Source: an optimization exercise on an open RTL-to-GDS flow (aim: small area, a short achievable clock period and few clock cycles). Production flows keep margins and buffers that such runs may drop. The RTL was checked by simulation tests, not by an equivalence proof against the original design. Some runs may be left out. An edit can pass the tests and still lose a function that they never use.

==> flow/design.v, too long to show whole: its modules and the start of the top module <==
// module csa_fa: 10 lines
// module csa_ha: 9 lines
// module booth_enc: 25 lines
// module matmul2x2: 4997 lines
module matmul2x2 (
    input  logic         clk,
    input  logic         reset,
    input  logic [127:0] a,
    input  logic [127:0] b,
    output logic [255:0] c,
    output logic         ready
);
  // ...
==> flow/flow/run.sh <==
#!/bin/bash
# The standard layout (standard.sh, unchanged synthesis), except that the
# ports are buffered with plain sky130_fd_sc_hd__buf_4 cells instead of the
# delay cells ORFS picks by default.  The whole make output goes to
# flow_standard.log in this folder.
set -euo pipefail
bash standard.sh 'BUFFER_PORTS_ARGS=-buffer_cell sky130_fd_sc_hd__buf_4' finish > flow_standard.log 2>&1
==> flow/standard.sh <==
#!/bin/bash
# synth_recipe.tcl (not shown) runs the flow's synth.tcl, then flattens the netlist and writes it again
# the make line also repeats each setting of config.mk as NAME=value (left out here)
make -C /OpenROAD-flow-scripts/flow DESIGN_CONFIG=/design/flow/config.mk WORK_HOME=/design/flow/orfs CLKGATE_MAP_FILE= SYNTH_SCRIPT=/design/flow/synth_recipe.tcl "${@:-finish}"
==> flow/config.mk <==
export PLATFORM = sky130hd
export DESIGN_NAME = matmul2x2
export DESIGN_NICKNAME = matmul2x2
export VERILOG_FILES = /design/flow/design.v
export SDC_FILE = /design/flow/constraint.sdc
export NUM_CORES = 4
export LEC_CHECK = 0
export CAP_MARGIN = 20
export CORE_MARGIN = 2
export CORE_UTILIZATION = 55
export PLACE_DENSITY = 0.65
export SLEW_MARGIN = 20
export SYNTH_HIERARCHICAL = 1
export SYNTH_MINIMUM_KEEP_SIZE = 0
==> flow/constraint.sdc <==
create_clock -name core_clock -period 5.0 [get_ports {clk}]
set_input_delay 1.0000 -clock core_clock [delete_from_list [all_inputs] [get_ports {clk}]]
set_output_delay 1.0000 -clock core_clock [all_outputs]
set_load 0.01 [all_outputs]
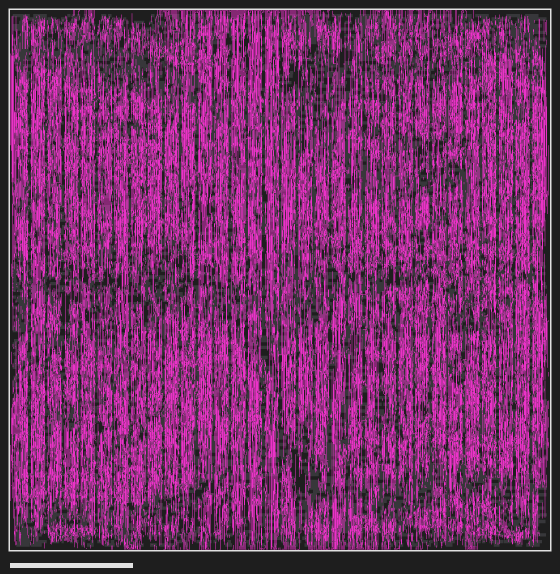
*Met2 routing, run 1*
Scale bar: 100 um.
- longest straight run: 139 um
- share of all routed wire: 44%
- wire length on this layer: 201 mm
- nets with wire on the layer: 11249
DR vias: 90.7k
GRT met2 Usage: 0.706
WL final: 459 mm

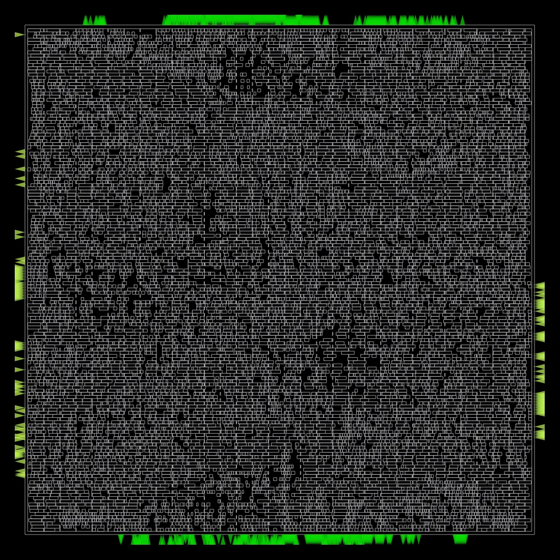
*Placement view, run 1*
# rows: 159
sequential share of cell area: 0.107
Well Taps: 2495
seq_cells: 446

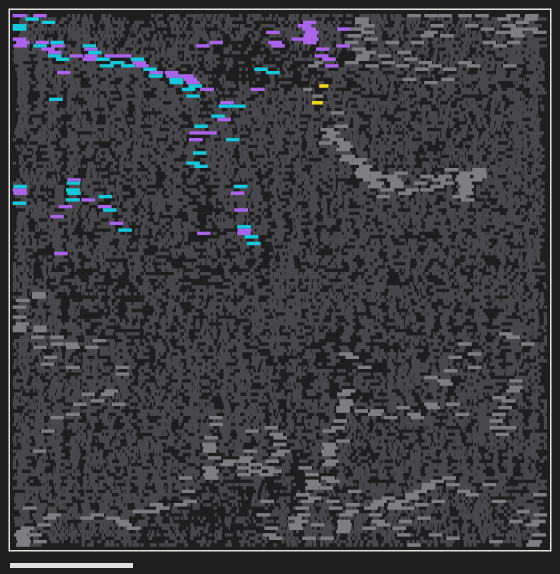
*Sequential cells grouped by signal name, run 1*
Scale bar: 100 um.
- yellow: `q` (flops 2)
- purple: `S1` (flops 64)
- cyan: `C1` (flops 46)
- not colored: 334

==> qor.yml, run 1 <==
status:
  status: "failed layout checks"
  check.faults: "negative setup slack"
critical_path:
  worst_setup_path_end_kind: "register"
  reg2reg_slack_ns: -0.13
  start_kind: "register"
  path_max_fanout: 13
  worstPathRequired_ns: 5.50
  worstPathArrival_ns: 5.64
  worst_r2r_path_depth: 15
  critPathKind: "reg -> reg"
yosys:
  synthFlopType: "edfxtp_1"
  seq_area_frac_synth: 0.128
  syn_area_per_cell_um2: 9.92
  synth-edff-count: 440
  synthDistinctLibCells: 98
  yosys_warnings: 7
  yosys-top-cells-area: "mux2i_1, fa_1, edfxtp_1, nand2_1, ha_1"
  synthArstFlopShare: 0
  synth_top_area_share: 0.296
  syn_inst: 10500
  synth-seq-cells: 446
  synth_area_um2: 104000
  synth_top_area_cell: "mux2i_1"
global_routing:
  grt_start_max_net_pins: 75
  grt_usage: 0.470
  grt_first_pass_wirelength_mm: 655
  overflow: 0
  grt_pass1_vias: 92200
  antenna_found_initial: 37
die:
  ioPinCount: 515
  fp.dieH_um: 438
  start_util: 0.553
  die_area_um2: 192000
  core_area_um2: 188000
  dieWidth_um: 438
drt:
  avgRoutedWirePerCell_um: 33.4
  ant_nets: 0
  first_iter_violations: 10200
  drc: 0
  first_pass_iters: 7
  vias_per_cell: 6.60
placed_design:
  hpwl_mm: 342
  port_buffers: 514
  place_inst: 13500
  pre_cts_ws_ns: -1.08
  placedInstanceArea_um2: 120000
timing:
  fin_skew_ns: 0.0365
  finalMaxSlewViolations: 0
  period_needed_ns: 5.13
  relSlewSlack: 0.281
  worst_pin_slew_ns: 1.08
  rsz0062_at_grt: "yes"
  setup_viol: 99
  fin_crit_sh: 1.03
  hold_viol_final: 0
  max_freq_mhz: 195
  setup_ws_ns: -0.135
cells_and_area:
  final_common_cell: "mux2i_1"
  drive_gt1_frac: 0.224
  fin_cells: 13700
  final_nets: 13200
  seq_area_um2: 13300
  fin_util: 0.663
  fin_area_um2: 124000
  area_delta_synth_final_pct: 19.8
  multi_input_area_um2: 88200
  final_cell_mix: "mux2i_1, nand2_1, buf_4"
  fillerInstances: 14900
clock_network:
  cts_root_buf: "clkbuf_16"
  clk_latency_ns: 0.76
  clk_pin_slew_worst_paths_ns: 0.06
  cts_inserted_buffers: 60
  tritoncts: "built"
  cts.sinks: 446
  h-tree-depth: 2
  cts_buffer_depth: 3
flow_run:
  cap_violations: 0
hold_path:
  min_path_cells: 1
Testbench counts for the RTL of run 1, summed over its fixed seeds: cycles 1,160.
==> run 1: cells in the mapped netlist (117+ instances only) <==
master and count:
xnor2_1 117, fa_1 1460, nor2b_1 300, a21oi_1 229, nand2_1 1752, ha_1 304
clkbuf_1 986, xor2_1 121, buf_1 148, edfxtp_1 440, mux2i_1 3072, nor2_1 176
o21ai_0 119
==> run 1: stage by stage <==
step | hold slack (ns) | TNS, ns
floorplan | 0.393 | -356.02
global placement | 0.397 | -184.98
detailed placement | 0.405 | -148.99
CTS | 0.378 | -0.538
global route | 0.418 | -20.49
finish | 0.415 | -4.16
==> run 1: critical path: stages, from the launching register on <==
cell and delay (ns):
dfxtp_4 0.40, buf_12 0.21, bufbuf_16 0.34, mux2_4 0.32, mux2i_4 0.29, buf_12 0.18
and3_4 0.27, buf_12 0.20, buf_12 0.14, mux2i_1 0.08, nand2_1 0.12, fa_1 0.45
fa_1 0.47, fa_1 0.43, fa_1 0.55, fa_1 0.42
==> run 1: metal layers <==
metal	track usage	share of wire
met3	0.122	0.11
met5	0	0.00011
met1	0.558	0.35
met4	0.410	0.11
met2	0.706	0.44
==> run 1: logic make-up (layout without fill, tap and decap cells) <==
family	Yosys count	count (layout)	share of synthesized area
DFF	446	446	0.128
buffers and inverters	1214	1922	0.0441
muxes	3180	3180	0.315
other	1	81	0.0000361
adders and majority gates	1764	1764	0.318
AOI/OAI and AO/OA	873	874	0.0559
xor gates and xnor gates	238	238	0.0201
and+or+nand+nor	2743	2746	0.118
==> run 1: timing repair <==
item	4_1_cts	5_1_grt
resized for setup	259	173
setup buffers	56	21
cloned	8	1
pin swaps	58	44
hold endpoints to repair	0	0
setup endpoints to repair	320	336
hold buffers	0	0
==> run 1: final cells by class <==
cell class,instances,area share
clock inverters,47,0.00396
clock buffers,63,0.0122
well taps,2495,0.0251
repair buffers,1751,0.139
multi-input cells,8850,0.710
diodes,33,0.000664
flip-flops and latches,446,0.107
inverters,61,0.00184
### Placement density heat map, run 1

Scale bar: 100 um. The die is cut into 22 by 22 equal tiles; black is low, pale yellow is high, 0 to 100% covered.
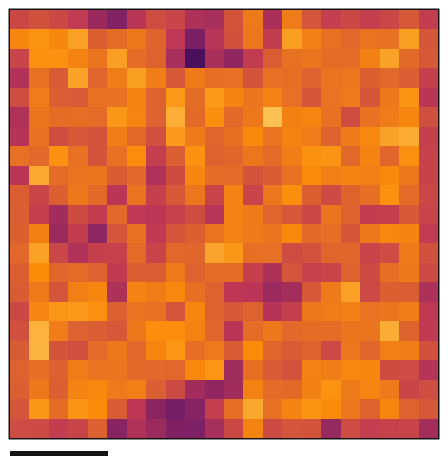

## Run 2: large edit since run 1, in outline
flow/design.v: 5041 -> 5258 lines; modules unchanged: 2
  booth_enc: edited, 25 -> 25 lines
  matmul2x2: edited, 4997 -> 5214 lines
==> module booth_enc as of run 2 <==
module booth_enc (
    input  logic [1:0] s,
    input  logic [2:0] hc,
    input  logic [2:0] oc,
    input  logic [2:0] xc,
    output logic onp,
    output logic onn,
    output logic twp,
    output logic twn,
    output logic neg,
    output logic pos
);
    logic h, one, hm;
    assign h = s[1] ? hc[2] : (s[0] ? hc[1] : hc[0]);
    assign one = s[1] ? oc[2] : (s[0] ? oc[1] : oc[0]);
    assign hm = s[1] ? xc[2] : (s[0] ? xc[1] : xc[0]);
    logic two;
    assign two = ~one & hm;              
    assign onp = one & ~h;
    assign onn = one & h;
    assign twp = two & ~h;
    assign twn = two & h;
    assign neg = h & (one | hm);         
    assign pos = ~neg;
endmodule
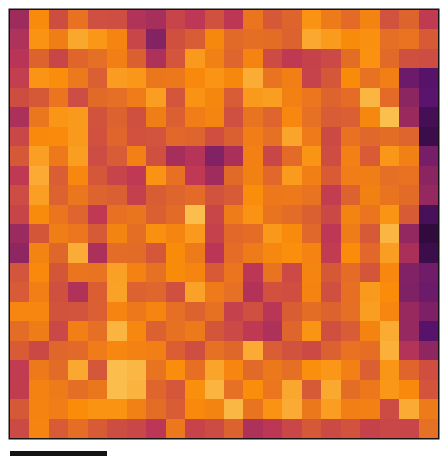
*Placement density heat map, run 2*
Scale bar: 100 um. The die is cut into 22 by 22 equal tiles; black is low, pale yellow is high, 0 to 100% covered.
- mean over tiles: 64%
- fullest tile: 86%
- tiles over 75% full: 16%

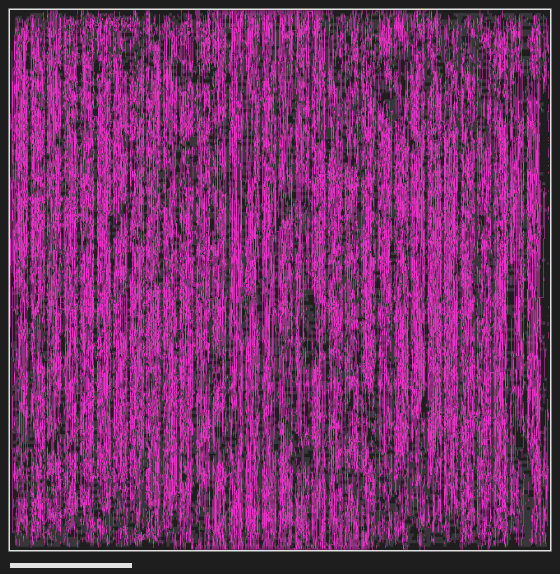
*Met2 routing, run 2*
Scale bar: 100 um.
- main direction: vertical
- wire length on this layer: 207 mm
- nets with wire on the layer: 11412
- share of all routed wire: 46%
- longest straight run: 114 um
GRT met2 Usage: 0.724
WL final: 455 mm
DR vias: 91.3k

==> qor.yml, run 2 <==
cells_and_area:
  final_cell_mix: "mux2i_1, nand2_1, buf_4"  # unchanged
  final_common_cell: "mux2i_1"  # unchanged
  area_delta_synth_final_pct: 21.3  # was 19.8%
  final_nets: 13300  # was 13.2k
  fin_area_um2: 129000  # was 124000 um^2
die:
  core_area_um2: 192000  # was 188000 um^2
  num_rows: 161  # was 159
  fp.dieH_um: 443  # was 438 um
  die_area_um2: 196000  # was 192000 um^2
  start_util: 0.552  # was 0.553
  dieWidth_um: 443  # was 438 um
yosys:
  synth_common_cells: "mux2i_1, nand2_1, fa_1, clkbuf_1, edfxtp_1"  # unchanged
  syn_inst: 10500  # about the same
  synthArstFlopShare: 0  # unchanged
  seq_area_frac_synth: 0.126  # was 0.128
  synth_most_common_cell: "mux2i_1"  # unchanged
  synth_top_area_share: 0.281  # was 0.296
  synthDistinctLibCells: 93  # was 98
  synthMuxAreaShare: 0.327  # was 0.315
  synthSimpleGateAreaFrac: 0.112  # was 0.118
global_routing:
  antenna_found_initial: 20  # was 37
  grt_first_pass_wirelength_mm: 647  # was 655 mm
  grt_usage: 0.447  # was 0.470
status:
  status: "failed layout checks"  # unchanged
  check.faults: "negative setup slack"  # unchanged
critical_path:
  start_kind: "register"  # unchanged
  worst_setup_path_end_kind: "output pin"  # was register
  worstPathArrival_ns: 4.22  # was 5.64 ns
timing:
  hold_viol_final: 0  # unchanged
  rsz0062_at_grt: "yes"  # unchanged
  setup_viol: 65  # was 99
  setup_ws_ns: -0.215  # was -0.135 ns
  period_needed_ns: 5.22  # was 5.13 ns
  setup_tns_ns: -3.59  # was -4.16 ns
placed_design:
  pre_cts_ws_ns: -0.908  # was -1.08 ns
clock_network:
  holdBufCountCts: 0  # unchanged
  tritoncts: "built"  # unchanged
  cts_root_buf: "clkbuf_16"  # unchanged
drt:
  drc: 0  # unchanged
  first_pass_iters: 6  # was 7
Testbench counts for the RTL of run 2, summed over its fixed seeds: cycles 1,160.
==> run 2: layer usage <==
layer	track usage	vias to the layer above	wire length [um]
li1	-	37900	-
met1	0.517	45600	157000
met2	0.724	5909	207000
met3	0.0954	1927	42700
met4	0.345	24	47300
met5	0	-	135
==> run 2: cells by family after synthesis <==
logic type,after synthesis
and+or+nand+nor,2589
adders and majority gates,1716
DFF,447
buffers and inverters,1219
muxes,3283
xor gates and xnor gates,363
other,1
AOI/OAI and AO/OA,867
==> run 2: critical path: stages (launching register included) <==
cell	delay [ns]
edfxtp_1	0.35
ha_2	0.19
fa_2	0.20
a21o_1	0.15
nand4_1	0.27
a211oi_4	0.45
buf_4	0.20
o31ai_4	0.08
buf_4	0.18
a2111oi_4	0.36
buf_4	0.21
nor3_4	0.08
o21ai_4	0.18
buf_6	0.13
nand2_1	0.06
xnor2_1	0.23
buf_4	0.16
==> run 2: what timing repair did <==
| action | CTS | global route |
|---|---|---|
| buffers inserted | 47 | 73 |
| cloned | 0 | 18 |
| resized for setup | 152 | 429 |
| pin swaps | 83 | 182 |
| endpoints found under the setup margin | 315 | 284 |
==> run 2: layout make-up <==
| cell class | instances | area, um^2 |
|---|---|---|
| Clock inverter | 43 | 548 |
| Clock buffer | 70 | 1540 |
| Tap cell | 2526 | 3160 |
| Antenna cell | 11 | 27.5 |
| Timing Repair Buffer | 1956 | 18900 |
| Fill cell | 15000 | 63300 |
| Sequential cell | 447 | 13400 |
| Multi-Input combinational cell | 8858 | 91000 |
| Inverter | 47 | 176 |
==> run 2: through the flow <==
step                      std cells   util
after floorplan               10500      -
after global placement        13700  0.639
after detailed placement      13700  0.639
after CTS                     13900  0.656
after global routing          14000  0.670
final                         14000  0.670
### Placement by cell class, run 2

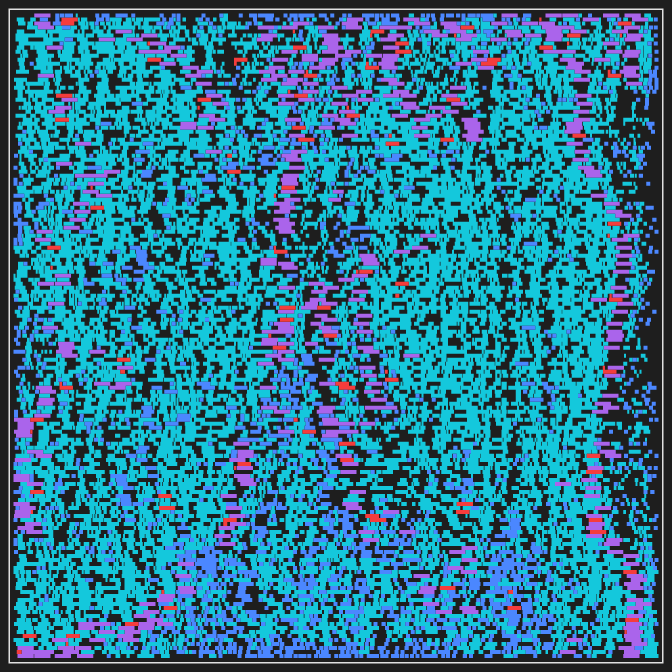

## Run 3: large edit since run 2, in outline
flow/design.v: 5258 -> 5424 lines; modules unchanged: 2
  booth_enc: edited, 25 -> 20 lines
  matmul2x2: edited, 5214 -> 5385 lines
==> module booth_enc as of run 3 <==
module booth_enc (
    input  logic h,
    input  logic one,
    input  logic hm,
    output logic onp,
    output logic onn,
    output logic twp,
    output logic twn,
    output logic neg,
    output logic pos
);
    logic two;
    assign two = ~one & hm;              
    assign onp = one & ~h;
    assign onn = one & h;
    assign twp = two & ~h;
    assign twn = two & h;
    assign neg = h & (one | hm);         
    assign pos = ~neg;
endmodule
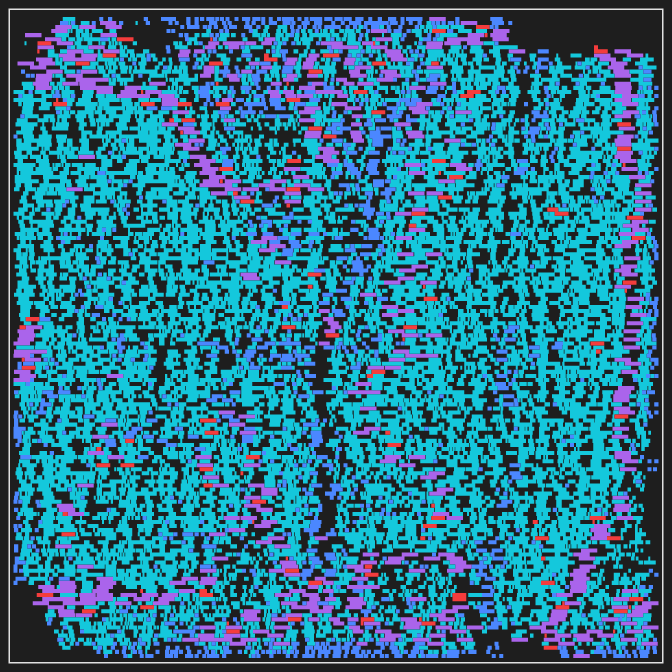
*Placement by cell class, run 3*
- blue: other buffers and delay cells (cells 1447; share of their area 12%)
- red: clock drivers and dummy loads (cells 134; share of their area 2.1%)
- purple: flip-flops (cells 518; share of their area 13%)
- cyan: all other logic (cells 8635; share of their area 73%)
Core Util, Final: 0.646
# rows: 158
Core Area: 186000 um^2

==> qor.yml, run 3 <==
die:
  start_util: 0.555  # was 0.552
  ioPinCount: 515  # unchanged
timing:
  finalMaxSlewViolations: 0  # unchanged
  setup_viol: 2  # was 65
  fin_crit_sh: 1.01  # was 1.04
  setup_ws_ns: -0.0391  # was -0.215 ns
  period_needed_ns: 5.04  # was 5.22 ns
  hold_ws_ns: 0.410  # was 0.469 ns
  relSlewSlack: 0.152  # was 0.398
  rsz0062_at_grt: "yes"  # unchanged
drt:
  vias_per_cell: 6.61  # was 6.54
  first_pass_iters: 8  # was 6
  first_iter_violations: 8655  # was 8982
  avgRoutedWirePerCell_um: 32.2  # was 32.6 um
  drc: 0  # unchanged
  wl_mm: 427  # was 455 mm
yosys:
  syn_inst: 10300  # was 10.5k
  syn_area_per_cell_um2: 9.99  # was 10.1 um^2
  yosys_warnings: 7  # unchanged
  yosys-top-cells-area: "mux2i_1, fa_1, edfxtp_1, nand2_1, clkbuf_1"  # unchanged
  synthDistinctLibCells: 100  # was 93
  synth_most_common_cell: "mux2i_1"  # unchanged
  seq_area_frac_synth: 0.143  # was 0.126
cells_and_area:
  final_nets: 12600  # was 13.3k
  final_cell_mix: "mux2i_1, nand2_1, fa_1"  # was mux2i_1, nand2_1, buf_4
  area_delta_synth_final_pct: 16.3  # was 21.3%
  multi_input_area_um2: 85400  # was 91000 um^2
  final_common_cell: "mux2i_1"  # unchanged
clock_network:
  clk_latency_ns: 0.74  # was 0.77 ns
  cts_inserted_buffers: 72  # was 60
  clk_pin_slew_worst_paths_ns: 0.06  # about the same
  tritoncts: "built"  # unchanged
critical_path:
  worst_r2r_path_depth: 14  # was 16
  path_max_fanout: 3  # was 4
  worstPathArrival_ns: 4.04  # was 4.22 ns
  worst_setup_path_end_kind: "output pin"  # unchanged
global_routing:
  grt_pass1_vias: 89900  # was 93.9k
  grt_usage: 0.437  # was 0.447
  grt_start_max_net_pins: 111  # was 84
  antenna_found_initial: 32  # was 20
status:
  check.faults: "negative setup slack"  # unchanged
  status: "failed layout checks"  # unchanged
placed_design:
  port_buffers: 514  # unchanged
hold_path:
  min_path_cells: 1  # unchanged
Testbench counts for the RTL of run 3, summed over its fixed seeds: cycles 1,160.
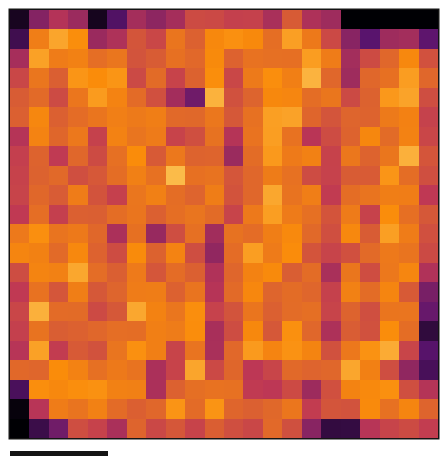
*Placement density heat map, run 3*
Scale bar: 100 um. The die is cut into 22 by 22 equal tiles; black is low, pale yellow is high, 0 to 100% covered.
- mean over tiles: 61%
- nearly empty tiles: 1.4%
- tiles over 75% full: 11%
- fullest tile: 85%

-- run 3: cell types whose count changed after synthesis, moves of 51 or more --
cell,before,now
mux2_2,111,6
xor2_1,229,129
nor2_1,192,118
dfxtp_1,7,78
and2_1,21,189
mux2i_4,96,0
clkbuf_1,1003,952
nor3b_1,2,58
o21a_1,20,71
xnor2_1,134,227
nor2b_1,301,166
-- run 3: per-layer routing --
layer	share of wire	routed length, um
met4	0.098	41900
met1	0.35	148000
met5	0.00015	62
met2	0.46	197000
met3	0.092	39200
-- run 3: what timing repair did --
item	in CTS	in global routing
setup endpoints to repair	167	178
gates resized for setup	106	193
hold buffers	0	0
buffers inserted	17	28
pin swaps	50	90
gates cloned	1	0
-- run 3: critical path: stages (launching register included) --
cell	delay, ns
edfxtp_1	0.40
buf_4	0.16
buf_4	0.13
ha_4	0.27
a211oi_4	0.06
o21ai_1	0.14
buf_4	0.21
nand3_1	0.10
nand2_2	0.11
buf_4	0.13
a31oi_4	0.11
o41a_1	0.49
o21ai_2	0.16
o31ai_1	0.10
or4_1	0.55
buf_4	0.18
-- run 3: kinds of logic (layout without fill, tap and decap cells) --
family                   count (synthesis)  after routing  synth area share
multiplexers                          2983           2983             0.290
flip-flops                             518            518             0.143
other                                    0             31                 0
AND/OR/NAND/NOR                       2545           2545             0.113
XOR/XNOR                               357            357            0.0304
adder cells (fa/ha/maj)               1716           1716             0.314
AO/OA/AOI/OAI                          965            965            0.0634
buffers and inverters                 1244           1650            0.0461
-- run 3: per-stage QoR --
step	setup TNS [ns]	area, um^2	utilization	instances
floorplan	-11.19	103000	-	10300
global placement	-61.25	116000	0.623	13000
detailed placement	-65.37	116000	0.623	13000
CTS	-0.0988	119000	0.639	13200
global route	-1.33	120000	0.646	13200
finish	-0.0739	120000	0.646	13200
-- run 3: layout make-up --
type | count | share of cell area
clock buffer | 94 | 0.0167
tap | 2480 | 0.0259
timing repair buffer | 1447 | 0.117
multi-input combinational | 8566 | 0.712
inverter | 69 | 0.00219
antenna | 31 | 0.000647
sequential | 518 | 0.123
clock inverter | 40 | 0.00330
### Met2 routing, run 3

Scale bar: 100 um.
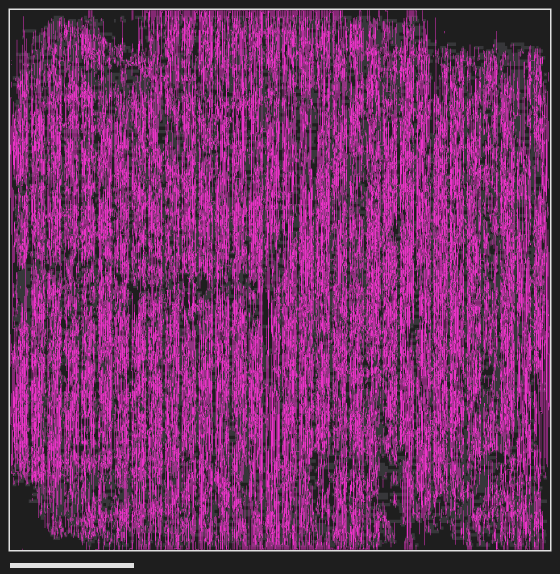

## Run 4: what changed since run 3
--- a/flow/config.mk
+++ b/flow/config.mk
@@ -7,8 +7,9 @@
 export LEC_CHECK = 0
 export CAP_MARGIN = 20
 export CORE_MARGIN = 2
-export CORE_UTILIZATION = 55
-export PLACE_DENSITY = 0.65
+export CORE_UTILIZATION = 58
+export PLACE_DENSITY = 0.68
+export SETUP_SLACK_MARGIN = 0.1
 export SLEW_MARGIN = 20
 export SYNTH_HIERARCHICAL = 1
 export SYNTH_MINIMUM_KEEP_SIZE = 0
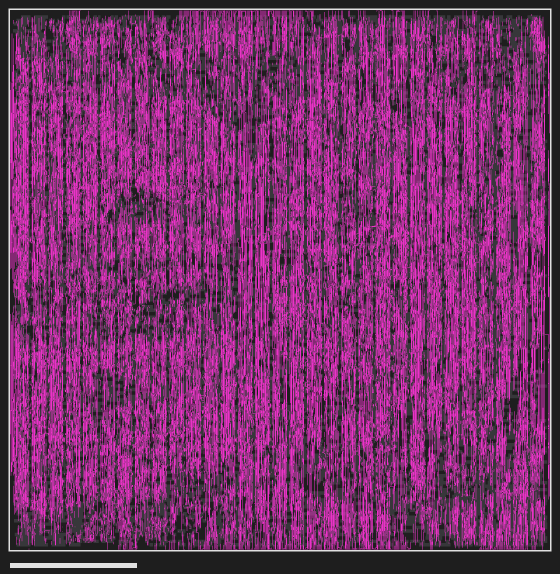
*Met2 routing, run 4*
Scale bar: 100 um.
- nets with wire on the layer: 10829
- share of all routed wire: 44%
- wire length on this layer: 196 mm
GRT met2 Usage: 0.725
WL final: 444 mm
DR vias: 89.5k

==> qor.yml, run 4 <==
die:
  num_rows: 154  # was 158
  fp.dieH_um: 426  # was 437 um
  ioPinCount: 515  # unchanged
  die_area_um2: 181000  # was 191000 um^2
  start_util: 0.584  # was 0.555
  dieWidth_um: 426  # was 437 um
critical_path:
  reg2reg_slack_ns: -0.01  # was 0.02 ns
  critPathKind: "reg -> out"  # unchanged
  worst_setup_path_end_kind: "output pin"  # unchanged
  worstPathArrival_ns: 4.11  # was 4.04 ns
  worst_r2r_path_depth: 19  # was 14
  path_max_fanout: 6  # was 3
  start_kind: "register"  # unchanged
  worstPathRequired_ns: 4.00  # about the same
yosys:
  synth_top_area_cell: "mux2i_1"  # unchanged
  synth_compound_area_frac: 0.0634  # unchanged
  synth_top_family_by_area: "adder cells"  # unchanged
  synth_top_area_share: 0.289  # unchanged
  seq_area_frac_synth: 0.143  # unchanged
  synth_most_common_cell: "mux2i_1"  # unchanged
  yosys-top-cells-area: "mux2i_1, fa_1, edfxtp_1, nand2_1, clkbuf_1"  # unchanged
  syn_inst: 10300  # unchanged
  synth-edff-count: 440  # unchanged
  synth_common_cells: "mux2i_1, nand2_1, fa_1, clkbuf_1, edfxtp_1"  # unchanged
  synth_area_um2: 103000  # unchanged
  synthFlopType: "edfxtp_1"  # unchanged
  yosys_warnings: 7  # unchanged
  synthArstFlopShare: 0  # unchanged
  synth-seq-cells: 518  # unchanged
  synthAdderAreaFrac: 0.314  # unchanged
  synthXorXnorAreaFrac: 0.0304  # unchanged
  synthSimpleGateAreaFrac: 0.113  # unchanged
  synthMuxAreaShare: 0.290  # unchanged
  syn_area_per_cell_um2: 9.99  # unchanged
  synthDistinctLibCells: 100  # unchanged
global_routing:
  overflow: 0  # unchanged
  grt_usage: 0.478  # was 0.437
  grt_pass1_vias: 91100  # was 89.9k
  grt_first_pass_wirelength_mm: 632  # was 617 mm
  antenna_found_initial: 26  # was 32
  grt_start_max_net_pins: 154  # was 111
timing:
  worst_pin_slew_ns: 1.19  # was 1.26 ns
  finalMaxSlewViolations: 0  # unchanged
  relSlewSlack: 0.201  # was 0.152
  setup_viol: 23  # was 2
  hold_viol_final: 0  # unchanged
  setup_tns_ns: -1.13  # was -0.0739 ns
  period_needed_ns: 5.11  # was 5.04 ns
  max_freq_mhz: 196  # was 198 MHz
  rsz0062_at_grt: "yes"  # unchanged
  fin_crit_sh: 1.02  # was 1.01
  fin_skew_ns: 0.0365  # was 0.0402 ns
  setup_ws_ns: -0.111  # was -0.0391 ns
  hold_ws_ns: 0.397  # was 0.410 ns
placed_design:
  placedInstanceArea_um2: 116000  # about the same
  port_buffers: 514  # unchanged
  gp_congestion: 1.06  # was 1.01
  pre_cts_ws_ns: -0.682  # was -0.472 ns
  hpwl_mm: 328  # was 319 mm
clock_network:
  cts.sinks: 518  # unchanged
  clk_pin_slew_worst_paths_ns: 0.06  # about the same
  tritoncts: "built"  # unchanged
  cts_buffer_depth: 3  # unchanged
  cts_inserted_buffers: 70  # was 72
  clk_latency_ns: 0.75  # was 0.74 ns
  h-tree-depth: 3  # unchanged
  cts_root_buf: "clkbuf_16"  # unchanged
cells_and_area:
  final_nets: 12800  # was 12.6k
  final_common_cell: "mux2i_1"  # unchanged
  area_delta_synth_final_pct: 18.5  # was 16.3%
  drive_gt1_frac: 0.209  # was 0.182
  fin_area_um2: 122000  # was 120000 um^2
  final_cell_mix: "mux2i_1, nand2_1, fa_1"  # unchanged
drt:
  vias_per_cell: 6.79  # was 6.61
  drc: 0  # unchanged
  avgRoutedWirePerCell_um: 33.7  # was 32.2 um
  first_pass_iters: 9  # was 8
  ant_nets: 0  # unchanged
  first_iter_violations: 10900  # was 8655
status:
  status: "failed layout checks"  # unchanged
  check.faults: "negative setup slack"  # unchanged
flow_run:
  cap_violations: 0  # unchanged
hold_path:
  min_path_type: "in -> reg"  # unchanged
  min_path_cells: 1  # unchanged
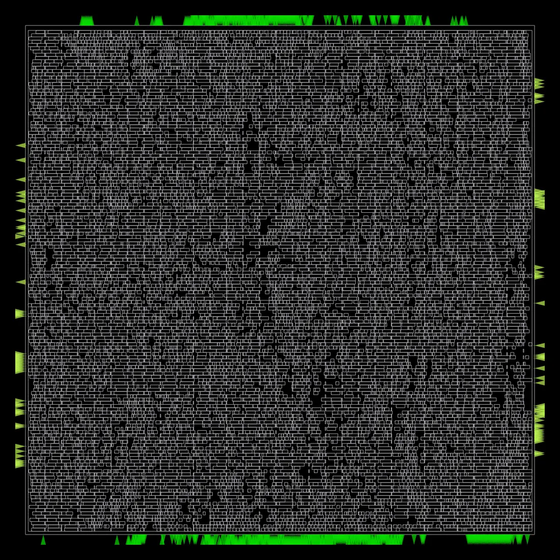
*Placement view, run 4*
sequential share of cell area: 0.121
Core Area: 176000 um^2
Fill cells: 13.5k

-- run 4: cell counts after synthesis --
Identical to the previous run, type by type.
-- run 4: layer usage --
metal	up-vias	track usage	share of wire
met4	10	0.413	0.10
met5	-	0	0.00016
met2	6561	0.725	0.44
met3	1949	0.123	0.11
li1	36400	-	-
met1	44600	0.567	0.35
-- run 4: cells by family (layout without fill, tap and decap cells) --
group / Yosys count / in the layout
xor gates and xnor gates: 357 / 357
muxes: 2983 / 2983
buffers and inverters: 1244 / 1750
and+or+nand+nor: 2545 / 2545
DFF: 518 / 518
adders and majority gates: 1716 / 1716
other: 0 / 18
AOI/OAI and AO/OA: 965 / 967
-- run 4: worst max-delay path, cell delays in order, from the launching register on --
cell       delay [ns]
edfxtp_1         0.57
ha_1             0.50
nand2_1          0.12
o21ai_0          0.48
a2bb2oi_1        0.19
a31oi_1          0.31
a21oi_4          0.07
a21o_4           0.24
o31a_1           0.38
nor2_1           0.17
xor2_1           0.16
buf_4            0.14
-- run 4: cell type report --
type / count / area [um^2] / area share
Inverter: 69 / 263 / 0.00215
Antenna cell: 18 / 45.0 / 0.000369
Timing Repair Buffer: 1552 / 15100 / 0.124
Clock buffer: 90 / 1920 / 0.0157
Multi-Input combinational cell: 8568 / 86800 / 0.710
Tap cell: 2340 / 2930 / 0.0240
Clock inverter: 39 / 393 / 0.00321
Sequential cell: 518 / 14800 / 0.121
-- run 4: timing repair --
item                       in CTS  in global routing
hold buffers                    0                  0
setup endpoints to repair     250                319
gates cloned                    1                  1
gates resized for setup       275                357
pin swaps                     101                197
buffers inserted               42                 52
-- run 4: through the flow --
| step | util | cells |
|---|---|---|
| finish | 0.692 | 13200 |
| detailed placement | 0.658 | 13000 |
| CTS | 0.681 | 13100 |
| floorplan | - | 10300 |
| global placement | 0.658 | 13000 |
| global route | 0.692 | 13200 |
### Wiring by layer, run 4

Scale bar: 100 um.
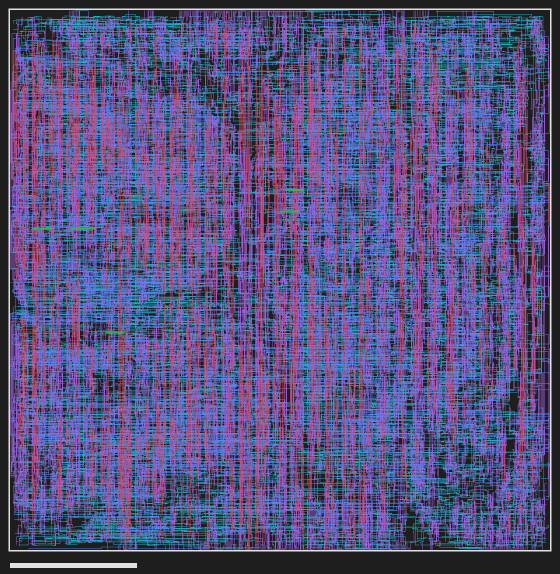

==> run 5: too many edits to list; what changed since run 4 <==
flow/design.v: 5424 -> 3567 lines; modules unchanged: 3
  matmul2x2: edited, 5385 -> 3528 lines
--- a/flow/config.mk
+++ b/flow/config.mk
@@ -8,7 +8,6 @@
 export CAP_MARGIN = 20
 export CORE_MARGIN = 2
-export CORE_UTILIZATION = 58
-export PLACE_DENSITY = 0.68
-export SETUP_SLACK_MARGIN = 0.1
+export CORE_UTILIZATION = 55
+export PLACE_DENSITY = 0.65
 export SLEW_MARGIN = 20
 export SYNTH_HIERARCHICAL = 1
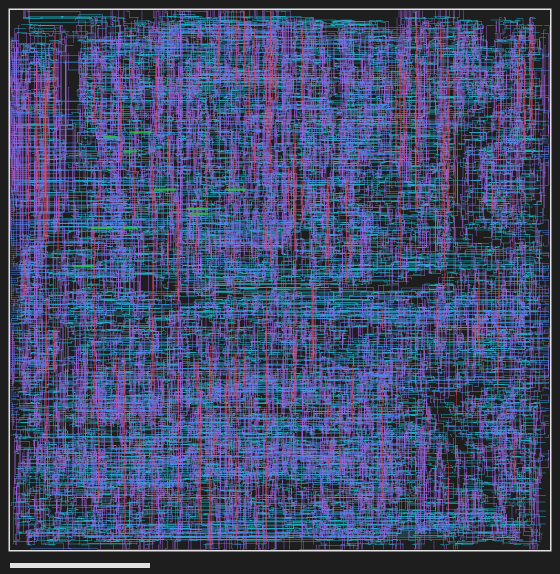
*Wiring by layer, run 5*
Scale bar: 100 um.
- cyan: met1 (wire length 118 mm)
- green: met5 (wire length 118 um)
- red: met4 (wire length 11200 um)
- purple: met2 (wire length 126 mm)
- blue: met3 (wire length 26.9 mm)
WL final: 282 mm
gr usage total: 0.375
Routed wire per std cell: 27.0 um

==> qor.yml, run 5 <==
die:
  num_rows: 139  # was 154
  start_util: 0.555  # was 0.584
global_routing:
  grt_start_max_net_pins: 183  # was 154
  grt_pass1_vias: 65800  # was 91.1k
  grt_first_pass_wirelength_mm: 421  # was 632 mm
clock_network:
  h-tree-depth: 3  # unchanged
  cts.sinks: 556  # was 518
  cts_inserted_buffers: 75  # was 70
  clk_pin_slew_worst_paths_ns: 0.06  # about the same
  tritoncts: "built"  # unchanged
  cts_root_buf: "clkbuf_16"  # unchanged
  holdBufCountCts: 0  # unchanged
critical_path:
  crit_path_cell_trace: "ha_1, nand4_1, nor4_1, nand4_1, a31oi_1, nor3_1, nor3b_1, or2_2, o31ai_1, a31oi_1, xor2_1, o21ai_0"  # was ha_1, nand2_1, o21ai_0, a2bb2oi_1, a31oi_1, a21oi_4, a21o_4, o31a_1, nor2_1, xor2_1, buf_4
  worst_r2r_path_depth: 12  # was 19
  worstPathArrival_ns: 5.20  # was 4.11 ns
  critPathKind: "reg -> reg"  # was reg -> out
  reg2reg_slack_ns: 0.24  # was -0.01 ns
  crit_path_top_delay_cell: "nor4_1"  # was edfxtp_1
  crit_family: "simple AND/OR/NAND/NOR gates"  # was compound AO/OA/AOI/OAI gates
yosys:
  synth_area_um2: 79700  # was 103000 um^2
  synthDistinctLibCells: 86  # was 100
  synthSimpleGateAreaFrac: 0.160  # was 0.113
  synth-edff-count: 512  # was 440
  synth_compound_area_frac: 0.109  # was 0.0634
  synth_top_area_cell: "fa_1"  # was mux2i_1
  synth_top_family_by_area: "adder cells"  # unchanged
  synthAdderAreaFrac: 0.262  # was 0.314
  synth-seq-cells: 556  # was 518
cells_and_area:
  final_common_cell: "mux2i_1"  # unchanged
  final_cell_mix: "mux2i_1, nand2_1, fa_1"  # unchanged
  fin_util: 0.615  # was 0.692
  area_delta_synth_final_pct: 10.9  # was 18.5%
drt:
  first_pass_iters: 6  # was 9
  drc: 0  # unchanged
  num_vias: 65900  # was 89.5k
placed_design:
  pre_cts_ws_ns: -0.0483  # was -0.682 ns
  place_inst: 10300  # was 13.0k
  gp_congestion: 0.999  # was 1.06
status:
  status: "no timing/DRC/antenna violations"  # was failed layout checks
timing:
  max_freq_mhz: 210  # was 196 MHz
  worst_pin_slew_ns: 1.09  # was 1.19 ns
  setup_ws_ns: 0.236  # was -0.111 ns
  setup_viol: 0  # was 23
Testbench counts for the RTL of run 5, summed over its fixed seeds: cycles 2,696.
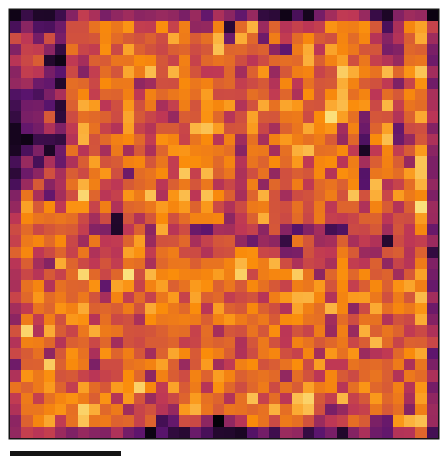
*Placement density heat map, run 5*
Scale bar: 100 um. The die is cut into 38 by 38 equal tiles; black is low, pale yellow is high, 0 to 100% covered.
- mean over tiles: 58%
- nearly empty tiles: 0.10%
- tiles over 75% full: 14%
- fullest tile: 94%
- emptiest ninth of the die: top left

==> run 5: cell count changes in the layout (fill, tap and decap cells not counted), sizes merged, moves of 51 or more <==
cell / change
buf: -826
nand2: -393
nor2b: +338
ha: +135
a21o: +51
a21oi: +127
and2: +110
o21ai: +277
fa: -660
edfxtp: +72
mux2i: -1487
==> run 5: stage by stage <==
step / hold slack, ns / cell area, um^2
2_1_floorplan: 0.515 / 79700
3_3_place_gp: 0.532 / 85800
3_5_place_dp: 0.538 / 85800
4_1_cts: 0.435 / 88300
5_1_grt: 0.458 / 88400
6_report: 0.477 / 88400
==> run 5: logic make-up after synthesis <==
logic type      Yosys count
xor+xnor                356
fa+ha+maj              1191
compound gates         1385
simple gates           2594
buf+inv                 810
flops                   556
mux                    1490
==> run 5: area by class of cell <==
class	instances	share of cell area
diodes	13	0.000368
clock buffers	93	0.0234
clock inverters	40	0.00510
inverters	72	0.00306
multi-input cells	7016	0.686
flip-flops and latches	556	0.184
well taps	1903	0.0269
repair buffers	726	0.0709
==> run 5: metal layers <==
layer  GRT usage  vias to the layer above  share of wire
met2       0.577                     3248           0.45
met5           0                        -        0.00042
li1            -                    29400              -
met4       0.140                       20          0.040
met3      0.0813                      499          0.096
met1       0.519                    32700           0.42
### Placement view, run 5

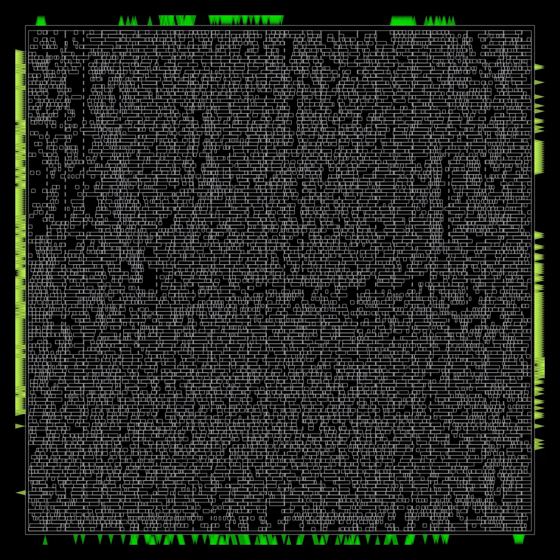

## Run 6: what changed since run 5
--- a/flow/config.mk
+++ b/flow/config.mk
@@ -9,6 +9,7 @@
 export CORE_MARGIN = 2
 export CORE_UTILIZATION = 55
 export PLACE_DENSITY = 0.65
+export SETUP_SLACK_MARGIN = 0.4
 export SLEW_MARGIN = 20
 export SYNTH_HIERARCHICAL = 1
 export SYNTH_MINIMUM_KEEP_SIZE = 0
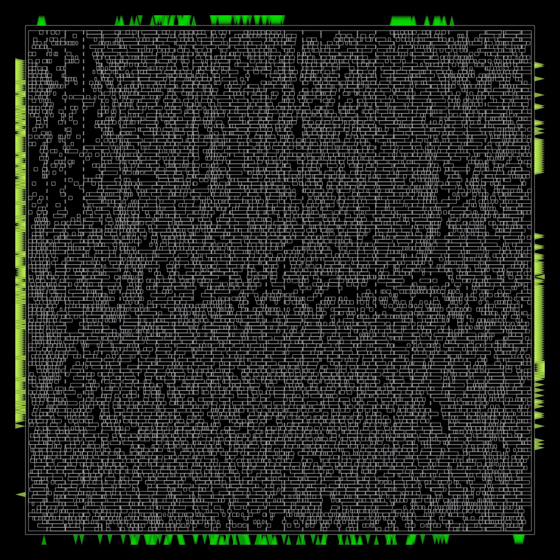
*Placement view, run 6*
Core Area: 144000 um^2
Well Taps: 1903
non-filler cells, final: 10.4k
Core Util, Final: 0.615

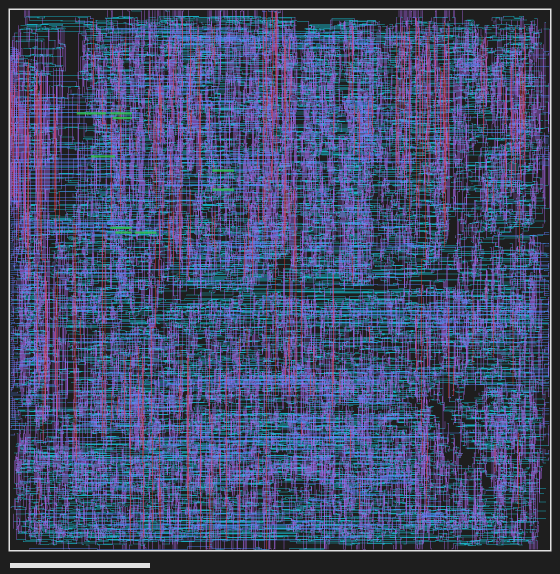
*Wiring by layer, run 6*
Scale bar: 100 um.
- cyan: met1 (wire length 116 mm)
- blue: met3 (wire length 25.3 mm)
- red: met4 (wire length 11200 um)
- green: met5 (wire length 126 um)
- purple: met2 (wire length 125 mm)

==> qor.yml, run 6 <==
status:
  status: "no timing/DRC/antenna violations"  # unchanged
yosys:
  synth_most_common_cell: "mux2i_1"  # unchanged
  synthArstFlopShare: 0  # unchanged
  syn_area_per_cell_um2: 9.51  # unchanged
  synth_top_area_cell: "fa_1"  # unchanged
  synth-edff-count: 512  # unchanged
  syn_inst: 8382  # unchanged
  yosys_warnings: 7  # unchanged
  synth_common_cells: "mux2i_1, nand2_1, fa_1, clkbuf_1, edfxtp_1"  # unchanged
  synthDistinctLibCells: 86  # unchanged
  yosys-top-cells-area: "fa_1, edfxtp_1, mux2i_1, ha_1, nand2_1"  # unchanged
  seq_area_frac_synth: 0.204  # unchanged
  synth_area_um2: 79700  # unchanged
  synthFlopType: "edfxtp_1"  # unchanged
  synth-seq-cells: 556  # unchanged
  synth_top_area_share: 0.201  # unchanged
clock_network:
  clk_latency_ns: 0.67  # was 0.70 ns
  cts_root_buf: "clkbuf_16"  # unchanged
  h-tree-depth: 3  # unchanged
  holdBufCountCts: 0  # unchanged
  cts_buffer_depth: 3  # unchanged
  post_cts_buffers: 0  # unchanged
  cts.sinks: 556  # unchanged
  tritoncts: "built"  # unchanged
  clk_pin_slew_worst_paths_ns: 0.06  # about the same
  cts_inserted_buffers: 73  # was 75
timing:
  fin_skew_ns: 0.0348  # was 0.0256 ns
  rsz0062_at_grt: "no"  # unchanged
  fin_crit_sh: 0.899  # was 0.953
  worst_pin_slew_ns: 1.06  # was 1.09 ns
  hold_viol_final: 0  # unchanged
  finalMaxSlewViolations: 0  # unchanged
  setup_tns_ns: 0  # unchanged
  setup_viol: 0  # unchanged
  period_needed_ns: 4.49  # was 4.76 ns
  max_freq_mhz: 223  # was 210 MHz
  relSlewSlack: 0.283  # was 0.264
cells_and_area:
  drive_gt1_frac: 0.119  # was 0.118
  area_delta_synth_final_pct: 10.9  # about the same
  multi_input_area_um2: 60700  # was 60600 um^2
  final_nets: 9901  # was 9896
  final_common_cell: "mux2i_1"  # unchanged
  seq_area_um2: 16300  # about the same
  fillerInstances: 12200  # about the same
  final_cell_mix: "mux2i_1, nand2_1, fa_1"  # unchanged
placed_design:
  port_buffers: 514  # unchanged
  gp_congestion: 1.01  # was 0.999
  hpwl_mm: 215  # was 216 mm
critical_path:
  reg2reg_slack_ns: 0.51  # was 0.24 ns
  crit_path_top_delay_cell: "a21o_1"  # was nor4_1
  worst_r2r_path_depth: 10  # was 12
  path_max_fanout: 28  # was 8
  slowest_delay_ns: 0.65  # was 0.74 ns
  crit_path_cell_trace: "a21o_1, and3b_1, buf_4, mux2i_1, nand2_1, fa_1, fa_1, fa_1, fa_1, and2_1"  # was ha_1, nand4_1, nor4_1, nand4_1, a31oi_1, nor3_1, nor3b_1, or2_2, o31ai_1, a31oi_1, xor2_1, o21ai_0
  cp_common_cell: "fa_1"
  start_kind: "register"  # unchanged
  worst_setup_path_end_kind: "register"  # unchanged
  critPathKind: "reg -> reg"  # unchanged
  worstPathRequired_ns: 5.41  # was 5.44 ns
  worstPathArrival_ns: 4.90  # was 5.20 ns
die:
  dieWidth_um: 385  # unchanged
  num_rows: 139  # unchanged
  fp.dieH_um: 385  # unchanged
  ioPinCount: 515  # unchanged
  die_area_um2: 148000  # unchanged
  start_util: 0.555  # unchanged
global_routing:
  overflow: 0  # unchanged
  antenna_found_initial: 22  # was 25
  grt_first_pass_wirelength_mm: 414  # was 421 mm
  grt_usage: 0.368  # was 0.375
  grt_start_max_net_pins: 149  # was 183
  grt_pass1_vias: 65100  # was 65.8k
drt:
  vias_per_cell: 6.27  # was 6.32
  first_pass_iters: 5  # was 6
  drc: 0  # unchanged
  num_vias: 65400  # was 65.9k
  first_iter_violations: 6681  # was 6978
  avgRoutedWirePerCell_um: 26.6  # was 27.0 um
  wl_mm: 278  # was 282 mm
  ant_nets: 0  # unchanged
hold_path:
  min_path_cells: 1  # unchanged
  min_path_type: "in -> reg"  # unchanged
flow_run:
  cap_violations: 0  # unchanged
-- run 6: cell counts after synthesis --
No cell type changed its count.
-- run 6: kinds of logic (layout without fill, tap and decap cells) --
kind of cell	count (synthesis)	count (layout)	synth area share
simple gates	2594	2594	0.160
mux	1490	1490	0.187
compound gates	1385	1385	0.109
fa+ha+maj	1191	1191	0.262
buf+inv	810	939	0.0383
flops	556	556	0.204
xor+xnor	356	356	0.0391
other cells	0	13	0
-- run 6: cell type report --
type / instances / share of cell area
antenna: 13 / 0.000368
clock buffer: 89 / 0.0226
clock inverter: 45 / 0.00559
inverter: 72 / 0.00306
multi-input combinational: 7016 / 0.686
sequential: 556 / 0.184
tap: 1903 / 0.0269
timing repair buffer: 733 / 0.0713
-- run 6: metal layers --
layer / GRT usage / wire (um) / up-vias / share of wire
met5: 0 / 126 / - / 0.00045
met4: 0.139 / 11200 / 18 / 0.040
met3: 0.0768 / 25300 / 502 / 0.091
met2: 0.571 / 125000 / 3081 / 0.45
met1: 0.507 / 116000 / 32500 / 0.42
li1: - / - / 29300 / -
-- run 6: metrics by stage --
step / hold slack [ns] / instance area (um^2) / setup WS, ns / instances
after floorplan: 0.515 / 79700 / -0.0372 / 8382
after global placement: 0.539 / 85800 / -0.319 / 10300
after detailed placement: 0.549 / 85900 / -0.148 / 10300
after CTS: 0.457 / 88300 / 0.511 / 10400
after global routing: 0.490 / 88400 / 0.437 / 10400
final: 0.504 / 88400 / 0.507 / 10400
-- run 6: timing repair --
action | in CTS | in global routing
setup endpoints to repair | 0 | 31
resized for setup | 0 | 3
hold endpoints to repair | 0 | 0
-- run 6: worst max-delay path, delay by kind of cell, from the launching register on --
kind / cells / cell delay, ns
adders and majority gates: 4 / 1.98
AOI/OAI and AO/OA: 1 / 0.65
and+or+nand+nor: 3 / 0.60
DFF: 1 / 0.55
buffers and inverters: 1 / 0.24
muxes: 1 / 0.16
### Placement density heat map, run 6

Scale bar: 100 um. The die is cut into 38 by 38 equal tiles; black is low, pale yellow is high, 0 to 100% covered.
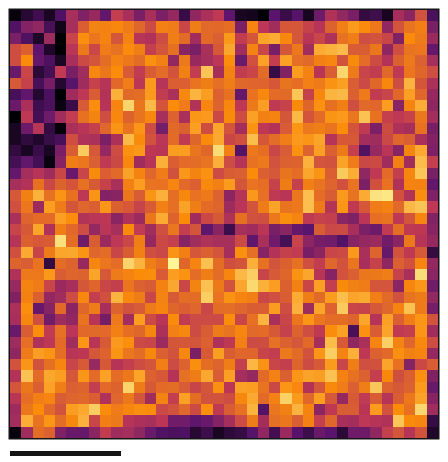

## Run 7: what changed since run 6
--- a/flow/config.mk
+++ b/flow/config.mk
@@ -9,7 +9,7 @@
 export CORE_MARGIN = 2
 export CORE_UTILIZATION = 55
 export PLACE_DENSITY = 0.65
-export SETUP_SLACK_MARGIN = 0.4
+export SETUP_SLACK_MARGIN = 0.75
 export SLEW_MARGIN = 20
 export SYNTH_HIERARCHICAL = 1
 export SYNTH_MINIMUM_KEEP_SIZE = 0
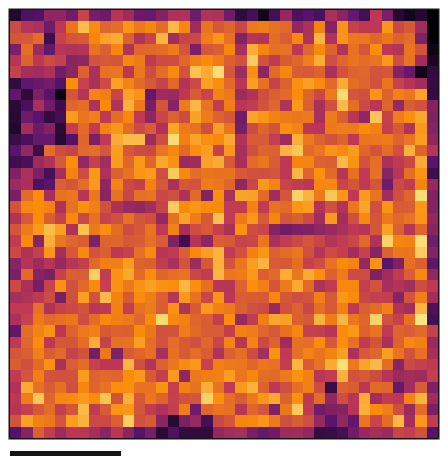
*Placement density heat map, run 7*
Scale bar: 100 um. The die is cut into 38 by 38 equal tiles; black is low, pale yellow is high, 0 to 100% covered.
- mean over tiles: 58%
- emptiest ninth of the die: top left
- fullest tile: 94%

==> qor.yml, run 7 <==
status:
  status: "no timing/DRC/antenna violations"  # unchanged
critical_path:
  crit_cells: 10  # unchanged
  slowest_delay_ns: 0.74  # was 0.65 ns
  crit_buf_inv: 1  # unchanged
  worstPathRequired_ns: 5.39  # was 5.41 ns
  start_kind: "register"  # unchanged
  path_max_fanout: 12  # was 28
  critPathKind: "reg -> reg"  # unchanged
  worstPathArrival_ns: 4.60  # was 4.90 ns
  worst_setup_path_end_kind: "register"  # unchanged
  crit_family: "adder cells"  # unchanged
  reg2reg_slack_ns: 0.79  # was 0.51 ns
  worst_r2r_path_depth: 10  # unchanged
clock_network:
  cts_buffer_depth: 3  # unchanged
  cts_inserted_buffers: 73  # unchanged
  h-tree-depth: 3  # unchanged
  clk_pin_slew_worst_paths_ns: 0.06  # about the same
  cts.sinks: 556  # unchanged
  clk_latency_ns: 0.69  # was 0.67 ns
  tritoncts: "built"  # unchanged
  cts_root_buf: "clkbuf_16"  # unchanged
cells_and_area:
  area_delta_synth_final_pct: 11.3  # was 10.9%
  final_nets: 9893  # was 9901
  final_common_cell: "mux2i_1"  # unchanged
  multi_input_area_um2: 61200  # was 60700 um^2
  seq_area_um2: 16300  # about the same
  drive_gt1_frac: 0.135  # was 0.119
die:
  fp.dieH_um: 385  # unchanged
  start_util: 0.555  # unchanged
  dieWidth_um: 385  # unchanged
  ioPinCount: 515  # unchanged
  core_area_um2: 144000  # unchanged
placed_design:
  hpwl_mm: 215  # about the same
  gp_congestion: 0.977  # was 1.01
  pre_cts_ws_ns: 0.0249  # was -0.148 ns
yosys:
  synthArstFlopShare: 0  # unchanged
  syn_area_per_cell_um2: 9.51  # unchanged
  synth_top_area_share: 0.201  # unchanged
  syn_inst: 8382  # unchanged
  yosys_warnings: 7  # unchanged
  synth_area_um2: 79700  # unchanged
  synth-seq-cells: 556  # unchanged
  synth_common_cells: "mux2i_1, nand2_1, fa_1, clkbuf_1, edfxtp_1"  # unchanged
  synthDistinctLibCells: 86  # unchanged
  yosys-top-cells-area: "fa_1, edfxtp_1, mux2i_1, ha_1, nand2_1"  # unchanged
  seq_area_frac_synth: 0.204  # unchanged
  synth_top_area_cell: "fa_1"  # unchanged
  synth-edff-count: 512  # unchanged
drt:
  wl_mm: 280  # was 278 mm
  num_vias: 65400  # about the same
  ant_nets: 0  # unchanged
  avgRoutedWirePerCell_um: 26.9  # was 26.6 um
  vias_per_cell: 6.28  # was 6.27
  first_iter_violations: 6451  # was 6681
  first_pass_iters: 6  # was 5
  drc: 0  # unchanged
global_routing:
  grt_first_pass_wirelength_mm: 419  # was 414 mm
  overflow: 0  # unchanged
  grt_pass1_vias: 64900  # was 65.1k
  antenna_found_initial: 19  # was 22
timing:
  finalMaxSlewViolations: 0  # unchanged
  setup_tns_ns: 0  # unchanged
  rsz0062_at_grt: "yes"  # was no
  worst_pin_slew_ns: 1.07  # was 1.06 ns
  fin_crit_sh: 0.842  # was 0.899
  relSlewSlack: 0.280  # was 0.283
  hold_viol_final: 0  # unchanged
  fin_skew_ns: 0.0424  # was 0.0348 ns
  hold_ws_ns: 0.513  # was 0.504 ns
  setup_viol: 0  # unchanged
  period_needed_ns: 4.21  # was 4.49 ns
flow_run:
  cap_violations: 0  # unchanged
hold_path:
  min_path_cells: 1  # unchanged
  min_path_type: "in -> reg"  # unchanged
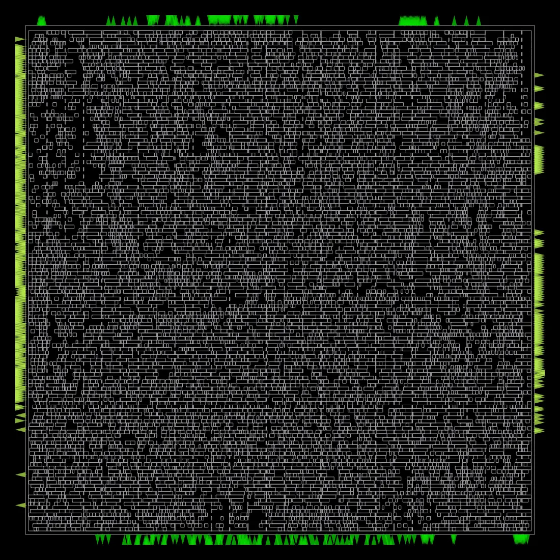
*Placement view, run 7*
sequential share of cell area: 0.183
Fill cells: 12.2k
Core Util, Final: 0.618
# rows: 139
seq_cells: 556

## run 7: cell counts after synthesis
Identical to the previous run, type by type.
## run 7: timing repair
action / in CTS / in global routing
hold buffers: 0 / 0
endpoints found under the setup margin: 220 / 187
cloned: 0 / 1
pin swaps: 0 / 5
buffers inserted: 0 / 5
resized for setup: 18 / 42
## run 7: stage by stage
step           cell area (um^2)  std cells   util
6_report                  88800      10400  0.618
5_1_grt                   88800      10400  0.618
4_1_cts                   88500      10400  0.616
3_5_place_dp              86200      10300  0.600
3_3_place_gp              86200      10300  0.600
2_1_floorplan             80200       8382      -
## run 7: layout make-up
class,count,area share
inverters,72,0.00304
clock inverters,33,0.00293
repair buffers,725,0.0717
flip-flops and latches,556,0.183
clock buffers,96,0.0226
diodes,7,0.000197
well taps,1903,0.0268
multi-input cells,7016,0.689
## run 7: cells by family (layout without fill, tap and decap cells)
logic type / count (synthesis) / count (layout) / share of synthesized area
compound gates: 1385 / 1385 / 0.109
other cells: 0 / 7 / 0
buf+inv: 810 / 926 / 0.0383
simple gates: 2594 / 2594 / 0.160
flops: 556 / 556 / 0.204
xor+xnor: 356 / 356 / 0.0391
fa+ha+maj: 1191 / 1191 / 0.262
mux: 1490 / 1490 / 0.187
## run 7: layer usage
layer | vias up | track usage | part of all wire
met5 | - | 0 | 0.00041
met4 | 18 | 0.110 | 0.029
met3 | 428 | 0.0971 | 0.10
met2 | 3116 | 0.572 | 0.45
met1 | 32500 | 0.517 | 0.42
li1 | 29300 | - | -
### Placement by cell class, run 7

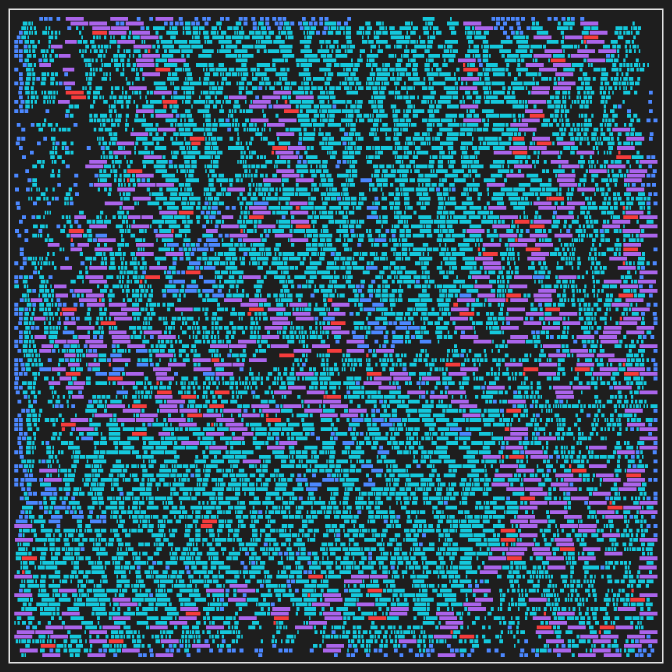

--- run 8: outline of the changes from run 7 ---
flow/design.v: 3567 -> 5259 lines; modules unchanged: 3
  matmul2x2: edited, 3528 -> 5220 lines
--- a/flow/config.mk
+++ b/flow/config.mk
@@ -10,5 +10,4 @@
 export CORE_UTILIZATION = 55
 export PLACE_DENSITY = 0.65
-export SETUP_SLACK_MARGIN = 0.75
 export SLEW_MARGIN = 20
 export SYNTH_HIERARCHICAL = 1
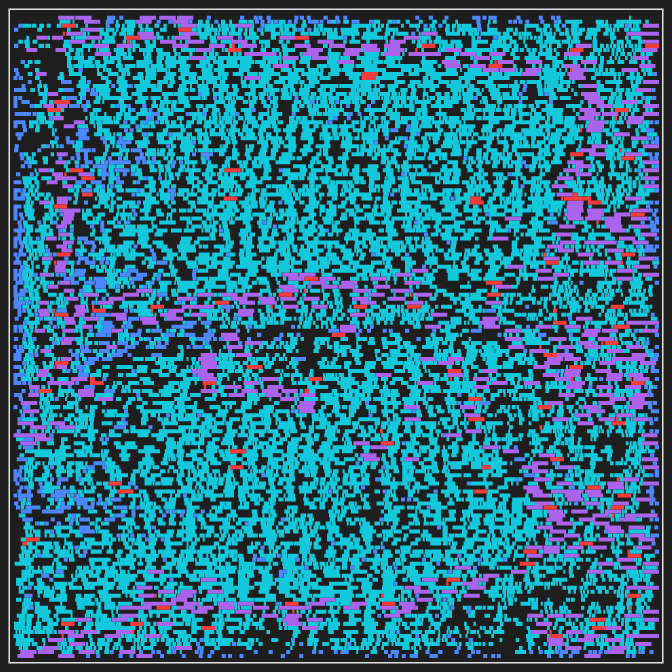
*Placement by cell class, run 8*
- blue: other buffers and delay cells (cells 952; share of their area 7.5%)
- red: clock drivers and dummy loads (cells 136; share of their area 2.2%)
- cyan: all other logic (cells 9238; share of their area 75%)
- purple: flip-flops (cells 579; share of their area 15%)

==> qor.yml, run 8 <==
timing:
  hold_viol_final: 0  # unchanged
  fin_skew_ns: 0.0479  # was 0.0424 ns
  max_freq_mhz: 207  # was 238 MHz
  period_needed_ns: 4.83  # was 4.21 ns
  fin_crit_sh: 0.966  # was 0.842
  setup_viol: 0  # unchanged
  worst_pin_slew_ns: 1.17  # was 1.07 ns
  setup_ws_ns: 0.171  # was 0.790 ns
die:
  die_area_um2: 195000  # was 148000 um^2
  fp.dieH_um: 442  # was 385 um
  ioPinCount: 515  # unchanged
yosys:
  syn_area_per_cell_um2: 9.67  # was 9.51 um^2
  synth_most_common_cell: "mux2i_1"  # unchanged
  seq_area_frac_synth: 0.159  # was 0.204
  yosys-top-cells-area: "fa_1, mux2i_1, edfxtp_1, nand2_1, ha_1"  # was fa_1, edfxtp_1, mux2i_1, ha_1, nand2_1
  synth_top_area_cell: "fa_1"  # unchanged
  yosys_warnings: 7  # unchanged
  synthDistinctLibCells: 106  # was 86
  synth-edff-count: 512  # unchanged
  synthArstFlopShare: 0  # unchanged
  synth_area_um2: 105000  # was 79700 um^2
  syn_inst: 10900  # was 8382
drt:
  first_pass_iters: 6  # unchanged
  drc: 0  # unchanged
  avgRoutedWirePerCell_um: 30.5  # was 26.9 um
  first_iter_violations: 10700  # was 6451
critical_path:
  worstPathArrival_ns: 5.33  # was 4.60 ns
  path_max_fanout: 15  # was 12
  worst_r2r_path_depth: 12  # was 10
  worst_setup_path_end_kind: "register"  # unchanged
  worstPathRequired_ns: 5.50  # was 5.39 ns
  start_kind: "register"  # unchanged
  critPathKind: "reg -> reg"  # unchanged
placed_design:
  placedInstanceArea_um2: 113000  # was 86200 um^2
  hpwl_mm: 311  # was 215 mm
hold_path:
  min_path_type: "in -> reg"  # unchanged
clock_network:
  clk_pin_slew_worst_paths_ns: 0.06  # about the same
  cts_inserted_buffers: 75  # was 73
  post_cts_buffers: 0  # unchanged
  h-tree-depth: 3  # unchanged
  clk_latency_ns: 0.77  # was 0.69 ns
  post_cts_resize_count: 0  # was 18
global_routing:
  grt_usage: 0.410  # was 0.372
  antenna_found_initial: 28  # was 19
  grt_pass1_vias: 87600  # was 64.9k
  overflow: 0  # unchanged
  met1_usage: 0.566  # was 0.517
  use_met3: 0.114  # was 0.0971
cells_and_area:
  final_nets: 12800  # was 9893
  final_cell_mix: "mux2i_1, nand2_1, fa_1"  # unchanged
  area_delta_synth_final_pct: 9.76  # was 11.3%
  fin_area_um2: 116000  # was 88800 um^2
status:
  status: "no timing/DRC/antenna violations"  # unchanged
Testbench counts for the RTL of run 8, summed over its fixed seeds: cycles 1,928.
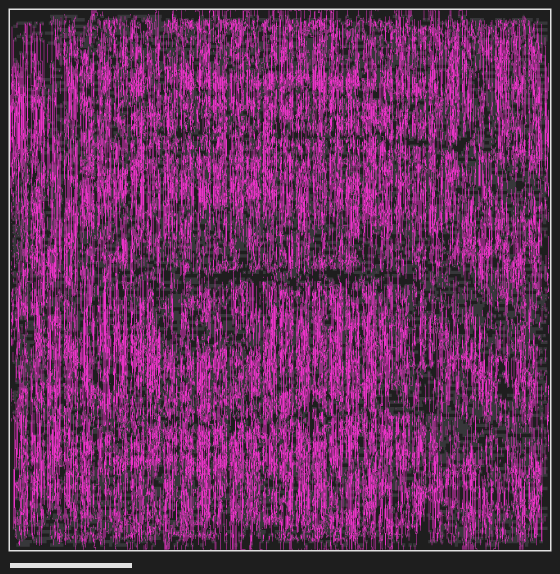
*Met2 routing, run 8*
Scale bar: 100 um.
- wire length on this layer: 171 mm
- main direction: vertical
- longest straight run: 141 um
- share of all routed wire: 42%
- nets with wire on the layer: 10641

run 8: changes by cell type after synthesis, moves of 23 or more:
cell | previous run | this run
nand2_1 | 1262 | 1732
mux2i_1 | 1489 | 2502
o22ai_1 | 46 | 6
a21oi_1 | 342 | 306
a211o_1 | 54 | 87
nor2b_1 | 504 | 527
buf_1 | 160 | 15
clkbuf_1 | 571 | 1042
fa_1 | 800 | 1336
dfxtp_1 | 44 | 67
xnor2_1 | 208 | 185
run 8: per-layer routing:
metal	share of wire	vias up
li1	-	37600
met1	0.41	43800
met2	0.42	5529
met3	0.11	992
met4	0.060	16
met5	0.00050	-
run 8: metrics by stage:
stage | std cells | utilization
finish | 13400 | 0.608
global route | 13400 | 0.608
CTS | 13400 | 0.607
detailed placement | 13300 | 0.595
global placement | 13300 | 0.594
floorplan | 10900 | -
run 8: worst max-delay path, stage by stage, from the launching register on:
cell	delay, ns
dfxtp_4	0.42
buf_4	0.18
a21o_1	0.22
buf_4	0.18
buf_4	0.14
o21ai_0	0.64
buf_4	0.30
fa_1	0.45
fa_1	0.56
fa_1	0.42
fa_1	0.54
fa_1	0.40
and2_1	0.14
run 8: kinds of logic after synthesis:
kind of cell | Yosys count | share of synthesized area
simple gates | 3152 | 0.144
mux | 2505 | 0.238
fa+ha+maj | 1734 | 0.301
compound gates | 1439 | 0.0886
buf+inv | 1157 | 0.0421
flops | 579 | 0.159
xor+xnor | 339 | 0.0282
run 8: cell type report:
class,instances,area [um^2]
diodes,24,60.1
clock buffers,98,1960
clock inverters,38,483
fillers,16300,74700
inverters,69,259
multi-input cells,9169,84700
flip-flops and latches,579,16700
well taps,2511,3140
repair buffers,952,8440

==> layout pictures side by side <==
Placement view.
Plate I
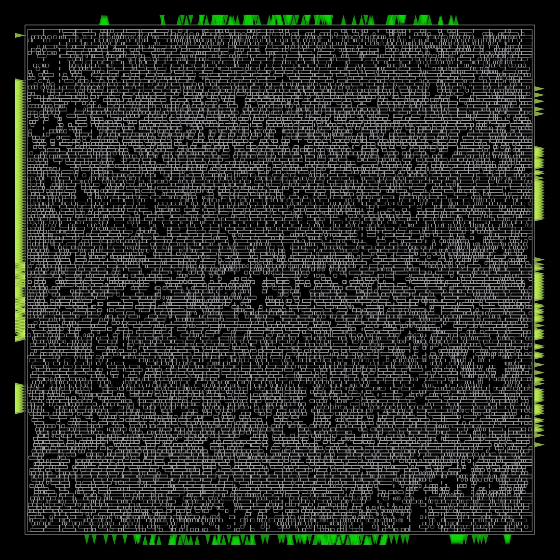
Plate II
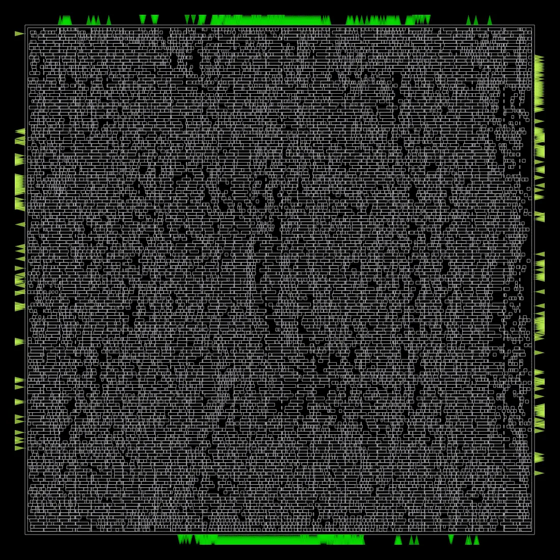
Plate III
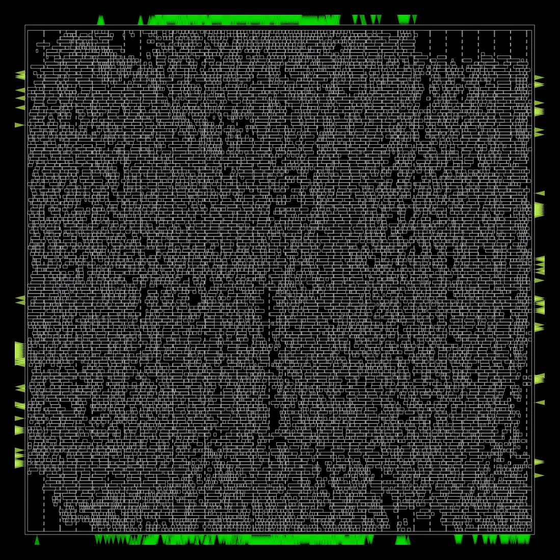
The one with the fewest sequential cells is Plate II.
run 2 -> Plate II
run 3 -> Plate III
run 8 -> Plate I

==> afterwards: timing with drivers on the ports <==
The flow's constraints put no driver on any port. The routed layouts listed below were extracted and timed again, unchanged, in two steps.
Step 1 (the two cells are an assumption about what drives the block):
set clk [get_ports {clk}]
set_driving_cell -lib_cell sky130_fd_sc_hd__clkbuf_16 $clk
set_driving_cell -lib_cell sky130_fd_sc_hd__buf_2 [delete_from_list [all_inputs] $clk]
Step 2 times the ports against the registers' clock, not the clock port: input delays grow and output delays shrink by t, the midpoint of the rising clock arrivals with the driver on.
Slacks: no drivers / after step 1 / after step 2; pairs: no drivers / after step 1.
| run | t, ns | setup WS [ns] | clock arrival spread, ns |
|---|---|---|---|
| run 1 | 0.841 | -0.135 / -0.188 / -0.556 | 0.047 / 0.047 |
| run 2 | 0.853 | -0.215 / -0.320 / -0.728 | 0.050 / 0.049 |
| run 3 | 0.801 | -0.039 / -0.125 / -0.611 | 0.041 / 0.041 |
| run 4 | 0.820 | -0.111 / -0.199 / -0.716 | 0.036 / 0.037 |
| run 5 | 0.770 | 0.236 / 0.236 / -0.133 | 0.027 / 0.027 |
| run 6 | 0.726 | 0.507 / 0.507 / -0.065 | 0.038 / 0.038 |
| run 7 | 0.766 | 0.790 / 0.790 / 0.128 | 0.043 / 0.043 |
| run 8 | 0.834 | 0.171 / 0.171 / -0.580 | 0.062 / 0.062 |
Met with ideal ports but missed after step 2: setup timing in run 5, run 6 and run 8. For run 8, which loses most, drivers alone change the setup slack by 0.000 ns; drivers and shift together by -0.751 ns.
